Source: an optimization exercise on an open RTL-to-GDS flow (aim: small area, a short achievable clock period and few clock cycles per item). Production flows keep margins and buffers that such runs may drop.
At most, simulation tests tie the RTL to the original design; equivalence was not proved.
Not every run is shown, and edits may drop behaviour that the tests do not exercise.
The RTL of runs 11 and 13 was laid out without a check of its function.

File: design/flow/design.v
module calc_core (
	input             clk,
	input             rst,
	input             start,
	input      [9:0]  op,
	input      [19:0] a,
	input      [19:0] b,
	output            busy,
	output reg        done,
	output reg [19:0] result,
	output reg        neg,
	output reg [47:0] hex
	);
	localparam OP_ADD  = 10'b0000000001;
	localparam OP_SUB  = 10'b0000000010;
	localparam OP_MUL  = 10'b0000000100;
	localparam OP_DIV  = 10'b0000001000;
	localparam OP_LOG  = 10'b1000000001;
	localparam OP_POW  = 10'b1000000010;
	localparam OP_FACT = 10'b1000000100;
	localparam OP_D2R  = 10'b1000001000;
	localparam S_IDLE = 2'd0;
	localparam S_CALC = 2'd1;
	localparam S_DISP = 2'd2;
	localparam blank = 8'b11111111;
	localparam zero  = 8'b11000000;
	localparam one   = 8'b11111001;
	localparam two   = 8'b10100100;
	localparam three = 8'b10110000;
	localparam four  = 8'b10011001;
	localparam five  = 8'b10010010;
	localparam six   = 8'b10000010;
	localparam seven = 8'b11111000;
	localparam eight = 8'b10000000;
	localparam nine  = 8'b10010000;
	localparam ifn   = 24'b111110111000111010101011;
	reg [1:0]  state;
	reg [9:0]  bttn_track;
	reg [19:0] operand_one;
	reg [19:0] operand_two;
	reg [19:0] operand_one_hold;
	reg        zero_check;
	reg [31:0] i;
	assign busy = (state != S_IDLE);
	function [7:0] seg;
		input [3:0] d;
		begin
			if (d == 4'd0) seg = zero;
			else if (d == 4'd1) seg = one;
			else if (d == 4'd2) seg = two;
			else if (d == 4'd3) seg = three;
			else if (d == 4'd4) seg = four;
			else if (d == 4'd5) seg = five;
			else if (d == 4'd6) seg = six;
			else if (d == 4'd7) seg = seven;
			else if (d == 4'd8) seg = eight;
			else if (d == 4'd9) seg = nine;
			else seg = blank;
		end
	endfunction
	wire [19:0] hex_hold = result[19] ? ((~result) + 20'd1) : result;
	wire [3:0] hex_decode0 = ((((hex_hold % 100000) % 10000) % 1000) % 100) % 10;
	wire [3:0] hex_decode1 = ((((hex_hold % 100000) % 10000) % 1000) % 100) / 10;
	wire [3:0] hex_decode2 = (((hex_hold % 100000) % 10000) % 1000) / 100;
	wire [3:0] hex_decode3 = ((hex_hold % 100000) % 10000) / 1000;
	wire [3:0] hex_decode4 = (hex_hold % 100000) / 10000;
	wire [3:0] hex_decode5 = (hex_hold / 100000);
	always @(posedge clk)
	begin
		done <= 1'b0;
		if (rst)
		begin
			state <= S_IDLE;
			i <= 32'd0;
		end
		else
		begin
			case (state)
			S_IDLE: begin
				if (start)
				begin
					operand_one <= a;
					operand_two <= b;
					bttn_track  <= op;
					zero_check  <= (b == 20'd0) && (op == OP_DIV);
					i <= 32'd0;
					state <= S_CALC;
				end
			end
			S_CALC: begin
				case (bttn_track)
				OP_ADD: begin
					result <= operand_one + operand_two;
					state <= S_DISP;
				end
				OP_SUB: begin
					result <= operand_one - operand_two;
					state <= S_DISP;
				end
				OP_MUL: begin
					result <= operand_one * operand_two;
					state <= S_DISP;
				end
				OP_DIV: begin
					if (zero_check == 1'b1) result <= 20'b0;
					else result <= operand_one / operand_two;
					state <= S_DISP;
				end
				OP_LOG: begin
					if (i == 0) begin operand_one_hold <= operand_one; i <= i + 1; end
					else if (operand_one_hold >= 2)
					begin
						operand_one_hold <= operand_one_hold / 2;
						i <= i + 1;
					end
					else
					begin
						result <= i - 1;
						state <= S_DISP;
					end
				end
				OP_POW: begin
					if (i == 0) begin operand_one_hold <= operand_one; i <= i + 1; end
					else if (i < operand_two)
					begin
						operand_one_hold <= operand_one_hold * operand_one;
						i <= i + 1;
					end
					else
					begin
						result <= operand_one_hold;
						state <= S_DISP;
					end
				end
				OP_FACT: begin
					if (i == 0) begin operand_one_hold <= 20'd1; i <= 32'd1; end
					else if ((i <= operand_one) && (operand_one_hold != 0))
					begin
						operand_one_hold <= operand_one_hold * i;
						i <= i + 1;
					end
					else
					begin
						result <= operand_one_hold;
						state <= S_DISP;
					end
				end
				OP_D2R: begin
					result <= (3 * operand_one) / 180;
					state <= S_DISP;
				end
				default: begin
					result <= 20'd63;  
					state <= S_DISP;
				end
				endcase
			end
			S_DISP: begin
				neg <= result[19];
				if (zero_check == 1'b1)
					hex <= {ifn[23:16], ifn[15:8], ifn[7:0], blank, blank, blank};
				else
					hex <= {seg(hex_decode5), seg(hex_decode4), seg(hex_decode3),
					        seg(hex_decode2), seg(hex_decode1), seg(hex_decode0)};
				done <= 1'b1;
				state <= S_IDLE;
			end
			default: state <= S_IDLE;
			endcase
		end
	end
endmodule
File: design/flow/run.sh
#!/bin/bash
# synth_recipe.tcl (not shown) runs the flow's synth.tcl, then flattens the netlist and writes it again
# the make line also repeats each setting of config.mk as NAME=value (left out here)
make -C /OpenROAD-flow-scripts/flow DESIGN_CONFIG=/design/flow/config.mk WORK_HOME=/design/flow/orfs CLKGATE_MAP_FILE= SYNTH_SCRIPT=/design/flow/synth_recipe.tcl finish
File: design/flow/config.mk
export PLATFORM = sky130hd
export DESIGN_NAME = calc_core
export DESIGN_NICKNAME = calc_core
export VERILOG_FILES = /design/flow/design.v
export SDC_FILE = /design/flow/constraint.sdc
export NUM_CORES = 4
export LEC_CHECK = 0
export CAP_MARGIN = 20
export CORE_MARGIN = 2
export CORE_UTILIZATION = 40
export SLEW_MARGIN = 20
File: design/flow/constraint.sdc
create_clock -name core_clock -period 55.0 [get_ports {clk}]
set_input_delay 11.0000 -clock core_clock [delete_from_list [all_inputs] [get_ports {clk}]]
set_output_delay 11.0000 -clock core_clock [all_outputs]
set_load 0.01 [all_outputs]
==> results.toml, run 1 <==
[status]
status = "no timing/DRC/antenna violations"

[die]
fp.dieW_um = 351
core_um2 = 120000
die_area_um2 = 123000
boundaryPins = 124
start_util_pct = 40.2

[placement]
hpwl_mm = 121
gp_congestion = 0.974
placed_cell_area_um2 = 51000

[timing]
clock.fmax_mhz = 19.7
slew_headroom_pct = 15.6
drv_slew = 0

[cts]
path_clk_slew_ps = 100
clk_latency_ps = 550
cts_buffers = 17
clockBufferDepth = 2

[synth]
syn_inst = 6096
synth.most_common_cell = "nand2_1"
synthFlopType = "edfxtp_1"
syn_area_um2 = 48100
synth-edff-count = 134
synth_top_area_share_pct = 17.2
synth_warnings = 1

[drt]
via_per_inst = 5.87
wire_per_inst_um = 20.8
drc = 0
drtPass1Iterations = 6

[global_routing]
grt-ovfl-total = 0
grt_pass1_wl_mm = 249
grt_max_degree = 53

[worst_hold_path]
min_to = "i[24]$_SDFFE_PP0P_"

[worst_setup_path]
r2r_cells = 278
crit_top_cell = "o21a_1"
crit_family = "compound AO/OA/AOI/OAI gates"
cp_data_arrival_time_ps = 51130
slowest_stage = "nor4_4"
slowest_delay_ps = 430
r2r-end = "result[0]$_DFFE_PP_"
cp.required_ps = 55300
critical_path_class = "flip-flop to flip-flop"

[finish]
antenna_cells = 0
nets = 7070
Testbench counts for the RTL of run 1, summed over its fixed seeds: cycles 15,405, items 1,920.
run 1: state kept, by name, summed over array words and instances, names as in the netlist:
register	flops
hex	42
i	32
operand_one	20
operand_one_hold	20
operand_two	20
result	20
bttn_track	10
state	2
done	1
neg	1
zero_check	1
run 1: layout make-up:
type                            instances  area (um2)  share of cell area (%)
Timing Repair Buffer                  251        2230                    4.30
Tap cell                             1612        2020                    3.88
Clock buffer                           17         425                   0.818
Sequential cell                       169        4720                    9.08
Inverter                              629        2360                    4.54
Clock inverter                         15         158                   0.303
Multi-Input combinational cell       5012       40100                    77.1
run 1: cell usage in the layout (no fill, tap or decap), types with 34 or more instances in the layout:
cell type	n
dfxtp_1	35
or3_1	43
mux2i_1	46
a211oi_1	41
nor3_1	222
o21a_1	173
and2_1	205
clkdlybuf4s50_1	117
inv_1	624
xnor2_1	266
nor2_1	400
a31oi_1	41
fa_1	413
o21bai_1	44
mux2_2	34
nand2b_1	70
o31ai_1	137
nor2b_1	38
a21o_1	114
edfxtp_1	134
o21ai_0	222
nand2_1	759
xor2_1	99
nor4_1	44
nand4_1	38
ha_1	524
nand3_1	112
a21oi_1	294
buf_4	123
run 1: timing repair:
item	CTS	global route
endpoints found under the setup margin	0	1
hold buffers	0	0
buffers inserted	0	22
resized for setup	0	40
run 1: tightest hold or removal path, cell delays in order, from the launching register on:
cell and delay (ps):
dfxtp_1 340, o21ai_0 80, a21oi_1 60
run 1: stage by stage:
stage | std cells
after floorplan | 6101
after global placement | 7646
after detailed placement | 7647
after CTS | 7679
after global routing | 7705
final | 7705
run 1: metal layers:
metal | part of all wire [%] | global-route usage, % | vias up
li1 | - | - | 21300
met4 | 3.6 | 8.51 | 6
met2 | 45 | 41.7 | 1597
met3 | 7.1 | 3.73 | 288
met1 | 45 | 35.3 | 22100
met5 | 0.026 | 0 | -
run 1: cell families (layout without fill, tap and decap cells):
family,count (synthesis),count (layout),share of synthesized area [%]
buffers and inverters,921,912,7.34
AO/OA/AOI/OAI,1505,1506,22.3
multiplexers,87,87,1.96
flip-flops,169,169,9.82
XOR/XNOR,369,369,6.78
AND/OR/NAND/NOR,2100,2100,20.9
adder cells (fa/ha/maj),944,944,31.0
other,1,6,0.00779
run 1: how the worst max path moves through the flow:
stage / slack, ps / end / cells after the start / startpoint
2_1_floorplan: 4460 / result[0]$_DFFE_PP_ / 279 / operand_two[0]$_DFFE_PP_
3_3_place_gp: 2670 / result[0]$_DFFE_PP_ / 278 / operand_two[16]$_DFFE_PP_
3_5_place_dp: 1620 / result[0]$_DFFE_PP_ / 278 / operand_two[16]$_DFFE_PP_
4_1_cts: 1410 / result[0]$_DFFE_PP_ / 278 / operand_two[16]$_DFFE_PP_
5_1_grt: -110 / result[0]$_DFFE_PP_ / 285 / operand_two[8]$_DFFE_PP_
6_report: 4180 / result[0]$_DFFE_PP_ / 278 / operand_two[8]$_DFFE_PP_
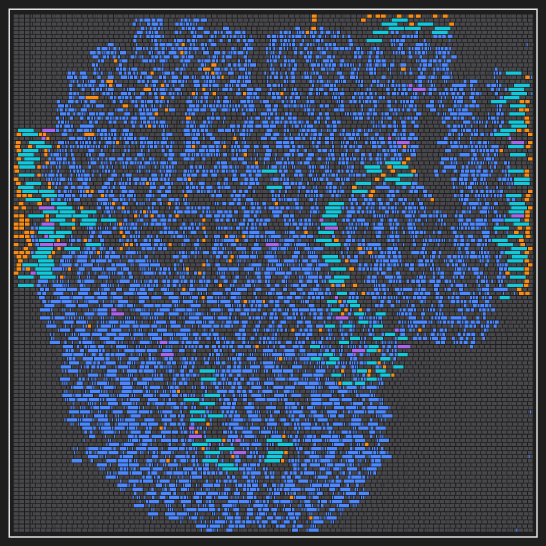
*Cell classes on the final placement, run 1*
Scale: 1.5 px per um. Fill, decap, tap and diode cells in gray.
class	color	cells	share of their area
remaining buffers and delay cells	orange	251	4.5%
remaining logic cells	blue	5641	85%
registers	cyan	169	9.5%
clock drivers and dummy loads	purple	32	1.2%
Row Count: 127
design area: 52000 um2

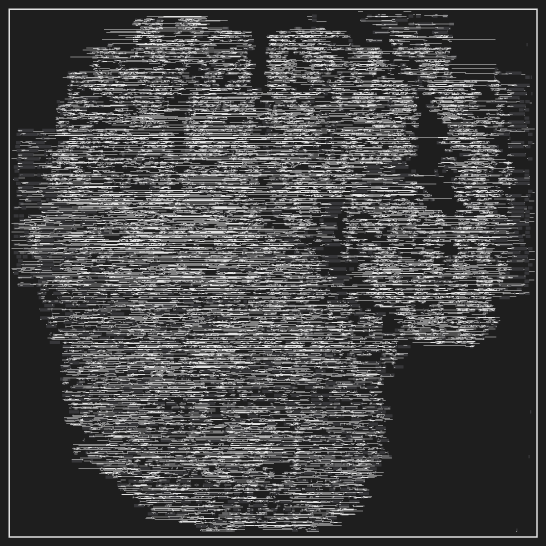
*M1 wires, run 1*
Scale: 1.5 px per um. Cells faint in the background.
longest straight run	88.8 um
nets with wire on the layer	6581
main direction	horizontal
wire length on this layer	71.7 mm
share of all routed wire	45%
GR Util met1: 35.3%
Post-Route WL: 161 mm

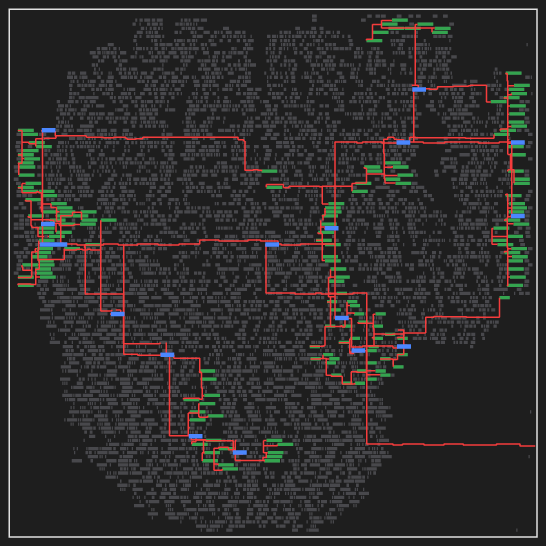
*Clock wires, drivers and flops, run 1*
Scale: 1.5 px per um.
[flip-flops] green | count: 169
[clock-net drivers] blue | count: 17
[clock wires] red | length: 3450 um
routed clock nets	18

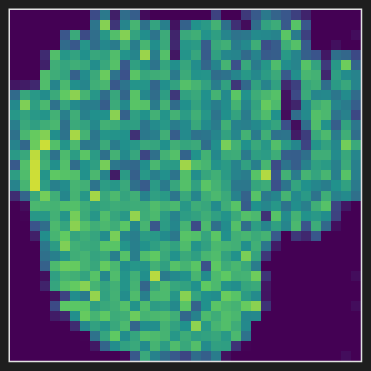
*Cell area per tile, run 1*
Scale: 1 px per um. The die is cut into 35 by 35 equal tiles; dark purple is low, yellow is high, 0 to 100% covered.
emptiest ninth of the die	lower right
fullest tile	93%
nearly empty tiles	21%
mean over tiles	41%
tiles over 75% full	4.0%

### Routing congestion map, run 1

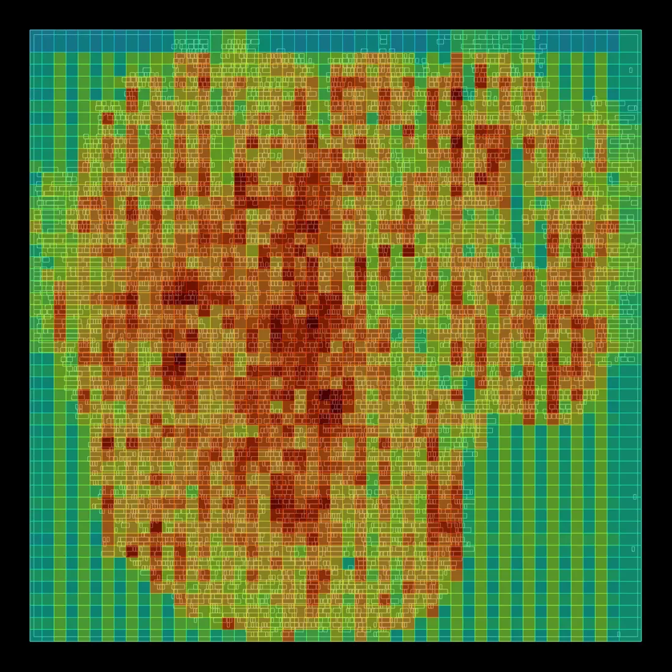

--- run 2 (changed files replaced; the others as in run 1) ---
==> design/flow/design.v <==
module calc_core (
	input             clk,
	input             rst,
	input             start,
	input      [9:0]  op,
	input      [19:0] a,
	input      [19:0] b,
	output            busy,
	output reg        done,
	output reg [19:0] result,
	output            neg,
	output     [47:0] hex
	);
	localparam OP_ADD  = 10'b0000000001;
	localparam OP_SUB  = 10'b0000000010;
	localparam OP_MUL  = 10'b0000000100;
	localparam OP_DIV  = 10'b0000001000;
	localparam OP_LOG  = 10'b1000000001;
	localparam OP_POW  = 10'b1000000010;
	localparam OP_FACT = 10'b1000000100;
	localparam OP_D2R  = 10'b1000001000;
	localparam N = 5;  
	reg        busy_r;
	reg        mode_pow;    
	reg        divz;        
	reg        acc1;        
	reg [19:0] ra;          
	reg [19:0] rb;          
	reg [1:0]  cnt;         
	assign busy = busy_r;
	assign neg  = result[19];
	wire accept = start & ~busy_r;
	wire        op_pow = (op == OP_POW);
	wire        pmul   = rb[0] & ~acc1;            
	wire [19:0] mx = busy_r ? (pmul ? result : ra) : a;
	wire [19:0] my = busy_r ? ra : (op_pow ? a : b);
	wire [19:0] prod = mx * my;
	function [19:0] fact_lut;
		input [4:0] x;
		begin
			case (x)
			5'd0: fact_lut = 20'd1;
			5'd1: fact_lut = 20'd1;
			5'd2: fact_lut = 20'd2;
			5'd3: fact_lut = 20'd6;
			5'd4: fact_lut = 20'd24;
			5'd5: fact_lut = 20'd120;
			5'd6: fact_lut = 20'd720;
			5'd7: fact_lut = 20'd5040;
			5'd8: fact_lut = 20'd40320;
			5'd9: fact_lut = 20'd362880;
			5'd10: fact_lut = 20'd483072;
			5'd11: fact_lut = 20'd70912;
			5'd12: fact_lut = 20'd850944;
			5'd13: fact_lut = 20'd576512;
			5'd14: fact_lut = 20'd731136;
			5'd15: fact_lut = 20'd481280;
			5'd16: fact_lut = 20'd360448;
			5'd17: fact_lut = 20'd884736;
			5'd18: fact_lut = 20'd196608;
			5'd19: fact_lut = 20'd589824;
			5'd20: fact_lut = 20'd262144;
			5'd21: fact_lut = 20'd262144;
			5'd22: fact_lut = 20'd524288;
			5'd23: fact_lut = 20'd524288;
			default: fact_lut = 20'd0;
			endcase
		end
	endfunction
	reg [19:0] log_r;
	integer k;
	always @* begin
		log_r = 20'd0;
		for (k = 1; k < 20; k = k + 1)
			if (a[k]) log_r = k;
	end
	wire [19:0] fact_r = (a < 20'd24) ? fact_lut(a[4:0]) : 20'd0;
	wire [19:0] d2r_r  = a / 20'd60;
	reg [19:0] dq, dr;
	reg [20:0] dt;
	reg [21:0] dd;
	integer s;
	always @* begin
		dr = ra;
		dq = result;
		for (s = 0; s < N; s = s + 1) begin
			dt = {dr, dq[19]};
			dq = {dq[18:0], 1'b0};
			dd = {1'b0, dt} - {2'b0, rb};
			if (!dd[21]) begin
				dr = dd[19:0];
				dq[0] = 1'b1;
			end else
				dr = dt[19:0];
		end
	end
	wire ge3 = ({15'd0, a[19:15]} >= b);
	wire ge2 = ({10'd0, a[19:10]} >= b);
	wire ge1 = ({5'd0,  a[19:5]}  >= b);
	wire ge0 = (a >= b);
	always @(posedge clk) begin
		done <= 1'b0;
		if (rst) begin
			busy_r <= 1'b0;
		end else if (!busy_r) begin
			if (start) begin
				divz <= 1'b0;
				case (op)
				OP_ADD:  begin result <= a + b; done <= 1'b1; end
				OP_SUB:  begin result <= a - b; done <= 1'b1; end
				OP_MUL:  begin result <= prod;  done <= 1'b1; end
				OP_LOG:  begin result <= log_r; done <= 1'b1; end
				OP_FACT: begin result <= fact_r; done <= 1'b1; end
				OP_D2R:  begin result <= d2r_r; done <= 1'b1; end
				OP_DIV: begin
					rb <= b;
					mode_pow <= 1'b0;
					if (b == 20'd0) begin
						result <= 20'd0; divz <= 1'b1; done <= 1'b1;
					end else if (ge3) begin
						ra <= 20'd0; result <= a; cnt <= 2'd3; busy_r <= 1'b1;
					end else if (ge2) begin
						ra <= {15'd0, a[19:15]}; result <= {a[14:0], 5'd0}; cnt <= 2'd2; busy_r <= 1'b1;
					end else if (ge1) begin
						ra <= {10'd0, a[19:10]}; result <= {a[9:0], 10'd0}; cnt <= 2'd1; busy_r <= 1'b1;
					end else if (ge0) begin
						ra <= {5'd0, a[19:5]}; result <= {a[4:0], 15'd0}; cnt <= 2'd0; busy_r <= 1'b1;
					end else begin
						result <= 20'd0; done <= 1'b1;
					end
				end
				OP_POW: begin
					mode_pow <= 1'b1;
					if (b == 20'd0) begin
						result <= a; done <= 1'b1;
					end else begin
						result <= b[0] ? a : 20'd1;
						acc1 <= ~b[0];
						ra <= prod;
						rb <= {1'b0, b[19:1]};
						if (b[19:1] == 19'd0) done <= 1'b1;
						else busy_r <= 1'b1;
					end
				end
				default: begin result <= 20'd63; done <= 1'b1; end
				endcase
			end
		end else if (!mode_pow) begin
			ra <= dr;
			result <= dq;
			cnt <= cnt - 2'd1;
			if (cnt == 2'd0) begin
				busy_r <= 1'b0; done <= 1'b1;
			end
		end else begin
			if (rb[0]) begin
				if (acc1) begin
					result <= ra;
					acc1 <= 1'b0;
					ra <= prod;
					rb <= {1'b0, rb[19:1]};
				end else begin
					result <= prod;
					rb[0] <= 1'b0;
				end
				if (rb[19:1] == 19'd0) begin
					busy_r <= 1'b0; done <= 1'b1;
				end
			end else begin
				ra <= prod;
				rb <= {1'b0, rb[19:1]};
			end
		end
	end
	function [7:0] seg;
		input [3:0] d;
		begin
			case (d)
			4'd0: seg = 8'b11000000;
			4'd1: seg = 8'b11111001;
			4'd2: seg = 8'b10100100;
			4'd3: seg = 8'b10110000;
			4'd4: seg = 8'b10011001;
			4'd5: seg = 8'b10010010;
			4'd6: seg = 8'b10000010;
			4'd7: seg = 8'b11111000;
			4'd8: seg = 8'b10000000;
			4'd9: seg = 8'b10010000;
			default: seg = 8'b11111111;
			endcase
		end
	endfunction
	wire [19:0] mag = result[19] ? (~result + 20'd1) : result;
	reg [23:0] bcd;
	integer i;
	always @* begin
		bcd = 24'd0;
		for (i = 19; i >= 0; i = i - 1) begin
			if (bcd[3:0]   >= 4'd5) bcd[3:0]   = bcd[3:0]   + 4'd3;
			if (bcd[7:4]   >= 4'd5) bcd[7:4]   = bcd[7:4]   + 4'd3;
			if (bcd[11:8]  >= 4'd5) bcd[11:8]  = bcd[11:8]  + 4'd3;
			if (bcd[15:12] >= 4'd5) bcd[15:12] = bcd[15:12] + 4'd3;
			if (bcd[19:16] >= 4'd5) bcd[19:16] = bcd[19:16] + 4'd3;
			if (bcd[23:20] >= 4'd5) bcd[23:20] = bcd[23:20] + 4'd3;
			bcd = {bcd[22:0], mag[i]};
		end
	end
	assign hex = divz ? 48'hFB8EAB_FFFFFF :
		{seg(bcd[23:20]), seg(bcd[19:16]), seg(bcd[15:12]),
		 seg(bcd[11:8]), seg(bcd[7:4]), seg(bcd[3:0])};
endmodule
==> design/flow/config.mk <==
export PLATFORM = sky130hd
export DESIGN_NAME = calc_core
export DESIGN_NICKNAME = calc_core
export VERILOG_FILES = /design/flow/design.v
export SDC_FILE = /design/flow/constraint.sdc
export NUM_CORES = 4
export LEC_CHECK = 0
export ABC_AREA = 1
export CAP_MARGIN = 20
export CORE_MARGIN = 2
export CORE_UTILIZATION = 40
export SLEW_MARGIN = 20
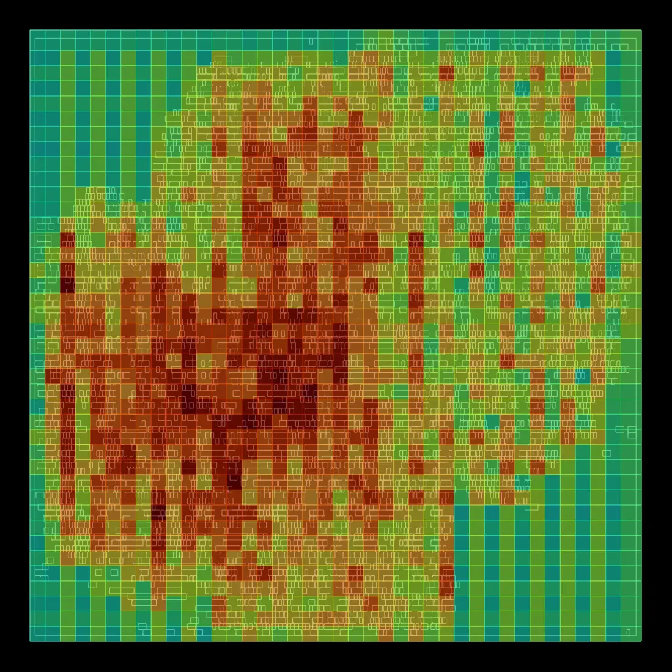
*Routing congestion map, run 2*
GR Util met1: 33.8%
WL per Instance: 17.9 um
met3 usage: 3.83%
GR Util All Layers: 26.5%
GR peak layer: met2

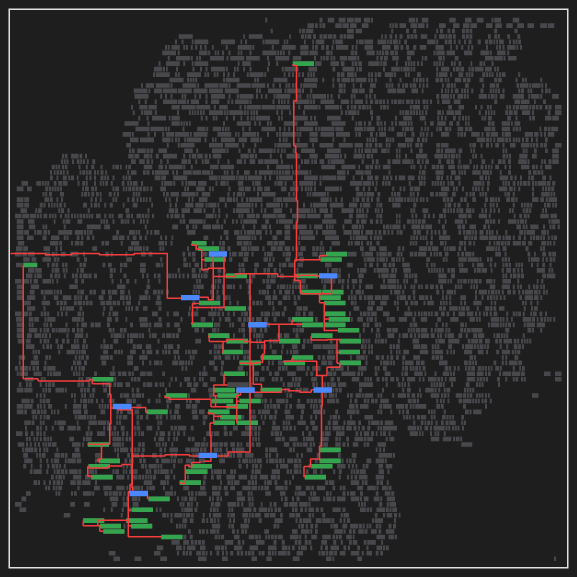
*Clock wires, drivers and flops, run 2*
Scale: 2 px per um.
[clock-net drivers] blue | count: 9
[flip-flops] green | count: 67
[clock wires] red | length: 1460 um
routed clock nets	10

==> run 2 against run 1 <==
  * Global-route usage is 0.68 points higher
  * Sequential share of layout area decreased by 3.0 points
  * Sequential cell count is 102 lower
  * Clock-buffer cell count down 8
  * Critical endpoint is now hex[38]
  * Via count is 31% lower
  * Still clean
  * Synthesized cell count shrank 22%
  * Fmax is 70% higher
  * Design area decreased by 37%
==> results.toml, run 2 <==
[status]
status = "no timing/DRC/antenna violations"

[global_routing]
grt-ovfl-total = 0
grt_max_degree = 54
grt_pass1_wl_mm = 163

[finish]
final_common_cell = "nand2_1"
layout_common_cells = "nand2_1 (1085), inv_1 (814), ha_1 (402)"
nets = 5432
seq_area_um2 = 1990
stdcell_count = 5808
multi_input_area_um2 = 24300

[worst_setup_path]
crit_top_cell = "inv_1"
setup.worst_path.start = "result[0]$_DFFE_PP_"
r2r-end = "ra[1]$_DFFE_PP_"
cp_data_arrival_time_ps = 18980
slowest_delay_ps = 550
critical_path_class = "flip-flop to output port"
endpoint = "hex[38]"
slowest_stage = "clkdlybuf4s50_1"

[drt]
drtPass1Iterations = 6
wl_mm = 104
via_per_inst = 5.40

[cts]
cts_resized = 0
clk_latency_ps = 380
path_clk_slew_ps = 70
postCtsSetupBuffers = 0
cts_hold_buf = 0

[synth]
syn_inst = 4749
synth.most_common_cell = "nand2_1"
syn_area_um2 = 30100
synth_top_area_share_pct = 16.7

[placement]
hpwl_mm = 85.5
placed_cells_incl_taps = 5791

[die]
die_area_um2 = 77500
start_util_pct = 40.5
core_um2 = 74400
fp.dieW_um = 278

[timing]
clock.fmax_mhz = 33.4
Testbench counts for the RTL of run 2, summed over its fixed seeds: cycles 3,024, items 1,920.
[run 2: changes by cell type after synthesis, moves of 190 or more]
cell,change
inv_1,+190
nand3_1,+248
nand2_1,+325
and2_1,-195
xnor2_1,-216
nor3_1,-207
fa_1,-269
[run 2: critical path, delay by kind of cell (launching register included)]
kind                       cells  cell delay (ps)
and+or+nand+nor               84            10040
adders and majority gates     23             3910
buffers and inverters         41             3370
AOI/OAI and AO/OA              3              460
xor gates and xnor gates       1              320
DFF                            1              450
[run 2: worst min-delay path by stage]
| stage | to | slack [ps] | depth (start not counted) |
|---|---|---|---|
| 2_1_floorplan | rb[11]$_DFFE_PP_ | 530 | 2 |
| 3_3_place_gp | rb[3]$_DFFE_PP_ | 550 | 2 |
| 3_5_place_dp | rb[3]$_DFFE_PP_ | 550 | 2 |
| 4_1_cts | rb[3]$_DFFE_PP_ | 580 | 2 |
| 5_1_grt | rb[3]$_DFFE_PP_ | 600 | 2 |
| 6_report | rb[3]$_DFFE_PP_ | 580 | 2 |
[run 2: stage by stage]
| step | cell area, um2 | hold slack, ps |
|---|---|---|
| final | 32700 | 578 |
| after global placement | 32400 | 547 |
| after detailed placement | 32400 | 550 |
| after global routing | 32700 | 604 |
| after CTS | 32700 | 580 |
| after floorplan | 30100 | 533 |
[run 2: cell type report]
class | instances | area share (%)
clock buffer | 9 | 0.689
timing repair buffer | 171 | 4.82
antenna | 1 | 0.00765
multi-input combinational | 3705 | 74.4
inverter | 879 | 10.1
sequential | 67 | 6.09
tap | 969 | 3.71
clock inverter | 7 | 0.207
[run 2: logic make-up (layout without fill, tap and decap cells)]
kind of cell | after synthesis | in the layout | synth area share (%)
DFF | 67 | 67 | 6.61
buffers and inverters | 982 | 1066 | 12.7
adders and majority gates | 546 | 546 | 26.3
other | 1 | 7 | 0.0124
xor gates and xnor gates | 153 | 153 | 4.50
muxes | 4 | 4 | 0.137
and+or+nand+nor | 2193 | 2193 | 33.4
AOI/OAI and AO/OA | 803 | 803 | 16.3
[run 2: routing by layer]
layer | up-vias | global-route usage, % | routed length (um)
li1 | 15600 | - | -
met1 | 14300 | 33.8 | 44100
met2 | 1180 | 43.7 | 45900
met3 | 301 | 3.83 | 7650
met4 | 6 | 12.7 | 5970
met5 | - | 0.625 | 98
### M1 wires, run 2

Scale: 2 px per um. Cells faint in the background.
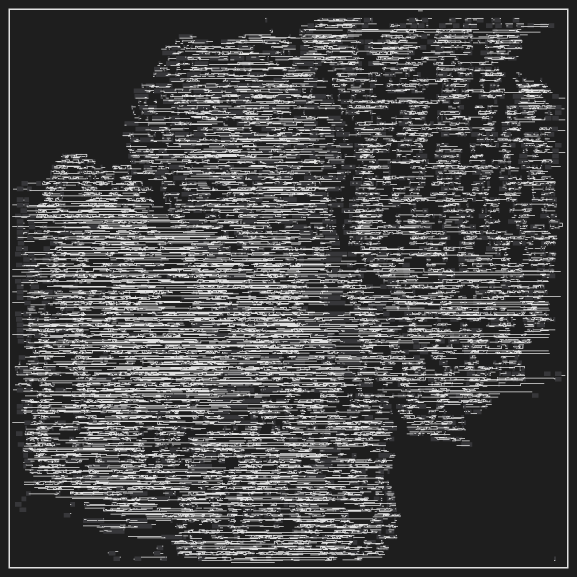

--- run 3 (diff from run 2) ---
--- a/design/flow/config.mk
+++ b/design/flow/config.mk
@@ -7,3 +7,2 @@
 export LEC_CHECK = 0
-export ABC_AREA = 1
 export CAP_MARGIN = 20
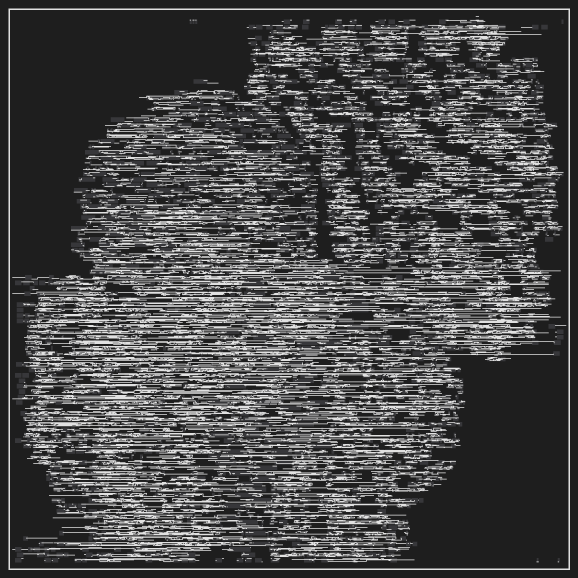
*M1 wires, run 3*
Scale: 2 px per um. Cells faint in the background.
share of all routed wire	45%
nets with wire on the layer	4416
longest straight run	58.4 um

==> run 3 against run 2 <==
  * Area after synthesis increased by 0.56%
  * Clock-buffer cell count increased by 1
  * Sequential cell count unchanged
  * Cell count decreased by 11%
  * Fmax decreased by 21%
  * Register-to-register slack got worse by 4000 ps
  * Sequential share of layout area about the same
  * Utilization increased by 0.087 points
  * Non-clock buffer count increased by 12
  * Critical endpoint is now hex[35]
  * Highest routed layer unchanged
==> results.toml, run 3 <==
[worst_setup_path]
crit_top_cell = "ha_1"
cp_data_arrival_time_ps = 26970
setup.worst_path.start = "result[0]$_DFFE_PP_"
slowest_delay_ps = 630
slowest_stage = "a211oi_1"

[placement]
hpwl_mm = 79.3

[timing]
slew_headroom_pct = 18.0
clock.fmax_mhz = 26.3

[synth]
synthFlopType = "edfxtp_1"
synth_top_area_share_pct = 16.6
synth.most_common_cell = "inv_1"
syn_inst = 4138

[die]
die_area_um2 = 78000
boundaryPins = 124
core_um2 = 74700
rows = 100

[drt]
drtPass1Iterations = 6
via_per_inst = 5.81

[status]
status = "no timing/DRC/antenna violations"

[finish]
biggestRegsByFlops = "ra x20, rb x20, result x20"
final_common_cell = "inv_1"
nets = 4774
multi_input_area_um2 = 25900
layout_common_cells = "inv_1 (478), ha_1 (402), nor2_1 (387), nand2_1 (387), a21oi_1 (332)"

[global_routing]
top_usage_layer = "met2"
use_met3_pct = 2.97
grt_usage_pct = 24.8
grt-ovfl-total = 0
grtUsageMet1_pct = 34.3

[cts]
path_clk_slew_ps = 60
cts_resized = 0
postCtsSetupBuffers = 0
clk_latency_ps = 340
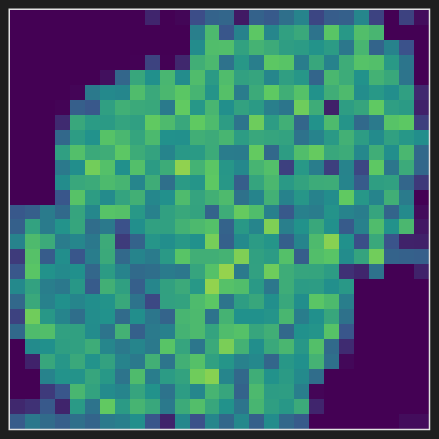
*Cell area per tile, run 3*
Scale: 1.5 px per um. The die is cut into 28 by 28 equal tiles; dark purple is low, yellow is high, 0 to 100% covered.
mean over tiles	41%
nearly empty tiles	19%
fullest tile	84%
tiles over 75% full	3.2%

run 3: worst max-delay path, delay by kind of cell (launching register included):
kind,cells,cell delay [ps]
buffers and inverters,16,2460
DFF,1,550
xor gates and xnor gates,9,2440
adders and majority gates,20,4740
and+or+nand+nor,35,8010
AOI/OAI and AO/OA,26,7360
muxes,4,980
run 3: area by class of cell:
type                       count  share of cell area (%)
multi-input combinational   3421                    78.7
sequential                    67                    6.07
clock inverter                 6                   0.171
inverter                     493                    5.63
tap                          969                    3.69
antenna                        1                 0.00761
timing repair buffer         183                    5.07
clock buffer                  10                   0.696
run 3: kinds of logic (layout without fill, tap and decap cells):
family / count (synthesis) / after routing / share of synthesized area (%)
compound gates: 1211 / 1211 / 26.3
flops: 67 / 67 / 6.57
simple gates: 1256 / 1256 / 19.5
buf+inv: 655 / 692 / 8.33
fa+ha+maj: 551 / 551 / 26.3
other cells: 1 / 7 / 0.0124
mux: 210 / 210 / 7.54
xor+xnor: 187 / 187 / 5.50
run 3: layer usage:
layer | up-vias | wire length (um)
li1 | 14600 | -
met1 | 14000 | 44300
met2 | 1096 | 42700
met3 | 191 | 7650
met4 | 4 | 3960
met5 | - | 29
run 3: path summary, 6_finish.rpt:
check | endpoint | cells after the start | slack, ps
worst max-delay path | hex[35] | 110 | 17030
worst min register to register | cnt[0]$_DFFE_PP_ | 1 | 590
worst max register to register | result[0]$_DFFE_PP_ | 126 | 29960
worst min-delay path | cnt[0]$_DFFE_PP_ | 1 | 590
run 3: per-stage QoR:
| stage | instance area [um2] | std cells | hold WS [ps] | setup slack [ps] |
|---|---|---|---|---|
| 6_report | 32900 | 5150 | 589 | 17030 |
| 5_1_grt | 32900 | 5149 | 612 | 14600 |
| 4_1_cts | 32900 | 5149 | 584 | 17190 |
| 3_5_place_dp | 32600 | 5133 | 576 | 17680 |
| 3_3_place_gp | 32600 | 5133 | 567 | 18270 |
| 2_1_floorplan | 30300 | 4143 | 550 | 21740 |
### Routing congestion map, run 3

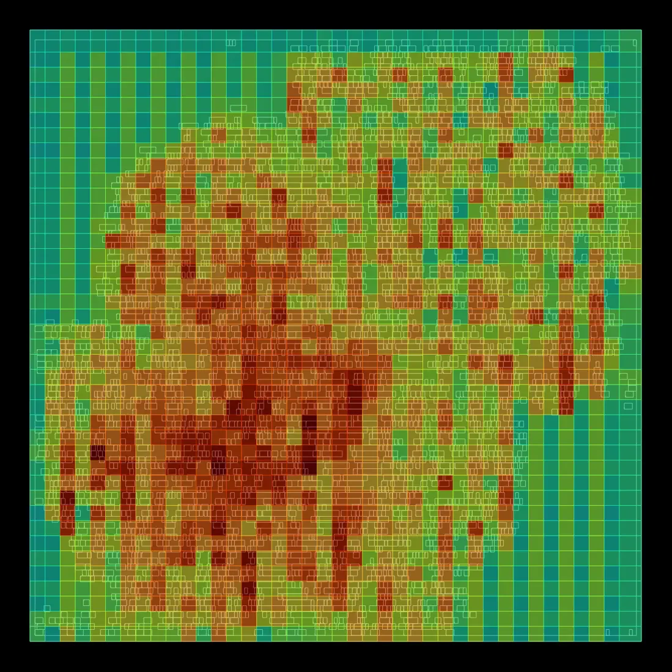

--- run 4 (diff from run 3) ---
--- a/design/flow/design.v
+++ b/design/flow/design.v
@@ -21,3 +21,3 @@
 	localparam OP_D2R  = 10'b1000001000;
-	localparam N = 5;  
+	localparam N = 4;  
 	reg        busy_r;
@@ -28,3 +28,3 @@
 	reg [19:0] rb;          
-	reg [1:0]  cnt;         
+	reg [2:0]  cnt;         
 	assign busy = busy_r;
@@ -96,6 +96,27 @@
 	end
-	wire ge3 = ({15'd0, a[19:15]} >= b);
-	wire ge2 = ({10'd0, a[19:10]} >= b);
-	wire ge1 = ({5'd0,  a[19:5]}  >= b);
-	wire ge0 = (a >= b);
+	reg [4:0] la, lb;
+	integer m;
+	always @* begin
+		la = 5'd0;
+		lb = 5'd0;
+		for (m = 0; m < 20; m = m + 1) begin
+			if (a[m]) la = m + 1;
+			if (b[m]) lb = m + 1;
+		end
+	end
+	wire [4:0] ldiff = la - lb;
+	wire       qzero = (la < lb);
+	reg [2:0]  j0;
+	always @* begin
+		if (ldiff >= 5'd16) j0 = 3'd4;
+		else j0 = {1'b0, ldiff[3:2]};
+	end
+	wire pzero = (a == 20'd0) ||
+		(a[0]   == 1'b0  && b >= 20'd20) ||
+		(a[1:0] == 2'd0  && b >= 20'd10) ||
+		(a[2:0] == 3'd0  && b >= 20'd7)  ||
+		(a[3:0] == 4'd0  && b >= 20'd5)  ||
+		(a[4:0] == 5'd0  && b >= 20'd4)  ||
+		(a[6:0] == 7'd0  && b >= 20'd3)  ||
+		(a[9:0] == 10'd0 && b >= 20'd2);
 	always @(posedge clk) begin
@@ -119,12 +140,14 @@
 						result <= 20'd0; divz <= 1'b1; done <= 1'b1;
-					end else if (ge3) begin
-						ra <= 20'd0; result <= a; cnt <= 2'd3; busy_r <= 1'b1;
-					end else if (ge2) begin
-						ra <= {15'd0, a[19:15]}; result <= {a[14:0], 5'd0}; cnt <= 2'd2; busy_r <= 1'b1;
-					end else if (ge1) begin
-						ra <= {10'd0, a[19:10]}; result <= {a[9:0], 10'd0}; cnt <= 2'd1; busy_r <= 1'b1;
-					end else if (ge0) begin
-						ra <= {5'd0, a[19:5]}; result <= {a[4:0], 15'd0}; cnt <= 2'd0; busy_r <= 1'b1;
+					end else if (qzero) begin
+						result <= 20'd0; done <= 1'b1;
 					end else begin
-						result <= 20'd0; done <= 1'b1;
+						busy_r <= 1'b1;
+						cnt <= j0;
+						case (j0)
+						3'd0: begin ra <= {4'd0,  a[19:4]};  result <= {a[3:0],  16'd0}; end
+						3'd1: begin ra <= {8'd0,  a[19:8]};  result <= {a[7:0],  12'd0}; end
+						3'd2: begin ra <= {12'd0, a[19:12]}; result <= {a[11:0], 8'd0};  end
+						3'd3: begin ra <= {16'd0, a[19:16]}; result <= {a[15:0], 4'd0};  end
+						default: begin ra <= 20'd0; result <= a; end
+						endcase
 					end
@@ -135,2 +158,4 @@
 						result <= a; done <= 1'b1;
+					end else if (pzero) begin
+						result <= 20'd0; done <= 1'b1;
 					end else begin
@@ -150,4 +175,4 @@
 			result <= dq;
-			cnt <= cnt - 2'd1;
-			if (cnt == 2'd0) begin
+			cnt <= cnt - 3'd1;
+			if (cnt == 3'd0) begin
 				busy_r <= 1'b0; done <= 1'b1;
@@ -193,2 +218,11 @@
 	wire [19:0] mag = result[19] ? (~result + 20'd1) : result;
+	function [3:0] add3;
+		input [3:0] d;
+		begin
+			add3[3] = d[3] | (d[2] & d[0]) | (d[2] & d[1]);
+			add3[2] = (d[3] & d[0]) | (d[2] & ~d[1] & ~d[0]);
+			add3[1] = (d[3] & ~d[0]) | (~d[2] & d[1]) | (d[1] & d[0]);
+			add3[0] = (d[3] & ~d[0]) | (~d[3] & ~d[2] & d[0]) | (d[2] & d[1] & ~d[0]);
+		end
+	endfunction
 	reg [23:0] bcd;
@@ -198,8 +232,8 @@
 		for (i = 19; i >= 0; i = i - 1) begin
-			if (bcd[3:0]   >= 4'd5) bcd[3:0]   = bcd[3:0]   + 4'd3;
-			if (bcd[7:4]   >= 4'd5) bcd[7:4]   = bcd[7:4]   + 4'd3;
-			if (bcd[11:8]  >= 4'd5) bcd[11:8]  = bcd[11:8]  + 4'd3;
-			if (bcd[15:12] >= 4'd5) bcd[15:12] = bcd[15:12] + 4'd3;
-			if (bcd[19:16] >= 4'd5) bcd[19:16] = bcd[19:16] + 4'd3;
-			if (bcd[23:20] >= 4'd5) bcd[23:20] = bcd[23:20] + 4'd3;
+			bcd[3:0]   = add3(bcd[3:0]);
+			bcd[7:4]   = add3(bcd[7:4]);
+			bcd[11:8]  = add3(bcd[11:8]);
+			bcd[15:12] = add3(bcd[15:12]);
+			bcd[19:16] = add3(bcd[19:16]);
+			bcd[23:20] = add3(bcd[23:20]);
 			bcd = {bcd[22:0], mag[i]};
--- a/design/flow/config.mk
+++ b/design/flow/config.mk
@@ -7,2 +7,3 @@
 export LEC_CHECK = 0
+export ABC_AREA = 1
 export CAP_MARGIN = 20
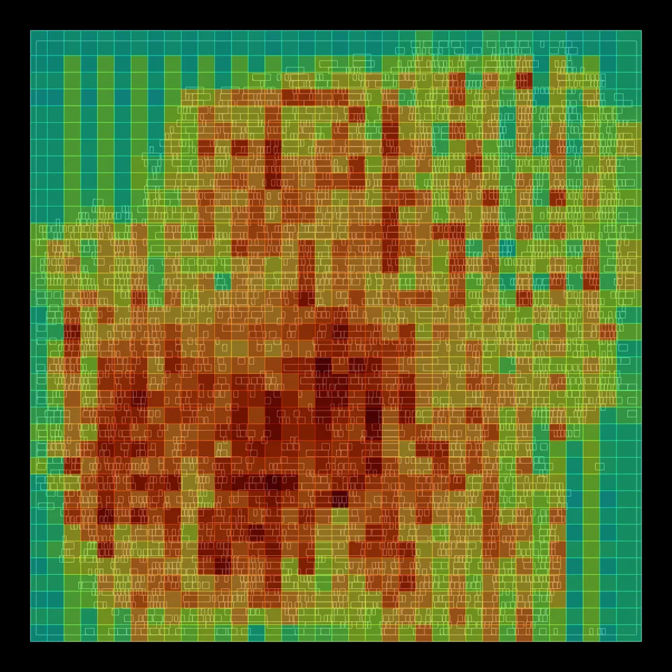
*Routing congestion map, run 4*
GR Util met1: 40.4%
met3 usage: 6.15%
GR Util All Layers: 30.1%

==> run 4 against run 3 <==
  * Non-clock buffer count fell by 6
  * Setup slack better by 17000 ps
  * Fmax is 83% higher
  * Clock-buffer cell count did not move
  * Worst hold slack lost 2.4 ps
  * Via count shrank 10%
  * Design area shrank 18%
  * Global-route usage up 5.3 points
  * Area after synthesis shrank 19%
  * Critical endpoint is now result[16]$_DFFE_PP_
  * Highest routed layer is now met4
==> results.toml, run 4 <==
[synth]
synth_warnings = 1
syn_area_um2 = 24600
syn_inst = 3977
synthFlopType = "edfxtp_1"
synth_top_area_share_pct = 15.3
synth-edff-count = 66

[worst_hold_path]
hold_depth = 2
min_to = "rb[3]$_DFFE_PP_"

[timing]
drv_slew = 0
clock.fmax_mhz = 48.2
finalWorstSetupSlack_ps = 34250
slew_headroom_pct = 21.3

[cts]
clk_latency_ps = 340
postCtsSetupBuffers = 0
cts_buffers = 9
clockBufferDepth = 2
cts_hold_buf = 0

[global_routing]
grt_pass1_wl_mm = 148
grt_max_degree = 61
grt-ovfl-total = 0

[die]
fp.dieW_um = 252
boundaryPins = 124

[worst_setup_path]
r2r-end = "ra[19]$_DFFE_PP_"
reg2reg_slack_ps = 39020
slowest_delay_ps = 830
critical_path_class = "primary input to flip-flop"
crit_top_cell = "inv_1"
cp.required_ps = 55080
cp_data_arrival_time_ps = 20840

[drt]
wl_mm = 95.9
drtPass1Iterations = 6
drc = 0
via_per_inst = 5.55

[placement]
hpwl_mm = 77.8
dp_slack_ps = 34160
placed_cells_incl_taps = 4829

[status]
status = "no timing/DRC/antenna violations"

[finish]
biggestRegsByFlops = "ra x20, rb x20, result x20"
multi_input_area_um2 = 19500
layout_common_cells = "nand2_1 (1004), inv_1 (625), nor2_1 (330)"
seq_area_um2 = 2020
final_common_cell = "nand2_1"
nets = 4471
Testbench counts for the RTL of run 4, summed over its fixed seeds: cycles 2,897, items 1,920.
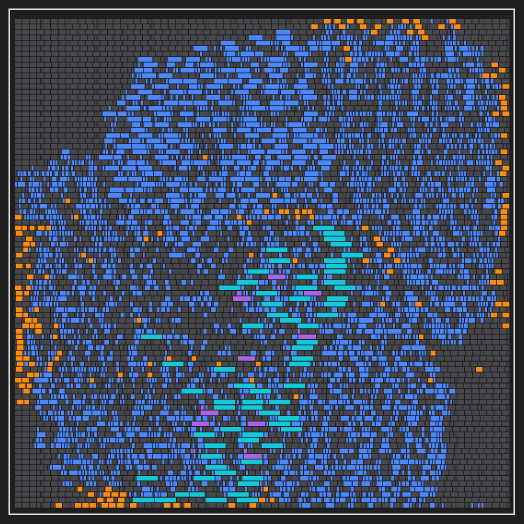
*Cell classes on the final placement, run 4*
Scale: 2 px per um. Fill, decap, tap and diode cells in gray.
class	color	cells	share of their area
remaining buffers and delay cells	orange	177	6.2%
registers	cyan	68	7.8%
remaining logic cells	blue	3802	85%
clock drivers and dummy loads	purple	16	1.0%

==> run 4: cell count changes after synthesis, sizes merged, moves of 49 or more <==
| cell | delta |
|---|---|
| nand2b | -86 |
| mux2i | -123 |
| clkbuf | -52 |
| xnor2 | -105 |
| mux2 | -85 |
| a21oi | -106 |
| nand3 | +225 |
| nor2b | -49 |
| inv | +189 |
| ha | -184 |
| and2 | -56 |
| a21o | -80 |
| nand2 | +698 |
| xor2 | +76 |
==> run 4: worst max path at each step <==
stage / from / end / slack [ps] / cells past startpoint
after floorplan: op[5] / result[19]$_DFFE_PP_ / 36050 / 43
final: op[5] / result[16]$_DFFE_PP_ / 34250 / 45
after global routing: op[5] / result[18]$_DFFE_PP_ / 33460 / 47
after CTS: op[5] / result[18]$_DFFE_PP_ / 34470 / 47
after detailed placement: op[5] / result[18]$_DFFE_PP_ / 34160 / 47
after global placement: op[5] / result[19]$_DFFE_PP_ / 34390 / 43
==> run 4: worst max-delay path, delay by kind of cell <==
kind	cells	cell delay (ps)
AOI/OAI and AO/OA	14	2500
xor gates and xnor gates	1	330
adders and majority gates	8	3050
buffers and inverters	13	1890
and+or+nand+nor	9	2070
==> run 4: stage by stage <==
stage | utilization [%] | cell area [um2] | hold WS [ps]
after floorplan | - | 24600 | 533
after global placement | 44.1 | 26700 | 566
after detailed placement | 44.1 | 26700 | 560
after CTS | 44.5 | 27000 | 581
after global routing | 44.5 | 27000 | 620
final | 44.5 | 27000 | 586
==> run 4: per-layer routing <==
metal / global-route usage [%] / vias to the layer above / wire (um)
met3: 6.15 / 256 / 9710
li1: - / 13100 / -
met1: 40.4 / 12400 / 40900
met2: 47.6 / 1217 / 40900
met4: 11.3 / 0 / 4420
met5: 0 / - / 0
==> run 4: kinds of logic after synthesis <==
family,count (synthesis),share of synthesized area (%)
other,1,0.0153
xor gates and xnor gates,158,5.67
and+or+nand+nor,1836,32.5
buffers and inverters,806,12.5
adders and majority gates,360,22.7
muxes,2,0.0866
AOI/OAI and AO/OA,746,18.3
DFF,68,8.23
==> run 4: layout make-up <==
type	count	share of cell area (%)
antenna	1	0.00928
clock buffer	10	0.849
clock inverter	6	0.116
inverter	694	9.66
multi-input combinational	3108	72.2
sequential	68	7.50
tap	782	3.63
timing repair buffer	177	6.01
### M1 wires, run 4

Scale: 2 px per um. Cells faint in the background.
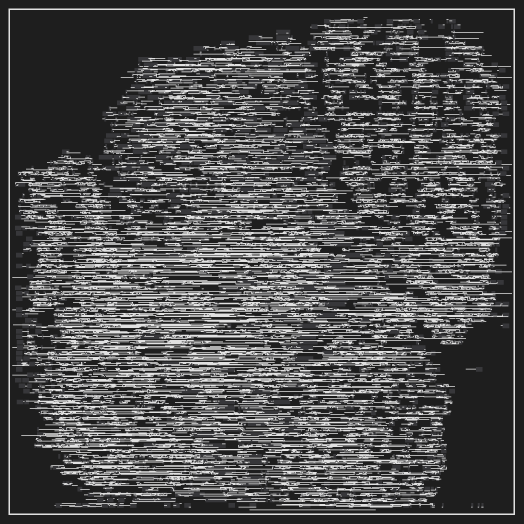

--- run 5 (diff from run 4) ---
--- a/design/flow/design.v
+++ b/design/flow/design.v
@@ -32,6 +32,5 @@
 	wire accept = start & ~busy_r;
-	wire        op_pow = (op == OP_POW);
 	wire        pmul   = rb[0] & ~acc1;            
 	wire [19:0] mx = busy_r ? (pmul ? result : ra) : a;
-	wire [19:0] my = busy_r ? ra : (op_pow ? a : b);
+	wire [19:0] my = busy_r ? ra : (op[1] ? a : b);
 	wire [19:0] prod = mx * my;
@@ -76,2 +75,3 @@
 	end
+	wire [19:0] addsub = a + (b ^ {20{op[1]}}) + {19'd0, op[1]};
 	wire [19:0] fact_r = (a < 20'd24) ? fact_lut(a[4:0]) : 20'd0;
@@ -129,4 +129,4 @@
 				case (op)
-				OP_ADD:  begin result <= a + b; done <= 1'b1; end
-				OP_SUB:  begin result <= a - b; done <= 1'b1; end
+				OP_ADD:  begin result <= addsub; done <= 1'b1; end
+				OP_SUB:  begin result <= addsub; done <= 1'b1; end
 				OP_MUL:  begin result <= prod;  done <= 1'b1; end
--- a/design/flow/config.mk
+++ b/design/flow/config.mk
@@ -8,5 +8,5 @@
 export ABC_AREA = 1
-export CAP_MARGIN = 20
+export CAP_MARGIN = 50
 export CORE_MARGIN = 2
 export CORE_UTILIZATION = 40
-export SLEW_MARGIN = 20
+export SLEW_MARGIN = 70
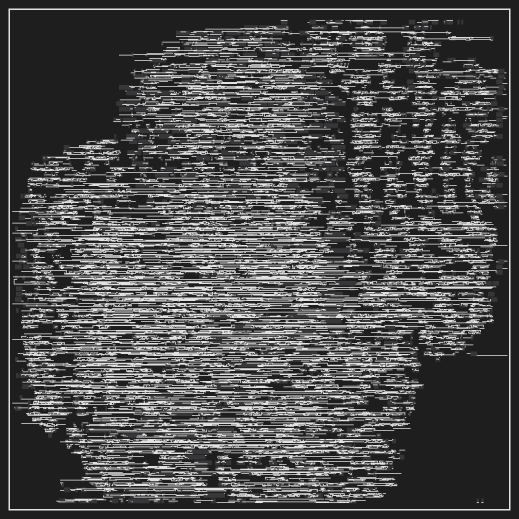
*M1 wires, run 5*
Scale: 2 px per um. Cells faint in the background.
main direction	horizontal
nets with wire on the layer	4145
share of all routed wire	43%
Post-Route WL: 92.3 mm
Vias: 26500

==> run 5 against run 4 <==
  * Still clean on timing, DRC and antenna
  * Synthesized cell count down 1.2%
  * Sequential cell count unchanged
  * Fmax up 6.6%
  * Critical path type is now flip-flop to output port
  * Largest cell class unchanged
==> results.toml, run 5 <==
[status]
status = "no timing/DRC/antenna violations"

[drt]
drtPass1Iterations = 6
via_per_inst = 5.55
drc = 0
wire_per_inst_um = 19.3

[synth]
yosys-top-cells-area = "nand2_1 (17%), fa_1 (12%), ha_1 (11%)"
synth_top_area_share_pct = 16.6
syn_area_um2 = 24100
synth.most_common_cell = "nand2_1"
synthFlopType = "edfxtp_1"
syn_inst = 3929
async_reset_ff_share_pct = 0
synth_warnings = 1

[finish]
syn2layout_area_growth_pct = 11.0
layout_common_cells = "nand2_1 (1064), inv_1 (578), nor2_1 (327)"
stdcell_count = 4785
final_common_cell = "nand2_1"
fin_area_um2 = 26800
postLayoutCoreUtil_pct = 45.1
nets = 4414
biggestRegsByFlops = "ra x20, rb x20, result x20"

[cts]
clockBufferDepth = 2
cts_hold_buf = 0
clk_latency_ps = 350
cts_resized = 0
cts_buffers = 9
path_clk_slew_ps = 60

[global_routing]
grt_pass1_wl_mm = 142
grt_usage_pct = 29.1
grt-ovfl-total = 0
grt_max_degree = 51

[timing]
skew_ps = 10.8
slew_headroom_pct = 65.5
finalWorstSetupSlack_ps = 35530
clock.fmax_mhz = 51.4
holdWs_ps = 673
drv_slew = 0

[die]
core_um2 = 59400
rows = 89
boundaryPins = 124
fp.dieW_um = 249
start_util_pct = 40.6
die_area_um2 = 62200

[placement]
placed_cell_area_um2 = 26400
dp_slack_ps = 35610
gp_congestion = 1.05
hpwl_mm = 75.0
io_buffers = 117
placed_cells_incl_taps = 4766

[worst_setup_path]
slowest_delay_ps = 540
critical_path_class = "flip-flop to output port"
cp_data_arrival_time_ps = 8470
slowest_stage = "clkdlybuf4s50_1"
cp.required_ps = 44000

[pwr]
Testbench counts for the RTL of run 5, summed over its fixed seeds: cycles 2,897, items 1,920.
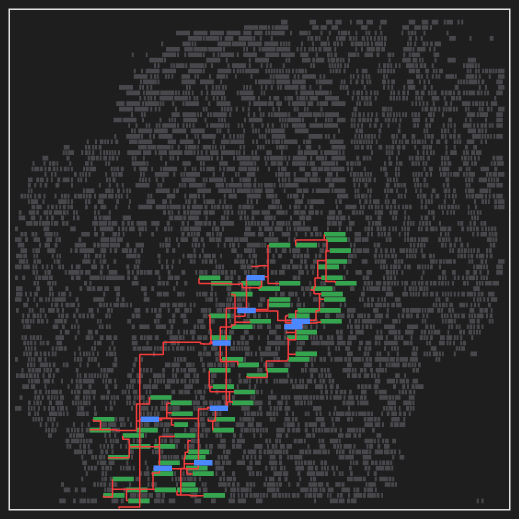
*Clock wires, drivers and flops, run 5*
Scale: 2 px per um.
[clock wires] red | length: 1060 um
[clock-net drivers] blue | count: 9
[flip-flops] green | count: 68
routed clock nets	10

-- run 5: cell count changes in the layout (fill, tap and decap cells not counted), moves of 22 or more --
cell             delta
buf_2              +31
nand3_1            -22
nand2_1            +60
clkdlybuf4s50_1    -28
inv_1              -47
-- run 5: cell families after synthesis --
kind of cell | synth area share, %
buf+inv | 12.3
fa+ha+maj | 22.8
xor+xnor | 5.88
mux | 0.0415
simple gates | 32.5
other cells | 0.0156
flops | 8.39
compound gates | 18.1
-- run 5: worst paths after layout --
path | slack (ps) | startpoint | to | cells past startpoint
hold / removal | 670 | cnt[0]$_DFFE_PP_ | cnt[0]$_DFFE_PP_ | 3
setup reg to reg | 39770 | result[19]$_DFFE_PP_ | ra[4]$_DFFE_PP_ | 98
setup / recovery | 35530 | result[0]$_DFFE_PP_ | hex[35] | 51
hold reg to reg | 670 | cnt[0]$_DFFE_PP_ | cnt[0]$_DFFE_PP_ | 3
-- run 5: area by class of cell --
class	instances	area [um2]
clock inverter	6	42.5
antenna	2	5.00
tap	773	967
sequential	68	2020
multi-input combinational	3090	19500
fill	6369	32600
clock buffer	9	225
timing repair buffer	175	1480
inverter	662	2500
-- run 5: per-layer routing --
metal	track usage [%]	share of wire, %
met3	5.18	9.5
met5	0	0
met2	45.3	42
met1	39.2	43
met4	13.4	5.5
-- run 5: worst max-delay path: cells and delay by family, from the launching register on --
kind / cells / cell delay (ps)
flip-flops: 1 / 520
AND/OR/NAND/NOR: 38 / 4910
adder cells (fa/ha/maj): 2 / 490
buffers and inverters: 5 / 1010
AO/OA/AOI/OAI: 5 / 1000
XOR/XNOR: 1 / 190
### Cell area per tile, run 5

Scale: 1.5 px per um. The die is cut into 25 by 25 equal tiles; dark purple is low, yellow is high, 0 to 100% covered.
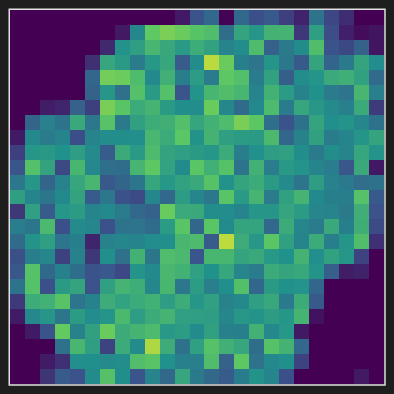

--- run 6 (diff from run 5) ---
--- a/design/flow/config.mk
+++ b/design/flow/config.mk
@@ -8,5 +8,5 @@
 export ABC_AREA = 1
-export CAP_MARGIN = 50
+export CAP_MARGIN = 20
 export CORE_MARGIN = 2
-export CORE_UTILIZATION = 40
-export SLEW_MARGIN = 70
+export CORE_UTILIZATION = 70
+export SLEW_MARGIN = 20
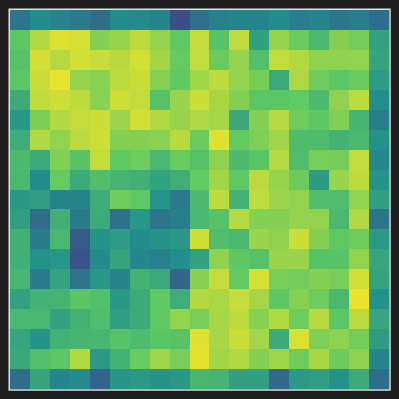
*Cell area per tile, run 6*
Scale: 2 px per um. The die is cut into 19 by 19 equal tiles; dark purple is low, yellow is high, 0 to 100% covered.
tiles over 75% full	48%
fullest tile	97%
mean over tiles	71%

==> run 6 against run 5 <==
  * Die area decreased by 42%
  * Non-clock buffer count decreased by 26
  * Fmax decreased by 2.4%
  * Via count increased by 6.9%
  * Wire length decreased by 3.2%
  * Critical path type is now primary input to flip-flop
==> results.toml, run 6 <==
[synth]
synth_warnings = 1
synth-simple-area-share_pct = 32.5
syn_area_um2 = 24100
async_reset_ff_share_pct = 0
synth_mux_area_share_pct = 0.0415
synth.most_common_cell = "nand2_1"
syn_inst = 3929

[die]
start_util_pct = 71.5
die_area_um2 = 35900

[worst_setup_path]
crit_top_cell = "inv_1"
critical_path_class = "primary input to flip-flop"

[cts]
cts_buffers = 9
clockBufferDepth = 2

[finish]
syn2layout_area_growth_pct = 7.50
nets = 4388
biggestRegsByFlops = "ra x20, rb x20, result x20"

[timing]
finalWorstSetupSlack_ps = 35060
skew_ps = 4.79
slew_headroom_pct = 14.7
drv_slew = 0

[global_routing]
grt_max_degree = 58
grt_pass1_wl_mm = 138

[placement]
hpwl_mm = 71.4
dp_slack_ps = 35040

[status]
status = "no timing/DRC/antenna violations"

[drt]
drtPass1Iterations = 13
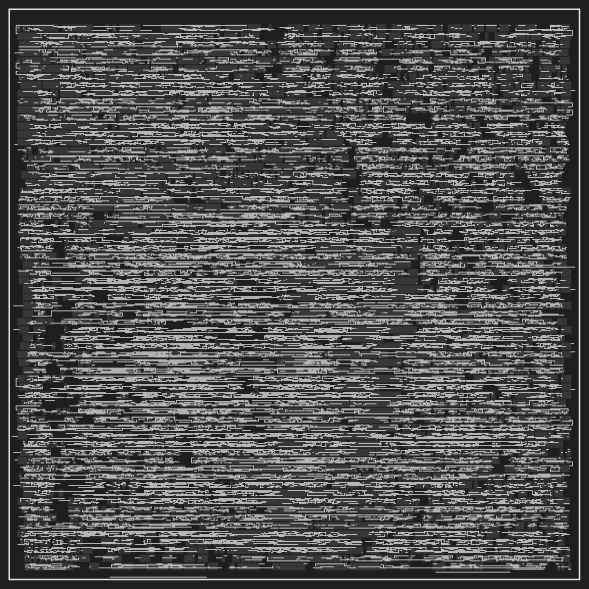
*M1 wires, run 6*
Scale: 3 px per um. Cells faint in the background.
main direction	horizontal
longest straight run	59.3 um
nets with wire on the layer	4136
share of all routed wire	35%
Vias: 28400
Post-Route WL: 89.3 mm
GR Util met1: 57.2%

## run 6: changes by cell type in the layout (fill, tap and decap cells not counted), sizes merged
cell | previous run | this run
buf | 82 | 32
clkbuf | 10 | 13
clkdlybuf4s15 | 1 | 0
clkdlybuf4s25 | 2 | 0
clkdlybuf4s50 | 89 | 116
clkinv | 21 | 19
clkinvlp | 2 | 0
diode | 2 | 4
inv | 645 | 647
## run 6: cell type report
type / instances / area (um2) / area share, %
Clock buffer: 12 / 236 / 0.913
Multi-Input combinational cell: 3090 / 19200 / 74.0
Inverter: 662 / 2480 / 9.59
Antenna cell: 4 / 10.0 / 0.0386
Clock inverter: 4 / 18.8 / 0.0724
Tap cell: 448 / 561 / 2.16
Timing Repair Buffer: 149 / 1410 / 5.45
Sequential cell: 68 / 2020 / 7.80
## run 6: kinds of logic after synthesis
| family | after synthesis |
|---|---|
| multiplexers | 1 |
| flip-flops | 68 |
| other | 1 |
| XOR/XNOR | 160 |
| AO/OA/AOI/OAI | 725 |
| AND/OR/NAND/NOR | 1843 |
| buffers and inverters | 776 |
| adder cells (fa/ha/maj) | 355 |
## run 6: final timing paths
| path | start | endpoint | slack, ps | cells past startpoint |
|---|---|---|---|---|
| worst max-delay path | a[3] | result[18]$_DFFE_PP_ | 35060 | 42 |
| worst min-delay path | cnt[0]$_DFFE_PP_ | cnt[0]$_DFFE_PP_ | 670 | 3 |
| worst max register to register | result[19]$_DFFE_PP_ | ra[16]$_DFFE_PP_ | 36140 | 95 |
| worst min register to register | cnt[0]$_DFFE_PP_ | cnt[0]$_DFFE_PP_ | 670 | 3 |
## run 6: per-layer routing
| metal | GRT usage [%] | wire (um) | part of all wire (%) | vias to the layer above |
|---|---|---|---|---|
| li1 | - | - | - | 12800 |
| met1 | 57.2 | 30900 | 35 | 12800 |
| met2 | 75.4 | 37100 | 42 | 2217 |
| met3 | 18.2 | 13800 | 15 | 565 |
| met4 | 30.0 | 7440 | 8.3 | 0 |
| met5 | 0.687 | 0 | 0 | - |
## run 6: worst max-delay path: cells and delay by family
family	cells	cell delay, ps
AO/OA/AOI/OAI	18	2720
AND/OR/NAND/NOR	4	610
XOR/XNOR	1	320
buffers and inverters	11	2270
adder cells (fa/ha/maj)	8	3060
## run 6: stage by stage
| stage | instance area [um2] | hold slack, ps |
|---|---|---|
| 2_1_floorplan | 24100 | 552 |
| 3_3_place_gp | 25600 | 651 |
| 3_5_place_dp | 25600 | 658 |
| 4_1_cts | 25900 | 665 |
| 5_1_grt | 25900 | 730 |
| 6_report | 25900 | 674 |
--- run 7 (diff from run 6) ---
--- a/design/flow/config.mk
+++ b/design/flow/config.mk
@@ -8,5 +8,5 @@
 export ABC_AREA = 1
-export CAP_MARGIN = 20
+export CAP_MARGIN = 80
 export CORE_MARGIN = 2
 export CORE_UTILIZATION = 70
-export SLEW_MARGIN = 20
+export SLEW_MARGIN = 90
==> run 7 against run 6 <==
  * The run now fails in detailed placement (3_5_place_dp)
  * Area after synthesis unchanged
  * Synthesized cell count unchanged
==> results.toml, run 7 <==
[status]
status = "stopped before the end"
haltStage = "detailed placement (3_5_place_dp)"
error_message = "[ERROR DPL-0038] Utilization greater than 100%, impossible to legalize"

[synth]
synthFlopType = "edfxtp_1"
synthTopCellsByCount = "nand2_1 (1069), inv_1 (603), nor2_1 (334)"
synth_top_area_cell = "nand2_1"
synth_top_area_share_pct = 16.6
syn_inst = 3929
synth_warnings = 1
synth-seq-cells = 68
syn_area_um2 = 24100
syn_avg_cell_area_um2 = 6.14
synth.most_common_cell = "nand2_1"
synth.distinct_cells = 64
synth-edff-count = 66
synth-seq-area-share_pct = 8.39
yosys-top-cells-area = "nand2_1 (17%), fa_1 (12%), ha_1 (11%)"
async_reset_ff_share_pct = 0

[die]
die_y_um = 190
start_util_pct = 71.5
boundaryPins = 124
fp.dieW_um = 190
rows = 67

[placement]
io_buffers = 117
gp_congestion = 1.15
run 7: cell counts after synthesis:
Identical to the previous run, type by type.
run 7: how the worst max path moves through the flow:
stage          start                    to  cells after the start
2_1_floorplan  op[1]  result[18]$_DFFE_PP_                     43
3_3_place_gp    a[4]  result[18]$_DFFE_PP_                     38
run 7: cell families after synthesis:
| kind of cell | share of synthesized area, % |
|---|---|
| AND/OR/NAND/NOR | 32.5 |
| multiplexers | 0.0415 |
| adder cells (fa/ha/maj) | 22.8 |
| AO/OA/AOI/OAI | 18.1 |
| buffers and inverters | 12.3 |
| flip-flops | 8.39 |
| XOR/XNOR | 5.88 |
| other | 0.0156 |
--- run 8 (diff from run 7) ---
--- a/design/flow/config.mk
+++ b/design/flow/config.mk
@@ -10,3 +10,3 @@
 export CORE_MARGIN = 2
-export CORE_UTILIZATION = 70
+export CORE_UTILIZATION = 40
 export SLEW_MARGIN = 90
==> run 8 against run 7 <==
  * The run fails in global routing (5_1_grt)
  * Area after synthesis unchanged
  * Synthesized cell count did not move
==> results.toml, run 8 <==
[status]
haltStage = "global routing (5_1_grt)"
error_message = "[ERROR GRT-0116] Global routing finished with congestion. Check the congestion regions in the DRC Viewer."
status = "stopped before the end"

[synth]
synth-seq-area-share_pct = 8.39
synth_top_area_share_pct = 16.6
synthTopCellsByCount = "nand2_1 (1069), inv_1 (603), nor2_1 (334)"
synth-seq-cells = 68
syn_avg_cell_area_um2 = 6.14
synth.most_common_cell = "nand2_1"
syn_inst = 3929
synth_top_area_cell = "nand2_1"
async_reset_ff_share_pct = 0
syn_area_um2 = 24100
synthFlopType = "edfxtp_1"
synth.distinct_cells = 64
yosys-top-cells-area = "nand2_1 (17%), fa_1 (12%), ha_1 (11%)"
synth-edff-count = 66
synth_warnings = 1

[cts]
htree_num_levels = 3
cts_buffers = 9
clock_sinks = 68
cts.root.buffer_cell = "clkbuf_16"
cts_resized = 0
cts_hold_buf = 0
postCtsSetupBuffers = 0
clockBufferDepth = 2

[placement]
gp_congestion = 1.05
placed_cells_incl_taps = 6300
io_buffers = 117
hpwl_mm = 170

[global_routing]
first_global_vias = 54600
grt_usage_pct = 95.2
grt_max_degree = 19
grt_pass1_wl_mm = 436
grt-ovfl-total = 3227

[die]
die_y_um = 249
start_util_pct = 40.6
rows = 89
fp.dieW_um = 249
boundaryPins = 124
==> run 8: cell families after synthesis <==
kind of cell | after synthesis | share of synthesized area [%]
AND/OR/NAND/NOR | 1843 | 32.5
buffers and inverters | 776 | 12.3
AO/OA/AOI/OAI | 725 | 18.1
adder cells (fa/ha/maj) | 355 | 22.8
XOR/XNOR | 160 | 5.88
flip-flops | 68 | 8.39
other | 1 | 0.0156
multiplexers | 1 | 0.0415
==> run 8: layer usage <==
metal	global-route usage, %	GRT overflow
met5	69.1	13
met4	98.8	730
met3	85.1	155
met2	112	2100
met1	88.7	229
==> run 8: how the worst max path moves through the flow <==
stage                      endpoint
2_1_floorplan  result[18]$_DFFE_PP_
3_3_place_gp   result[18]$_DFFE_PP_
3_5_place_dp    result[6]$_DFFE_PP_
4_1_cts         result[6]$_DFFE_PP_
==> run 8: metrics by stage <==
stage / setup slack (ps) / hold slack (ps) / area [um2]
floorplan: 36500 / 552 / 24100
global placement: 35150 / 650 / 26100
detailed placement: 21820 / 614 / 49800
CTS: 21540 / 633 / 50100
--- run 9 (diff from run 8) ---
--- a/design/flow/config.mk
+++ b/design/flow/config.mk
@@ -8,5 +8,5 @@
 export ABC_AREA = 1
-export CAP_MARGIN = 80
+export CAP_MARGIN = 20
 export CORE_MARGIN = 2
 export CORE_UTILIZATION = 40
-export SLEW_MARGIN = 90
+export SLEW_MARGIN = 20
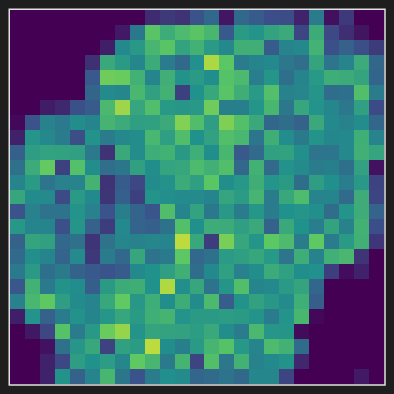
*Cell area per tile, run 9*
Scale: 1.5 px per um. The die is cut into 25 by 25 equal tiles; dark purple is low, yellow is high, 0 to 100% covered.
mean over tiles	41%
fullest tile	90%
emptiest ninth of the die	upper left
tiles over 75% full	2.6%
nearly empty tiles	13%

==> run 9 against run 8 <==
  * Now clean on timing, DRC and antenna
  * Synthesized cell count unchanged
  * Area after synthesis is the same
==> results.toml, run 9 <==
[placement]
placed_cell_area_um2 = 26100
io_buffers = 117

[die]
die_area_um2 = 62200
start_util_pct = 40.6
boundaryPins = 124
fp.dieW_um = 249
rows = 89

[global_routing]
grt_pass1_wl_mm = 142
first_global_vias = 24700
grt-ovfl-total = 0

[cts]
cts_buffers = 9
postCtsSetupBuffers = 0
cts_resized = 0
path_clk_slew_ps = 60

[drt]
wl_met3_mm = 8.72
drtPass1Iterations = 9
wl_met2_mm = 38.9
wl_mm = 92.0
via_per_inst = 5.54
top_layer = "met5"
vias = 26500

[synth]
synth_top_area_share_pct = 16.6
yosys-top-cells-area = "nand2_1 (17%), fa_1 (12%), ha_1 (11%)"
synth-seq-area-share_pct = 8.39
synth-edff-count = 66
synth.most_common_cell = "nand2_1"
synthFlopType = "edfxtp_1"
synth.distinct_cells = 64

[status]
status = "no timing/DRC/antenna violations"

[timing]
clock.fmax_mhz = 50.1
slew_headroom_pct = 30.7
drv_slew = 0

[finish]
biggestRegsByFlops = "ra x20, rb x20, result x20"
nets = 4404
layout_common_cells = "nand2_1 (1069), inv_1 (603), nor2_1 (334)"
syn2layout_area_growth_pct = 9.69
antenna_cells = 0

[worst_setup_path]
critical_path_class = "primary input to flip-flop"
slowest_delay_ps = 930
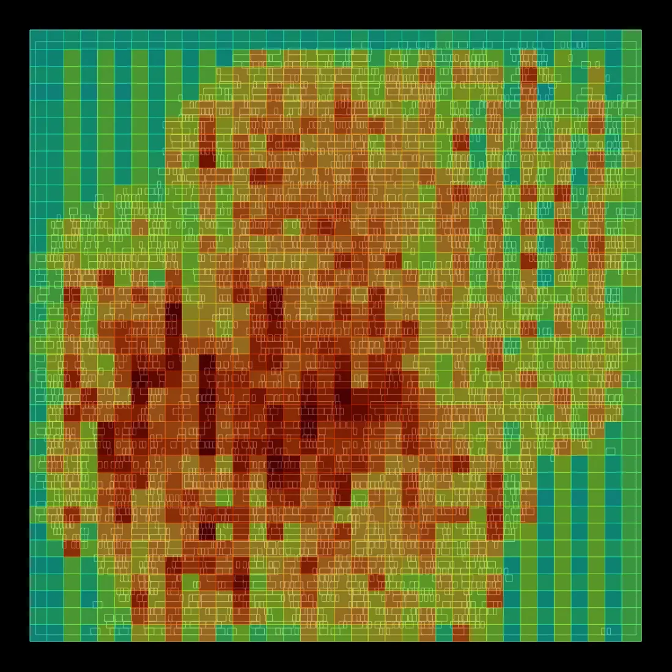
*Routing congestion map, run 9*
met2 Use GR: 45.3%
WL per Instance: 19.3 um

## run 9: cell counts after synthesis
No cell type changed its count.
## run 9: final timing paths
path,to,cells after the start,from
max reg2reg,ra[17]$_DFFE_PP_,96,result[19]$_DFFE_PP_
min reg2reg,cnt[0]$_DFFE_PP_,3,cnt[0]$_DFFE_PP_
max,result[18]$_DFFE_PP_,42,a[2]
min,cnt[0]$_DFFE_PP_,3,cnt[0]$_DFFE_PP_
## run 9: layout make-up
cell class	count	area (um2)
multi-input combinational	3090	19100
fill	6422	32900
sequential	68	2020
clock buffer	9	225
inverter	662	2480
clock inverter	6	66.3
timing repair buffer	165	1530
tap	773	967
## run 9: per-stage QoR
step           std cells  worst slack (ps)  utilization [%]
6_report            4773             35050             44.5
5_1_grt             4773             34420             44.5
4_1_cts             4773             35280             44.5
3_5_place_dp        4758             34960             44.1
3_3_place_gp        4758             35150             44.1
2_1_floorplan       3934             36500                -
## run 9: critical path, delay by kind of cell
family	cells	cell delay [ps]
fa+ha+maj	8	3000
compound gates	18	2720
buf+inv	11	2260
simple gates	4	680
xor+xnor	1	330
## run 9: logic make-up after synthesis
logic type	share of synthesized area, %
AO/OA/AOI/OAI	18.1
AND/OR/NAND/NOR	32.5
adder cells (fa/ha/maj)	22.8
flip-flops	8.39
XOR/XNOR	5.88
multiplexers	0.0415
buffers and inverters	12.3
other	0.0156
## run 9: routing by layer
| metal | GRT usage (%) | vias up |
|---|---|---|
| met5 | 0 | - |
| met4 | 13.3 | 6 |
| met3 | 5.34 | 265 |
| met2 | 45.3 | 1237 |
| met1 | 39.2 | 12100 |
| li1 | - | 12800 |
### Clock wires, drivers and flops, run 9

Scale: 2 px per um.
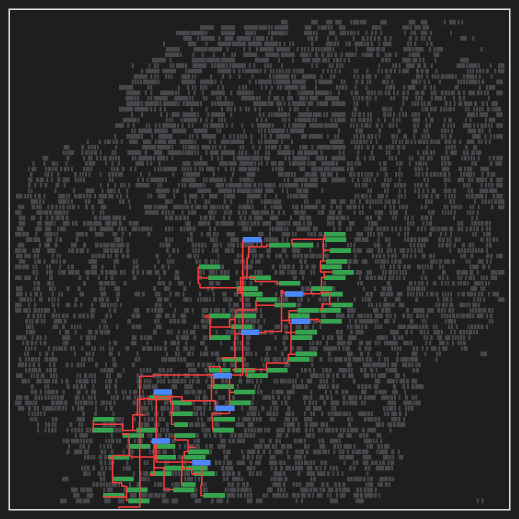

--- run 10 (diff from run 9) ---
--- a/design/flow/design.v
+++ b/design/flow/design.v
@@ -68,9 +68,2 @@
 	endfunction
-	reg [19:0] log_r;
-	integer k;
-	always @* begin
-		log_r = 20'd0;
-		for (k = 1; k < 20; k = k + 1)
-			if (a[k]) log_r = k;
-	end
 	wire [19:0] addsub = a + (b ^ {20{op[1]}}) + {19'd0, op[1]};
@@ -108,2 +101,3 @@
 	wire       qzero = (la < lb);
+	wire [19:0] log_r = {15'd0, (la[4:1] == 4'd0) ? 5'd0 : la - 5'd1};
 	reg [2:0]  j0;
@@ -160,2 +154,4 @@
 						result <= 20'd0; done <= 1'b1;
+					end else if (b == 20'd2) begin
+						result <= prod; done <= 1'b1;
 					end else begin
@@ -196,2 +192,6 @@
 				rb <= {1'b0, rb[19:1]};
+				if (acc1 && rb[19:1] == 19'd1) begin
+					result <= prod;
+					busy_r <= 1'b0; done <= 1'b1;
+				end
 			end
--- a/design/flow/config.mk
+++ b/design/flow/config.mk
@@ -8,5 +8,5 @@
 export ABC_AREA = 1
-export CAP_MARGIN = 20
+export CAP_MARGIN = 50
 export CORE_MARGIN = 2
 export CORE_UTILIZATION = 40
-export SLEW_MARGIN = 20
+export SLEW_MARGIN = 70
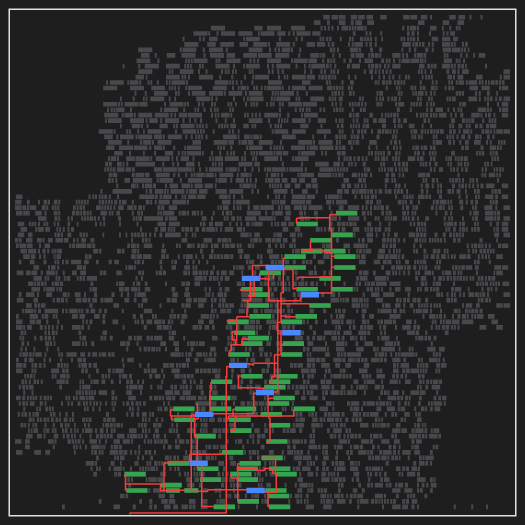
*Clock wires, drivers and flops, run 10*
Scale: 2 px per um.
[flip-flops] green | count: 68
[clock-net drivers] blue | count: 9
[clock wires] red | length: 1150 um
routed clock nets	10

==> run 10 against run 9 <==
  * Area after synthesis up 2.5%
  * First-iteration DRC count up 5.7%
  * Still clean
  * Clock skew up 0.87 ps
  * Via count up 4.0%
  * Sequential share of layout area down 0.29 points
  * Global-route usage up 0.52 points
  * Worst hold slack worse by 93 ps
  * Critical path depth down 5
  * Design area up 4.0%
==> results.toml, run 10 <==
[status]
status = "no timing/DRC/antenna violations"

[synth]
synth_top_area_share_pct = 16.0
synth_warnings = 1
synth.most_common_cell = "nand2_1"
synth-edff-count = 66
async_reset_ff_share_pct = 0
synth.distinct_cells = 69
synth_top_area_cell = "nand2_1"
synth-seq-cells = 68
syn_avg_cell_area_um2 = 6.13
yosys-top-cells-area = "nand2_1 (16%), fa_1 (12%), ha_1 (11%)"
synth-seq-area-share_pct = 8.19
syn_inst = 4029

[global_routing]
first_global_vias = 25500
grt-ovfl-total = 0

[timing]
clock.fmax_mhz = 51.2
skew_ps = 9.17
drv_slew = 0
slew_headroom_pct = 65.2

[worst_setup_path]
slowest_stage = "clkdlybuf4s50_1"
cp.required_ps = 55080
critical_path_class = "primary input to flip-flop"
cp_data_arrival_time_ps = 19600

[cts]
htree_num_levels = 3
clockBufferDepth = 2
cts_buffers = 9
cts_hold_buf = 0
path_clk_slew_ps = 60
postCtsSetupBuffers = 0
clock_sinks = 68
cts.root.buffer_cell = "clkbuf_16"

[drt]
drtPass1Iterations = 8
via_per_inst = 5.62
wl_mm = 95.3

[die]
boundaryPins = 124
start_util_pct = 40.2
core_um2 = 61400
die_area_um2 = 63800
rows = 91

[finish]
syn2layout_area_growth_pct = 11.3
biggestRegsByFlops = "ra x20, rb x20, result x20"
fillers = 6526
final_common_cell = "nand2_1"
stdcell_count = 4898

[placement]
gp_congestion = 1.03
hpwl_mm = 76.7
io_buffers = 117
placed_cells_incl_taps = 4881
Testbench counts for the RTL of run 10, summed over its fixed seeds: cycles 2,871, items 1,920.
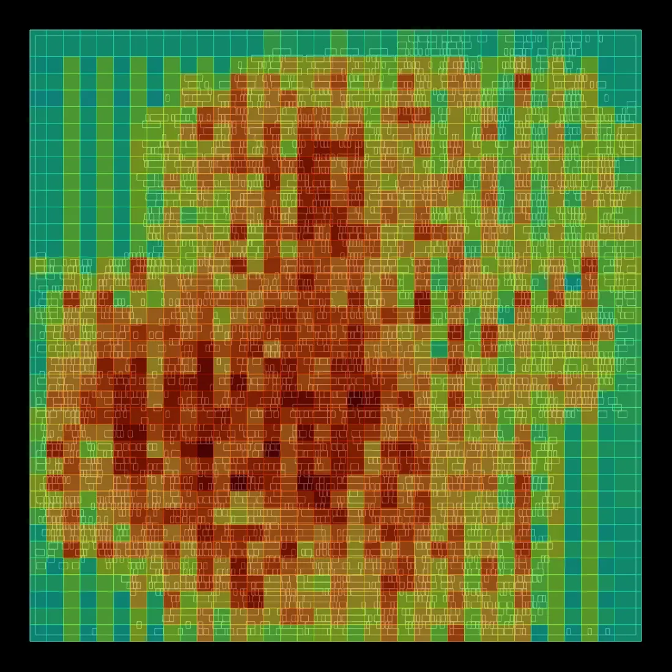
*Routing congestion map, run 10*
met3 usage: 5.28%
WL per Instance: 19.5 um
utilization after layout: 44.8%
GR Util met1: 40.4%

-- run 10: changes by cell type after synthesis, moves of 10 or more --
cell	before	now
o211ai_1	40	55
xor2_1	115	99
o22ai_1	24	50
a31oi_1	7	17
nand4_1	23	35
o2111ai_1	10	20
nand2_1	1069	1054
nor2_1	334	357
inv_2	44	54
xnor2_1	43	54
clkbuf_1	83	94
-- run 10: final cells by class --
type                            instances  area (um2)  share of cell area (%)
Timing Repair Buffer                  180        1550                    5.65
Inverter                              678        2570                    9.33
Multi-Input combinational cell       3167       20100                    72.9
Clock buffer                           10         229                   0.833
Clock inverter                          5        77.6                   0.282
Sequential cell                        68        2020                    7.35
Tap cell                              790         988                    3.60
-- run 10: layer usage --
| layer | part of all wire [%] | vias to the layer above | GRT usage (%) | wire length (um) |
|---|---|---|---|---|
| met5 | 0 | - | 0 | 0 |
| met3 | 9.9 | 250 | 5.28 | 9410 |
| met2 | 42 | 1316 | 45.7 | 40400 |
| li1 | - | 13300 | - | - |
| met1 | 43 | 12700 | 40.4 | 40500 |
| met4 | 5.2 | 0 | 13.3 | 4990 |
-- run 10: per-stage QoR --
stage	hold WS (ps)	util (%)	cell area, um2	setup slack (ps)
detailed placement	574	44.2	27100	35000
finish	588	44.8	27500	35480
global placement	571	43.6	26700	35240
CTS	585	44.7	27400	35350
global route	593	44.8	27500	34630
floorplan	549	-	24700	36700
-- run 10: worst paths after layout --
path	start	end	slack (ps)	depth (start not counted)
worst max-delay path	a[5]	result[18]$_DFFE_PP_	35480	37
worst min-delay path	cnt[0]$_DFFE_PP_	cnt[0]$_DFFE_PP_	590	1
worst max register to register	result[19]$_DFFE_PP_	ra[14]$_DFFE_PP_	39840	93
worst min register to register	cnt[0]$_DFFE_PP_	cnt[0]$_DFFE_PP_	590	1
-- run 10: worst max-delay path: cells and delay by family --
kind                       cells  cell delay [ps]
AOI/OAI and AO/OA             15             2280
and+or+nand+nor                5              730
adders and majority gates      8             3490
xor gates and xnor gates       1              330
buffers and inverters          8             1750
-- run 10: logic make-up after synthesis --
| kind of cell | Yosys count | synth area share [%] |
|---|---|---|
| buffers and inverters | 799 | 12.4 |
| adder cells (fa/ha/maj) | 356 | 22.3 |
| flip-flops | 68 | 8.19 |
| multiplexers | 1 | 0.0456 |
| other | 1 | 0.0152 |
| AND/OR/NAND/NOR | 1877 | 32.6 |
| AO/OA/AOI/OAI | 772 | 18.8 |
| XOR/XNOR | 155 | 5.56 |
### M1 wires, run 10

Scale: 2 px per um. Cells faint in the background.
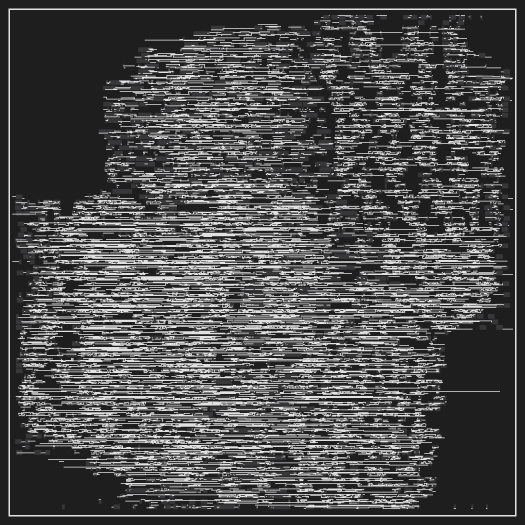

--- run 11 (diff from run 10) ---
--- a/design/flow/design.v
+++ b/design/flow/design.v
@@ -217,3 +217,3 @@
 	endfunction
-	wire [19:0] mag = result[19] ? (~result + 20'd1) : result;
+	wire [19:0] mag = result ^ {20{result[19]}};
 	function [3:0] add3;
@@ -241,5 +241,16 @@
 	end
+	reg [23:0] dig;
+	reg        cy;
+	integer    g;
+	always @* begin
+		cy = result[19];
+		for (g = 0; g < 6; g = g + 1) begin
+			dig[4*g +: 4] = !cy ? bcd[4*g +: 4] :
+				(bcd[4*g +: 4] == 4'd9) ? 4'd0 : bcd[4*g +: 4] + 4'd1;
+			cy = cy & (bcd[4*g +: 4] == 4'd9);
+		end
+	end
 	assign hex = divz ? 48'hFB8EAB_FFFFFF :
-		{seg(bcd[23:20]), seg(bcd[19:16]), seg(bcd[15:12]),
-		 seg(bcd[11:8]), seg(bcd[7:4]), seg(bcd[3:0])};
+		{seg(dig[23:20]), seg(dig[19:16]), seg(dig[15:12]),
+		 seg(dig[11:8]), seg(dig[7:4]), seg(dig[3:0])};
 endmodule
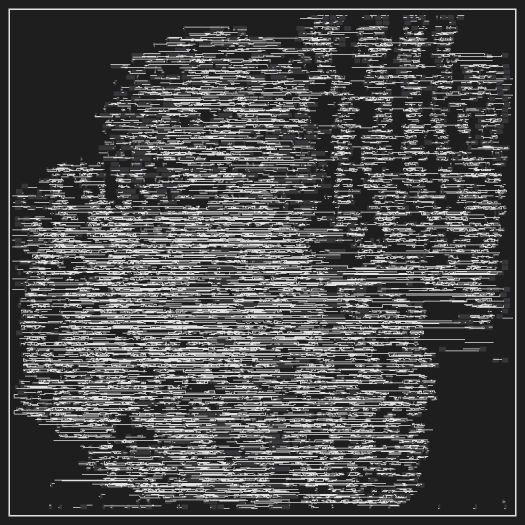
*M1 wires, run 11*
Scale: 2 px per um. Cells faint in the background.
share of all routed wire	42%
wire length on this layer	39.2 mm
main direction	horizontal
nets with wire on the layer	4155
longest straight run	60.3 um

==> run 11 against run 10 <==
  * Still clean
  * Clock skew fell by 2.3 ps
  * Utilization shrank 0.28 points
  * Sequential cell count unchanged
  * Critical path type is now flip-flop to output port
  * Largest cell class unchanged
  * Highest routed layer is now met5
==> results.toml, run 11 <==
[cts]
cts_resized = 0
clockBufferDepth = 2
clock_sinks = 68
path_clk_slew_ps = 60
cts_hold_buf = 0

[placement]
hpwl_mm = 75.3

[synth]
syn_area_um2 = 24700
yosys-top-cells-area = "nand2_1 (15%), fa_1 (12%), ha_1 (11%)"
async_reset_ff_share_pct = 0
synthFlopType = "edfxtp_1"
synth_warnings = 1
synth-seq-area-share_pct = 8.18
syn_avg_cell_area_um2 = 6.23
syn_inst = 3964
synth.most_common_cell = "nand2_1"
synthTopCellsByCount = "nand2_1 (1003), inv_1 (592), nor2_1 (333)"

[timing]
slew_headroom_pct = 65.9
skew_ps = 6.85

[global_routing]
grt_max_degree = 58
grt_usage_pct = 29.1
grt-ovfl-total = 0
grt_pass1_wl_mm = 145
first_global_vias = 25200

[finish]
syn2layout_area_growth_pct = 10.6
seq_area_um2 = 2020
multi_input_area_um2 = 20000
layout_common_cells = "nand2_1 (998), inv_1 (570), nor2_1 (322)"

[drt]
wire_per_inst_um = 19.5
vias = 26900
wl_mm = 94.2

[worst_setup_path]
crit_top_cell = "nand2_1"
cp.required_ps = 44000
critical_path_class = "flip-flop to output port"
slowest_stage = "edfxtp_1"
slowest_delay_ps = 480

[worst_hold_path]
hp-start = "cnt[0]$_DFFE_PP_"

[status]
status = "no timing/DRC/antenna violations"

[die]
fp.dieW_um = 253
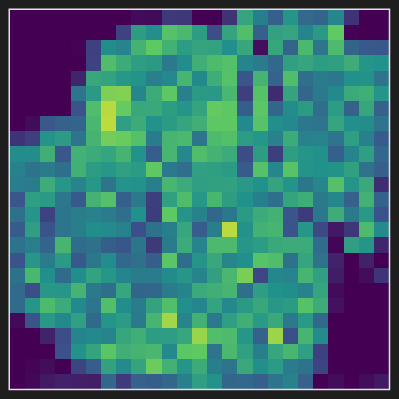
*Cell area per tile, run 11*
Scale: 1.5 px per um. The die is cut into 25 by 25 equal tiles; dark purple is low, yellow is high, 0 to 100% covered.
fullest tile	90%
emptiest ninth of the die	upper left
nearly empty tiles	13%
tiles over 75% full	2.7%
mean over tiles	41%
Core Footprint: 61400 um2
starting density of the core: 40.3%
utilization after layout: 44.5%

[run 11: path summary, 6_finish.rpt]
check	endpoint	slack [ps]	cells past startpoint
max reg2reg	ra[16]$_DFFE_PP_	39530	96
min reg2reg	cnt[0]$_DFFE_PP_	590	1
min	cnt[0]$_DFFE_PP_	590	1
max	hex[35]	35790	55
[run 11: cell type report]
cell class | instances | share of cell area (%)
multi-input cells | 3096 | 73.1
repair buffers | 181 | 5.54
inverters | 678 | 9.38
clock buffers | 10 | 0.838
flip-flops and latches | 68 | 7.41
well taps | 790 | 3.62
clock inverters | 6 | 0.151
[run 11: cell families after synthesis]
| family | Yosys count | synth area share [%] |
|---|---|---|
| AOI/OAI and AO/OA | 785 | 19.2 |
| and+or+nand+nor | 1772 | 30.5 |
| buffers and inverters | 805 | 13.2 |
| muxes | 1 | 0.0456 |
| adders and majority gates | 363 | 22.7 |
| xor gates and xnor gates | 169 | 6.16 |
| DFF | 68 | 8.18 |
| other | 1 | 0.0152 |
[run 11: per-layer routing]
layer  global-route usage, %  part of all wire [%]  vias up  wire [um]
met1                    38.2                    42    12300      39200
met2                    45.3                    43     1262      40200
met5                       0                 0.034        -         32
li1                        -                     -    13000          -
met3                    5.52                   9.4      303       8810
met4                    15.4                   6.3        4       5950
[run 11: critical path, delay by kind of cell, from the launching register on]
kind	cells	cell delay [ps]
flops	1	480
compound gates	10	1700
buf+inv	9	1300
xor+xnor	2	420
simple gates	32	3490
fa+ha+maj	2	470
[run 11: stage by stage]
stage | hold slack (ps) | cell area [um2] | worst slack, ps
global placement | 574 | 26500 | 35120
global route | 622 | 27300 | 34630
floorplan | 549 | 24700 | 36100
CTS | 584 | 27200 | 35620
finish | 585 | 27300 | 35790
detailed placement | 577 | 26900 | 35300
### Clock wires, drivers and flops, run 11

Scale: 2 px per um.
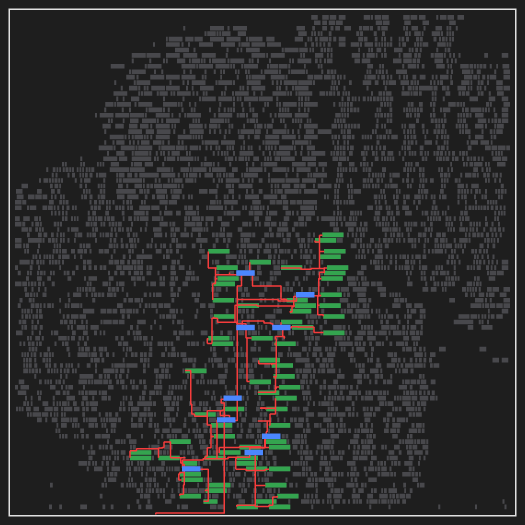

--- run 12 (diff from run 11) ---
--- a/design/flow/design.v
+++ b/design/flow/design.v
@@ -115,2 +115,5 @@
 		(a[9:0] == 10'd0 && b >= 20'd2);
+	wire take_prod = busy_r ?
+		(mode_pow & ((rb[0] & ~acc1) | (~rb[0] & acc1 & (rb[19:1] == 19'd1)))) :
+		(start & ((op == OP_MUL) | ((op == OP_POW) & (b == 20'd2) & ~pzero)));
 	always @(posedge clk) begin
@@ -125,3 +128,3 @@
 				OP_SUB:  begin result <= addsub; done <= 1'b1; end
-				OP_MUL:  begin result <= prod;  done <= 1'b1; end
+				OP_MUL:  done <= 1'b1;
 				OP_LOG:  begin result <= log_r; done <= 1'b1; end
@@ -155,3 +158,3 @@
 					end else if (b == 20'd2) begin
-						result <= prod; done <= 1'b1;
+						done <= 1'b1;
 					end else begin
@@ -183,3 +186,2 @@
 				end else begin
-					result <= prod;
 					rb[0] <= 1'b0;
@@ -193,3 +195,2 @@
 				if (acc1 && rb[19:1] == 19'd1) begin
-					result <= prod;
 					busy_r <= 1'b0; done <= 1'b1;
@@ -198,2 +199,3 @@
 		end
+		if (!rst && take_prod) result <= prod;
 	end
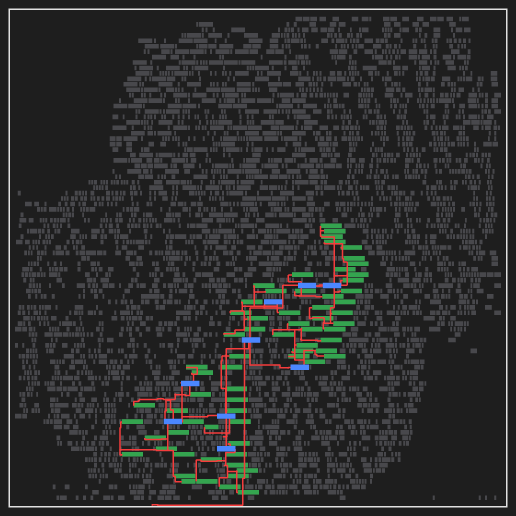
*Clock wires, drivers and flops, run 12*
Scale: 2 px per um.
[flip-flops] green | count: 68
[clock wires] red | length: 1050 um
[clock-net drivers] blue | count: 9
routed clock nets	10
skew final: 5.66 ps
worst skew pair latency: 340 ps

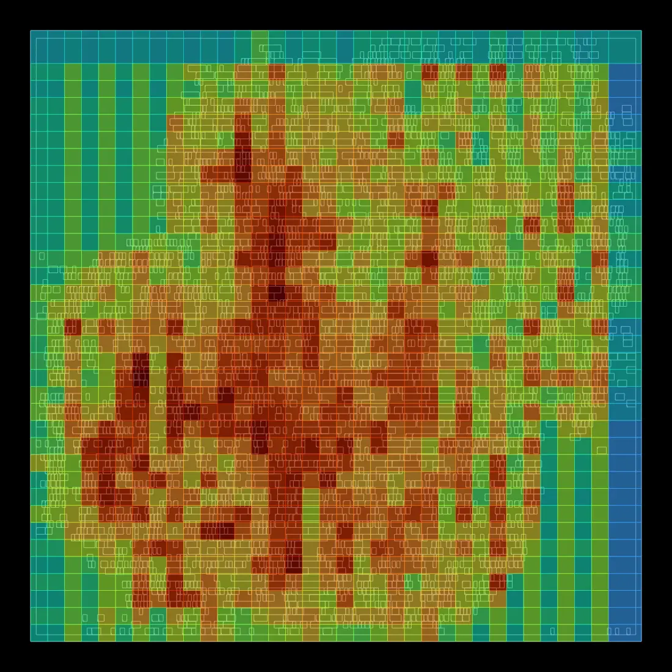
*Routing congestion map, run 12*
GR Util met1: 35.3%
met2 Use GR: 43.4%

==> run 12 against run 11 <==
  * Utilization is 0.54 points higher
  * Clock-buffer cell count is 1 lower
  * Register-to-register slack worse by 50 ps
  * Die area is 3.6% lower
  * Sequential cell count stayed put
  * Clock skew is 1.2 ps lower
  * Design area is 2.8% lower
==> results.toml, run 12 <==
[cts]
htree_num_levels = 3

[die]
core_um2 = 58900
rows = 89
die_y_um = 248
start_util_pct = 40.4

[timing]
drv_slew = 0
clock.fmax_mhz = 52.0

[synth]
synth_warnings = 1
synth-compound-area-share_pct = 18.6
synth-seq-area-share_pct = 8.49
yosys-top-cells-area = "nand2_1 (15%), fa_1 (12%), ha_1 (12%)"
synth.most_common_cell = "nand2_1"
synth-simple-area-share_pct = 30.5
synth-edff-count = 66
synthFlopType = "edfxtp_1"
synth-seq-cells = 68
async_reset_ff_share_pct = 0

[global_routing]
grt_pass1_wl_mm = 129
grt_max_degree = 58

[finish]
antenna_cells = 0
syn2layout_area_growth_pct = 11.5
biggestRegsByFlops = "ra x20, rb x20, result x20"
nets = 4296
final_common_cell = "nand2_1"
fin_area_um2 = 26500

[drt]
via_per_inst = 5.48
drc = 0

[placement]
placed_cell_area_um2 = 26000
gp_congestion = 1.00

[status]
status = "no timing/DRC/antenna violations"

[worst_setup_path]
cp_data_arrival_time_ps = 8230
critical_path_class = "flip-flop to output port"
Testbench counts for the RTL of run 12, summed over its fixed seeds: cycles 2,871, items 1,920.
[run 12: final timing paths]
kind,endpoint,cells after the start,slack [ps],start
hold reg to reg,cnt[0]$_DFFE_PP_,3,700,cnt[0]$_DFFE_PP_
setup reg to reg,ra[11]$_DFFE_PP_,109,39480,result[19]$_DFFE_PP_
hold / removal,cnt[0]$_DFFE_PP_,3,700,cnt[0]$_DFFE_PP_
setup / recovery,hex[25],53,35770,result[16]$_DFFE_PP_
[run 12: cell type report]
cell class	count	area (um2)
flip-flops and latches	68	2020
clock buffers	9	225
fillers	6208	32400
well taps	773	967
repair buffers	169	1490
clock inverters	7	115
multi-input cells	2978	19300
inverters	654	2470
[run 12: logic make-up (layout without fill, tap and decap cells)]
| group | Yosys count | after routing |
|---|---|---|
| xor+xnor | 169 | 169 |
| other cells | 1 | 6 |
| compound gates | 726 | 726 |
| fa+ha+maj | 363 | 363 |
| flops | 68 | 68 |
| simple gates | 1711 | 1711 |
| buf+inv | 766 | 839 |
| mux | 3 | 3 |
[run 12: worst max-delay path, delay by kind of cell, from the launching register on]
kind / cells / cell delay, ps
AND/OR/NAND/NOR: 29 / 3020
buffers and inverters: 9 / 1310
AO/OA/AOI/OAI: 12 / 2070
flip-flops: 1 / 580
adder cells (fa/ha/maj): 2 / 540
XOR/XNOR: 1 / 350
[run 12: stage by stage]
step / worst slack, ps / util, %
final: 35770 / 45.1
after floorplan: 36620 / -
after detailed placement: 35760 / 44.2
after global routing: 34690 / 45.1
after CTS: 35630 / 44.8
after global placement: 35380 / 43.7
[run 12: routing by layer]
metal | track usage (%) | routed length, um | vias up
met4 | 10.8 | 3640 | 0
met1 | 35.3 | 35400 | 11700
li1 | - | - | 12500
met5 | 0 | 0 | -
met2 | 43.4 | 36500 | 1046
met3 | 4.17 | 7020 | 198
### Cell area per tile, run 12

Scale: 1.5 px per um. The die is cut into 25 by 25 equal tiles; dark purple is low, yellow is high, 0 to 100% covered.
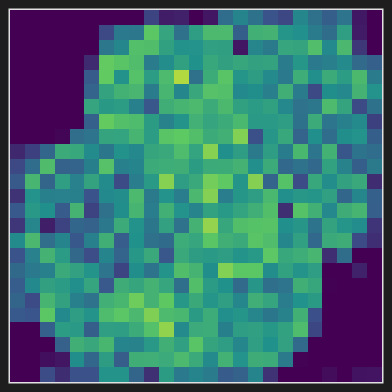

==> run 13: too many edits to list; what changed since run 12 <==
design/flow/design.v: 258 -> 612 lines; modules unchanged: 0
  calc_core: edited, 258 -> 612 lines
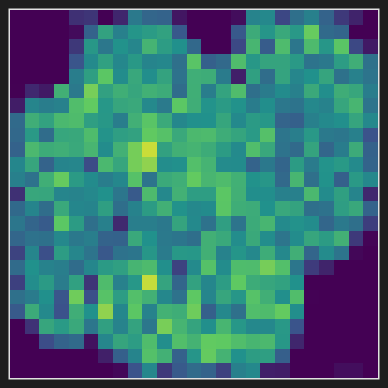
*Cell area per tile, run 13*
Scale: 1.5 px per um. The die is cut into 25 by 25 equal tiles; dark purple is low, yellow is high, 0 to 100% covered.
mean over tiles	42%
emptiest ninth of the die	lower right
nearly empty tiles	14%
Core Footprint: 57700 um2
starting density of the core: 40.4%

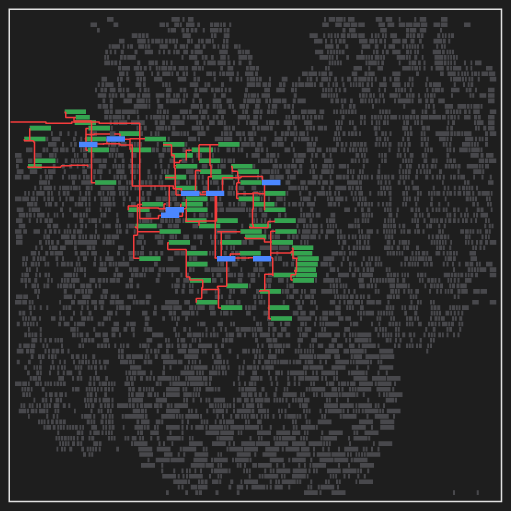
*Clock wires, drivers and flops, run 13*
Scale: 2 px per um.
[flip-flops] green | count: 68
[clock-net drivers] blue | count: 9
[clock wires] red | length: 1080 um
routed clock nets	10
worst skew pair latency: 350 ps

==> run 13 against run 12 <==
  * Critical path depth up 9
  * Non-clock buffer count up 7
  * Register-to-register slack worse by 130 ps
  * Setup slack worse by 180 ps
  * Synthesized cell count up 0.53%
  * Area after synthesis down 2.1%
  * Still clean
  * Largest cell class unchanged
==> results.toml, run 13 <==
[status]
status = "no timing/DRC/antenna violations"

[die]
die_y_um = 245

[drt]
drtPass1Iterations = 6
drc = 0
via_per_inst = 5.57
wl_mm = 87.3

[cts]
clock_sinks = 68
cts_resized = 0
clockBufferDepth = 2

[finish]
nets = 4263
seq_area_um2 = 2020
multi_input_area_um2 = 18700
fillers = 6246
antenna_cells = 0

[synth]
synth-edff-count = 66
syn_inst = 3827
synthFlopType = "edfxtp_1"
yosys-top-cells-area = "nand2_1 (18%), fa_1 (12%), inv_1 (9.8%)"
synth-seq-cells = 68
synth.distinct_cells = 70

[global_routing]
grt_max_degree = 54
grt_pass1_wl_mm = 137

[worst_setup_path]
crit_top_cell = "nand2_1"

[placement]
hpwl_mm = 70.2

[worst_hold_path]
hold_depth = 3
==> run 13: cell types whose count changed after synthesis, sizes merged, moves of 18 or more <==
cell and change:
nand2 +126, ha -52, a21oi -43, nand3 +39, nor2 -32, xor2 -19, a221oi +18
==> run 13: worst paths after layout <==
check	endpoint	slack, ps	start
setup / recovery	hex[35]	35590	result[19]$_DFFE_PP_
hold / removal	cnt[0]$_DFFE_PP_	680	cnt[0]$_DFFE_PP_
hold reg to reg	cnt[0]$_DFFE_PP_	680	cnt[0]$_DFFE_PP_
setup reg to reg	ra[5]$_DFFE_PP_	39350	result[19]$_DFFE_PP_
==> run 13: final cells by class <==
cell class | instances | area share (%)
multi-input cells | 2991 | 72.0
inverters | 653 | 9.55
flip-flops and latches | 68 | 7.78
repair buffers | 176 | 5.79
well taps | 765 | 3.68
clock buffers | 9 | 0.866
clock inverters | 7 | 0.313
==> run 13: cells by family (layout without fill, tap and decap cells) <==
kind of cell    Yosys count  after routing  share of synthesized area (%)
mux                       1              1                         0.0483
xor+xnor                153            153                           5.88
compound gates          710            710                           18.8
fa+ha+maj               311            311                           21.3
flops                    68             68                           8.68
simple gates           1810           1810                           32.6
buf+inv                 773            845                           12.8
other cells               1              6                         0.0161
==> run 13: worst max-delay path: cells and delay by family, from the launching register on <==
family | cells | cell delay, ps
AOI/OAI and AO/OA | 9 | 1500
xor gates and xnor gates | 1 | 220
adders and majority gates | 2 | 470
buffers and inverters | 15 | 1940
DFF | 1 | 340
and+or+nand+nor | 35 | 3570
==> run 13: per-stage QoR <==
stage,cell area [um2],worst slack (ps),hold slack (ps),cells,util [%]
after floorplan,23300,37440,587,3832,-
after global placement,25200,35980,663,4634,43.8
after detailed placement,25600,35990,680,4651,44.4
after CTS,25900,35590,690,4667,44.9
after global routing,26000,34430,728,4669,45.1
final,26000,35590,676,4669,45.1
==> run 13: layer usage <==
metal,up-vias,routed length [um]
li1,12600,-
met1,11800,35500
met2,1292,37000
met3,324,8740
met4,2,5970
met5,-,56
### Routing congestion map, run 13

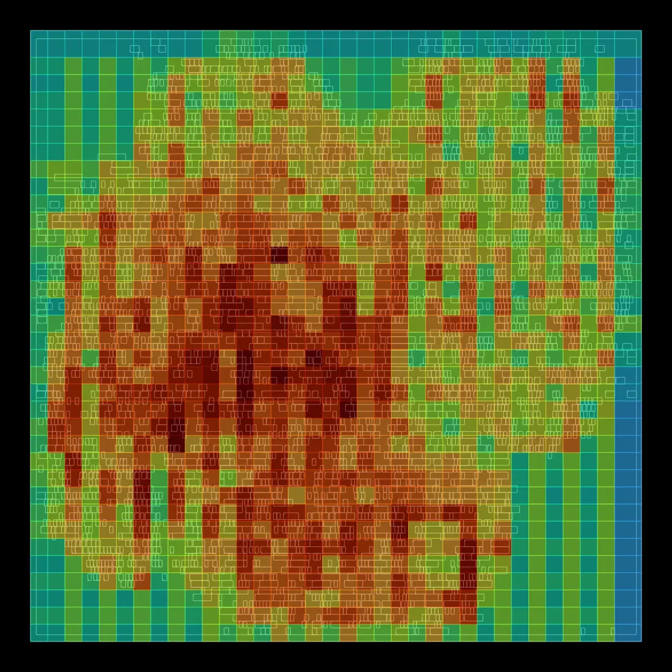

--- run 14 (diff from run 13) ---
--- a/design/flow/design.v
+++ b/design/flow/design.v
@@ -573,3 +573,10 @@
 	endfunction
-	wire [19:0] mag = result ^ {20{result[19]}};
+	reg [19:0] low_or;
+	integer q;
+	always @* begin
+		low_or[0] = 1'b0;
+		for (q = 1; q < 20; q = q + 1)
+			low_or[q] = low_or[q-1] | result[q-1];
+	end
+	wire [19:0] mag = result ^ ({20{result[19]}} & low_or);
 	function [3:0] add3;
@@ -597,16 +604,5 @@
 	end
-	reg [23:0] dig;
-	reg        cy;
-	integer    g;
-	always @* begin
-		cy = result[19];
-		for (g = 0; g < 6; g = g + 1) begin
-			dig[4*g +: 4] = !cy ? bcd[4*g +: 4] :
-				(bcd[4*g +: 4] == 4'd9) ? 4'd0 : bcd[4*g +: 4] + 4'd1;
-			cy = cy & (bcd[4*g +: 4] == 4'd9);
-		end
-	end
 	assign hex = divz ? 48'hFB8EAB_FFFFFF :
-		{seg(dig[23:20]), seg(dig[19:16]), seg(dig[15:12]),
-		 seg(dig[11:8]), seg(dig[7:4]), seg(dig[3:0])};
+		{seg(bcd[23:20]), seg(bcd[19:16]), seg(bcd[15:12]),
+		 seg(bcd[11:8]), seg(bcd[7:4]), seg(bcd[3:0])};
 endmodule
--- a/design/flow/config.mk
+++ b/design/flow/config.mk
@@ -10,3 +10,3 @@
 export CORE_MARGIN = 2
-export CORE_UTILIZATION = 40
+export CORE_UTILIZATION = 55
 export SLEW_MARGIN = 70
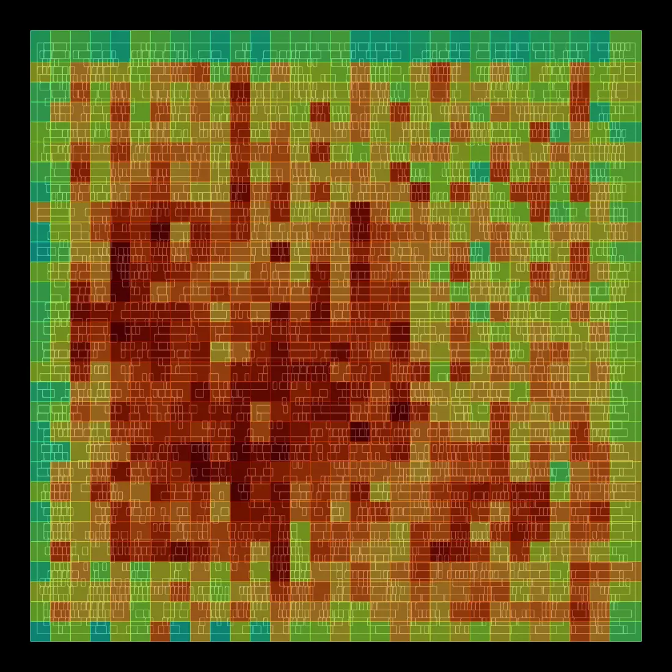
*Routing congestion map, run 14*
GR Util All Layers: 39.6%
met2 Use GR: 62.0%
utilization after layout: 61.6%
WL per Instance: 20.0 um
met3 usage: 8.64%

==> run 14 against run 13 <==
  * Highest routed layer is now met4
  * Area after synthesis is 1.1% higher
  * Setup slack better by 120 ps
  * Design area decreased by 0.22%
  * Largest cell class unchanged
  * Sequential share of layout area is essentially flat
==> results.toml, run 14 <==
[cts]
postCtsSetupBuffers = 0
cts_resized = 0
cts_hold_buf = 0
htree_num_levels = 3
cts_buffers = 9
clk_latency_ps = 350
cts.root.buffer_cell = "clkbuf_16"

[worst_setup_path]
crit_top_cell = "nand2_1"
cp_data_arrival_time_ps = 8290
slowest_stage = "edfxtp_1"
cp.required_ps = 44000

[global_routing]
first_global_vias = 25300
grt-ovfl-total = 0
grt_pass1_wl_mm = 138

[drt]
drc = 0
wl_mm = 89.2
via_per_inst = 6.04

[timing]
slew_headroom_pct = 65.4
finalWorstSetupSlack_ps = 35710
clock.fmax_mhz = 51.8
holdWs_ps = 679

[placement]
io_buffers = 117
placed_cells_incl_taps = 4435
hpwl_mm = 71.4
dp_slack_ps = 36150
placed_cell_area_um2 = 25600
gp_congestion = 1.11

[finish]
layout_common_cells = "nand2_1 (1102), inv_1 (531), nor2_1 (278)"
syn2layout_area_growth_pct = 10.1
seq_area_um2 = 2020
stdcell_count = 4457
multi_input_area_um2 = 18900
biggestRegsByFlops = "ra x20, rb x20, result x20"
nets = 4267
final_common_cell = "nand2_1"
fillers = 4063

[die]
boundaryPins = 124
fp.dieW_um = 211
die_y_um = 211

[synth]
synth.most_common_cell = "nand2_1"
synth-seq-cells = 68
syn_avg_cell_area_um2 = 6.16
synth-seq-area-share_pct = 8.58
async_reset_ff_share_pct = 0
synthTopCellsByCount = "nand2_1 (1105), inv_1 (547), nor2_1 (287)"
synthFlopType = "edfxtp_1"
synth_warnings = 1

[status]
status = "no timing/DRC/antenna violations"
Testbench counts for the RTL of run 14, summed over its fixed seeds: cycles 2,871, items 1,920.
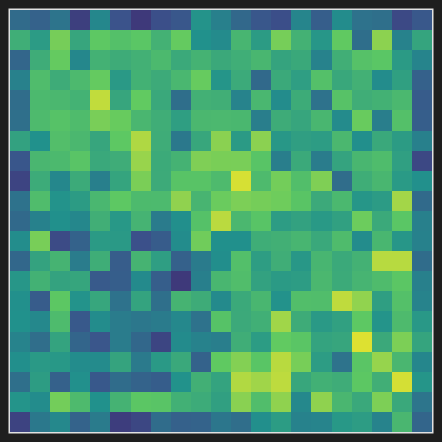
*Cell area per tile, run 14*
Scale: 2 px per um. The die is cut into 21 by 21 equal tiles; dark purple is low, yellow is high, 0 to 100% covered.
fullest tile	95%
mean over tiles	57%
tiles over 75% full	13%

[run 14: area by class of cell]
type,instances,share of cell area [%]
Clock inverter,7,0.222
Antenna cell,2,0.0193
Clock buffer,9,0.868
Timing Repair Buffer,192,6.48
Tap cell,539,2.60
Sequential cell,68,7.79
Multi-Input combinational cell,3016,72.9
Inverter,624,9.09
[run 14: logic make-up after synthesis]
logic type | synth area share [%]
xor gates and xnor gates | 5.16
adders and majority gates | 20.6
buffers and inverters | 12.9
and+or+nand+nor | 34.7
AOI/OAI and AO/OA | 18.1
DFF | 8.58
other | 0.0159
muxes | 0.0425
[run 14: worst paths after layout]
check                                          from  slack, ps          endpoint  cells after the start
worst max-delay path            result[0]$_DFFE_PP_      35710           hex[35]                     62
worst min-delay path               cnt[0]$_DFFE_PP_        680  cnt[0]$_DFFE_PP_                      3
worst min register to register     cnt[0]$_DFFE_PP_        680  cnt[0]$_DFFE_PP_                      3
worst max register to register      ra[1]$_DFFE_PP_      39010   ra[6]$_DFFE_PP_                     94
[run 14: critical path, delay by kind of cell, from the launching register on]
| family | cells | cell delay (ps) |
|---|---|---|
| AOI/OAI and AO/OA | 1 | 200 |
| adders and majority gates | 1 | 290 |
| and+or+nand+nor | 50 | 5600 |
| DFF | 1 | 560 |
| buffers and inverters | 10 | 1290 |
[run 14: metal layers]
layer	part of all wire, %	GRT usage, %	wire length [um]
met1	39	49.9	34700
met4	7.4	24.1	6640
met2	43	62.0	38100
met3	11	8.64	9810
met5	0	0	0
### Clock wires, drivers and flops, run 14

Scale: 3 px per um.
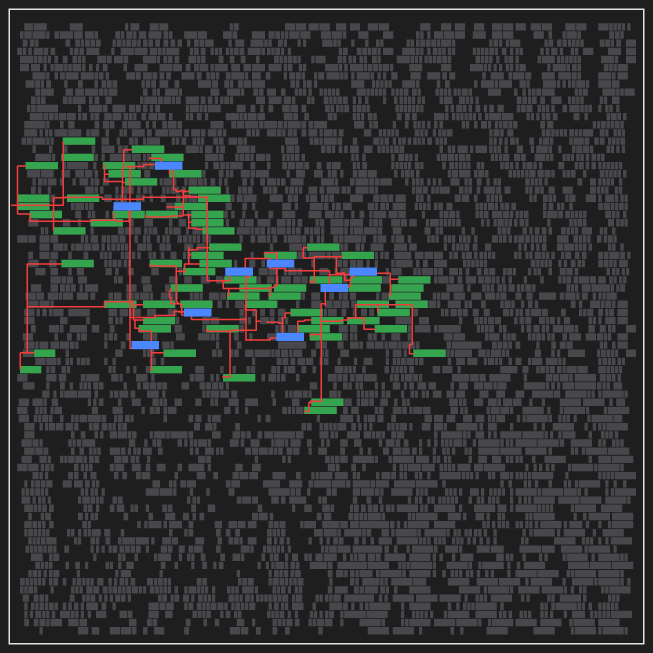

--- run 15 (diff from run 14) ---
--- a/design/flow/config.mk
+++ b/design/flow/config.mk
@@ -10,3 +10,3 @@
 export CORE_MARGIN = 2
-export CORE_UTILIZATION = 55
+export CORE_UTILIZATION = 40
 export SLEW_MARGIN = 70
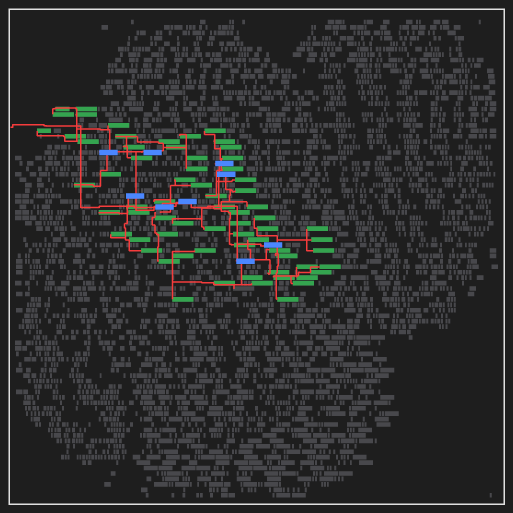
*Clock wires, drivers and flops, run 15*
Scale: 2 px per um.
[clock wires] red | length: 1080 um
[flip-flops] green | count: 68
[clock-net drivers] blue | count: 9
routed clock nets	10

==> run 15 against run 14 <==
  * Setup slack better by 91 ps
  * Non-clock buffer count is 5 lower
  * Clock-buffer cell count stayed put
  * Still clean
  * Highest routed layer unchanged
==> results.toml, run 15 <==
[status]
status = "no timing/DRC/antenna violations"

[global_routing]
first_global_vias = 24500
grt-ovfl-total = 0
grt_max_degree = 64
grt_pass1_wl_mm = 136

[worst_setup_path]
cp_data_arrival_time_ps = 8200
crit_top_cell = "nand2_1"
cp.required_ps = 44000
slowest_stage = "clkdlybuf4s50_1"
critical_path_class = "flip-flop to output port"
slowest_delay_ps = 540

[die]
core_um2 = 57900
die_area_um2 = 60900
start_util_pct = 40.7
fp.dieW_um = 247
rows = 88

[synth]
synth_warnings = 1
synth-seq-cells = 68
syn_inst = 3825
synth_top_area_share_pct = 17.6
synth_top_area_cell = "nand2_1"
synth.distinct_cells = 72
synth.most_common_cell = "nand2_1"
syn_area_um2 = 23600
synth-seq-area-share_pct = 8.58
yosys-top-cells-area = "nand2_1 (18%), fa_1 (12%), inv_1 (8.7%)"
synthTopCellsByCount = "nand2_1 (1105), inv_1 (547), nor2_1 (287)"

[finish]
final_common_cell = "nand2_1"
biggestRegsByFlops = "ra x20, rb x20, result x20"
stdcell_count = 4676
postLayoutCoreUtil_pct = 45.3
layout_common_cells = "nand2_1 (1100), inv_1 (532), nor2_1 (279)"

[cts]
clockBufferDepth = 2
path_clk_slew_ps = 60
clk_latency_ps = 340
postCtsSetupBuffers = 0
cts_hold_buf = 0

[timing]
holdWs_ps = 682
clock.fmax_mhz = 52.1
slew_headroom_pct = 64.4

[worst_hold_path]
hold_depth = 3

[drt]
via_per_inst = 5.54
wire_per_inst_um = 18.7

[placement]
placed_cell_area_um2 = 25800
hpwl_mm = 70.2
placed_cells_incl_taps = 4656
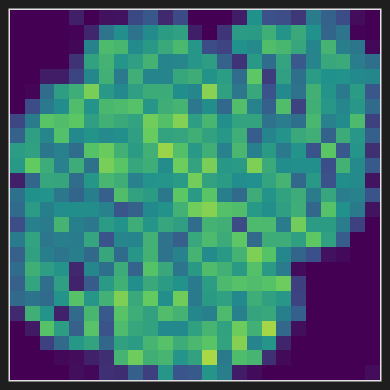
*Cell area per tile, run 15*
Scale: 1.5 px per um. The die is cut into 25 by 25 equal tiles; dark purple is low, yellow is high, 0 to 100% covered.
tiles over 75% full	4.2%
fullest tile	87%
mean over tiles	42%
emptiest ninth of the die	lower right
nearly empty tiles	14%

## run 15: cell counts after synthesis
No cell type changed its count.
## run 15: worst max-delay path, delay by kind of cell (launching register included)
family	cells	cell delay, ps
AND/OR/NAND/NOR	48	5310
adder cells (fa/ha/maj)	1	300
flip-flops	1	440
AO/OA/AOI/OAI	3	480
buffers and inverters	9	1340
## run 15: path summary, 6_finish.rpt
kind	end	slack (ps)	startpoint
worst max-delay path	hex[35]	35800	result[0]$_DFFE_PP_
worst min-delay path	cnt[0]$_DFFE_PP_	680	cnt[0]$_DFFE_PP_
worst max register to register	ra[6]$_DFFE_PP_	39530	ra[1]$_DFFE_PP_
worst min register to register	cnt[0]$_DFFE_PP_	680	cnt[0]$_DFFE_PP_
## run 15: cell type report
cell class	instances	area, um2	area share (%)
Inverter	624	2360	8.99
Sequential cell	68	2020	7.71
Clock inverter	7	98.8	0.377
Tap cell	765	957	3.65
Clock buffer	9	225	0.859
Timing Repair Buffer	187	1630	6.20
Multi-Input combinational cell	3016	18900	72.2
## run 15: cell families after synthesis
logic type	after synthesis	synth area share, %
xor+xnor	138	5.16
buf+inv	746	12.9
compound gates	696	18.1
flops	68	8.58
simple gates	1872	34.7
mux	1	0.0425
fa+ha+maj	303	20.6
other cells	1	0.0159
## run 15: routing by layer
metal,share of wire [%],vias up,GRT usage [%]
li1,-,12600,-
met1,41,11800,37.4
met2,43,1236,45.4
met3,9.1,297,4.37
met4,6.7,0,14.8
met5,0,-,0
## run 15: per-stage QoR
stage,setup slack [ps]
final,35800
after global placement,36200
after CTS,35770
after floorplan,37780
after global routing,34700
after detailed placement,36150
### M1 wires, run 15

Scale: 2 px per um. Cells faint in the background.
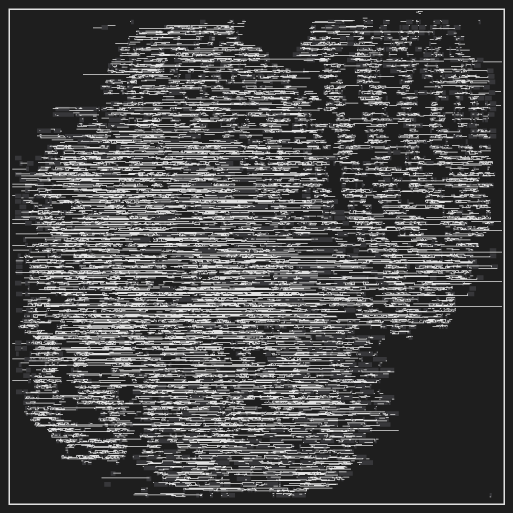

--- run 16 (diff from run 15) ---
==> design/flow/flow/run.sh (new file) <==
#!/bin/bash
# The standard layout, with a stronger buffer on every input and output port
# than buffer_ports picks by default.
set -euo pipefail
bash standard.sh "BUFFER_PORTS_ARGS=-buffer_cell sky130_fd_sc_hd__buf_4" finish > standard_make.log 2>&1
==> design/flow/standard.sh (new file) <==
#!/bin/bash
# synth_recipe.tcl (not shown) runs the flow's synth.tcl, then flattens the netlist and writes it again
# the make line also repeats each setting of config.mk as NAME=value (left out here)
make -C /OpenROAD-flow-scripts/flow DESIGN_CONFIG=/design/flow/config.mk WORK_HOME=/design/flow/orfs CLKGATE_MAP_FILE= SYNTH_SCRIPT=/design/flow/synth_recipe.tcl "${@:-finish}"
removed: design/flow/run.sh
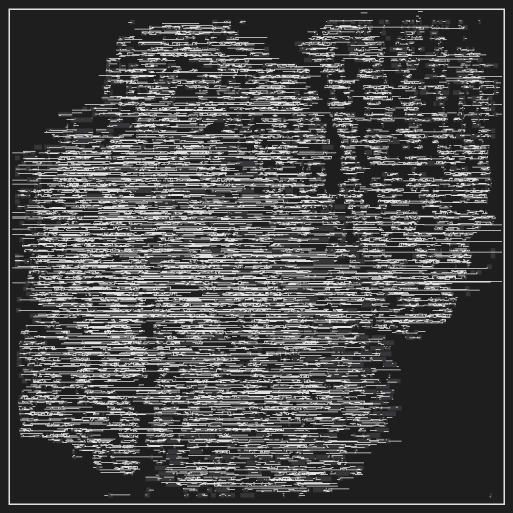
*M1 wires, run 16*
Scale: 2 px per um. Cells faint in the background.
nets with wire on the layer	3941
main direction	horizontal

==> run 16 against run 15 <==
  * Sequential share of layout area is 0.099 points higher
  * Still clean on timing, DRC and antenna
  * Sequential cell count stayed put
  * Cell count is 0.24% lower
  * Setup slack better by 410 ps
  * Clock skew hardly changed
  * Clock-buffer cell count stayed put
  * Synthesized cell count stayed put
  * Design area is 1.3% lower
  * First-iteration DRC count is 14% lower
  * Highest routed layer unchanged
==> results.toml, run 16 <==
[timing]
holdWs_ps = 672
slew_headroom_pct = 66.3
drv_slew = 0

[die]
die_y_um = 247
fp.dieW_um = 247
boundaryPins = 124

[finish]
final_common_cell = "nand2_1"
seq_area_um2 = 2020
layout_common_cells = "nand2_1 (1101), inv_1 (533), nor2_1 (278)"
syn2layout_area_growth_pct = 9.84
biggestRegsByFlops = "ra x20, rb x20, result x20"

[worst_setup_path]
r2r-end = "ra[6]$_DFFE_PP_"
slowest_delay_ps = 530
crit_top_cell = "nand2_1"
critical_path_class = "flip-flop to output port"
cp_data_arrival_time_ps = 7800
slowest_stage = "edfxtp_1"
r2r_start = "ra[1]$_DFFE_PP_"
r2r_cells = 93

[synth]
synth.most_common_cell = "nand2_1"
syn_area_um2 = 23600
syn_avg_cell_area_um2 = 6.16
synthTopCellsByCount = "nand2_1 (1105), inv_1 (547), nor2_1 (287)"
async_reset_ff_share_pct = 0
syn_inst = 3825
synth_warnings = 1
yosys-top-cells-area = "nand2_1 (18%), fa_1 (12%), inv_1 (8.7%)"
synth.distinct_cells = 72
synth-seq-area-share_pct = 8.58
synth_top_area_share_pct = 17.6
synth_top_area_cell = "nand2_1"

[drt]
drc = 0
via_per_inst = 5.58
wl_mm = 88.9
drtPass1Iterations = 6
wire_per_inst_um = 19.0

[cts]
cts_resized = 0
postCtsSetupBuffers = 0
cts_buffers = 9
cts_hold_buf = 0
htree_num_levels = 3
clk_latency_ps = 350
clockBufferDepth = 2
cts.root.buffer_cell = "clkbuf_16"
clock_sinks = 68
path_clk_slew_ps = 60

[global_routing]
first_global_vias = 24100
grt_max_degree = 53
grt-ovfl-total = 0
grt_pass1_wl_mm = 137

[placement]
io_buffers = 117
hpwl_mm = 71.5

[status]
status = "no timing/DRC/antenna violations"

[worst_hold_path]
min_to = "cnt[0]$_DFFE_PP_"
hold_depth = 3

[pwr]
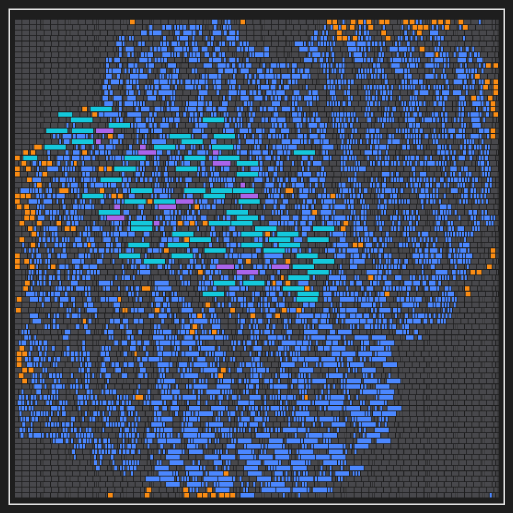
*Cell classes on the final placement, run 16*
Scale: 2 px per um. Fill, decap, tap and diode cells in gray.
class	color	cells	share of their area
remaining logic cells	blue	3640	85%
clock drivers and dummy loads	purple	16	1.2%
remaining buffers and delay cells	orange	176	5.3%
registers	cyan	68	8.1%
utilization after layout: 44.7%
design area: 25900 um2
fraction of area in registers: 7.81%
Core Footprint: 57900 um2
Row Count: 88

[run 16: changes by cell type in the layout (fill, tap and decap cells not counted), sizes merged]
cell	before	now
clkbuf	11	10
clkdlybuf4s25	1	0
dlymetal6s2s	0	1
buf	85	174
clkinvlp	1	2
bufinv	2	1
clkinv	17	14
clkdlybuf4s50	99	0
inv	611	614
[run 16: worst max-delay path by stage]
stage,from,end,cells after the start
final,result[1]$_DFFE_PP_,hex[35],60
after global routing,result[0]$_DFFE_PP_,hex[35],64
after CTS,result[0]$_DFFE_PP_,hex[35],61
after detailed placement,result[0]$_DFFE_PP_,hex[35],61
after global placement,result[0]$_DFFE_PP_,hex[35],59
after floorplan,result[0]$_DFFE_PP_,hex[35],62
[run 16: layout make-up]
cell class                 instances  share of cell area [%]
clock inverter                     7                   0.309
clock buffer                       9                   0.870
tap                              765                    3.70
sequential                        68                    7.81
timing repair buffer             176                    5.07
inverter                         624                    9.12
multi-input combinational       3016                    73.1
[run 16: cells by family after synthesis]
family / synth area share (%)
other: 0.0159
adder cells (fa/ha/maj): 20.6
multiplexers: 0.0425
AO/OA/AOI/OAI: 18.1
buffers and inverters: 12.9
AND/OR/NAND/NOR: 34.7
XOR/XNOR: 5.16
flip-flops: 8.58
[run 16: worst max-delay path: cells and delay by family, from the launching register on]
kind / cells / cell delay (ps)
simple gates: 48 / 5430
flops: 1 / 530
fa+ha+maj: 1 / 200
compound gates: 3 / 470
buf+inv: 8 / 780
[run 16: layer usage]
metal | wire (um) | global-route usage, %
met5 | 0 | 0
met4 | 5650 | 15.2
met3 | 8290 | 4.67
met2 | 38400 | 46.0
met1 | 36500 | 37.6
[run 16: through the flow]
stage / instances / instance area [um2] / setup slack [ps]
floorplan: 3830 / 23600 / 37780
global placement: 4633 / 25100 / 36650
detailed placement: 4648 / 25500 / 36610
CTS: 4664 / 25800 / 36220
global route: 4665 / 25900 / 35180
finish: 4665 / 25900 / 36200

==> static timing again, ports no longer ideal <==
The flow's constraints put no driver on any port. The routed layouts listed below were extracted and timed again, unchanged, in two steps.
Step 1 (the two cells are an assumption about what drives the block):
set clk [get_ports {clk}]
set_driving_cell -lib_cell sky130_fd_sc_hd__clkbuf_16 $clk
set_driving_cell -lib_cell sky130_fd_sc_hd__buf_2 [delete_from_list [all_inputs] $clk]
Step 2 also shifts input and output timing later by t, the mid clock arrival at the registers, as if the neighbouring blocks saw the same clock.
a / b / c = ideal / step 1 / step 2; a / b = the first two.
run | t, ns | setup slack, ns | worst data-port slew with drivers (ns) | cell pins on the clock port's net
run 1 | 0.603 | 4.176 / 4.176 / 4.176 | 0.13 | 1
run 2 | 0.413 | 25.020 / 24.975 / 25.389 | 0.04 | 1
run 3 | 0.387 | 17.032 / 16.984 / 17.371 | 0.04 | 1
run 4 | 0.386 | 34.246 / 34.272 / 33.887 | 0.04 | 1
run 5 | 0.387 | 35.531 / 35.485 / 35.525 | 0.05 | 1
run 6 | 0.374 | 35.059 / 35.076 / 34.702 | 0.05 | 1
run 9 | 0.390 | 35.052 / 35.056 / 34.666 | 0.05 | 1
run 10 | 0.390 | 35.477 / 35.489 / 35.099 | 0.04 | 1
run 11 | 0.383 | 35.787 / 35.750 / 35.508 | 0.04 | 1
run 12 | 0.387 | 35.766 / 35.721 / 35.625 | 0.04 | 1
run 13 | 0.387 | 35.588 / 35.544 / 35.931 | 0.03 | 1
run 14 | 0.388 | 35.709 / 35.665 / 36.053 | 0.05 | 1
run 15 | 0.383 | 35.799 / 35.753 / 36.136 | 0.04 | 1
run 16 | 0.394 | 36.205 / 36.160 / 36.554 | 0.04 | 1
After both steps setup and hold are still met in every run listed. For run 9, which loses most, drivers alone change the setup slack by +0.004 ns; drivers and shift together by -0.386 ns.
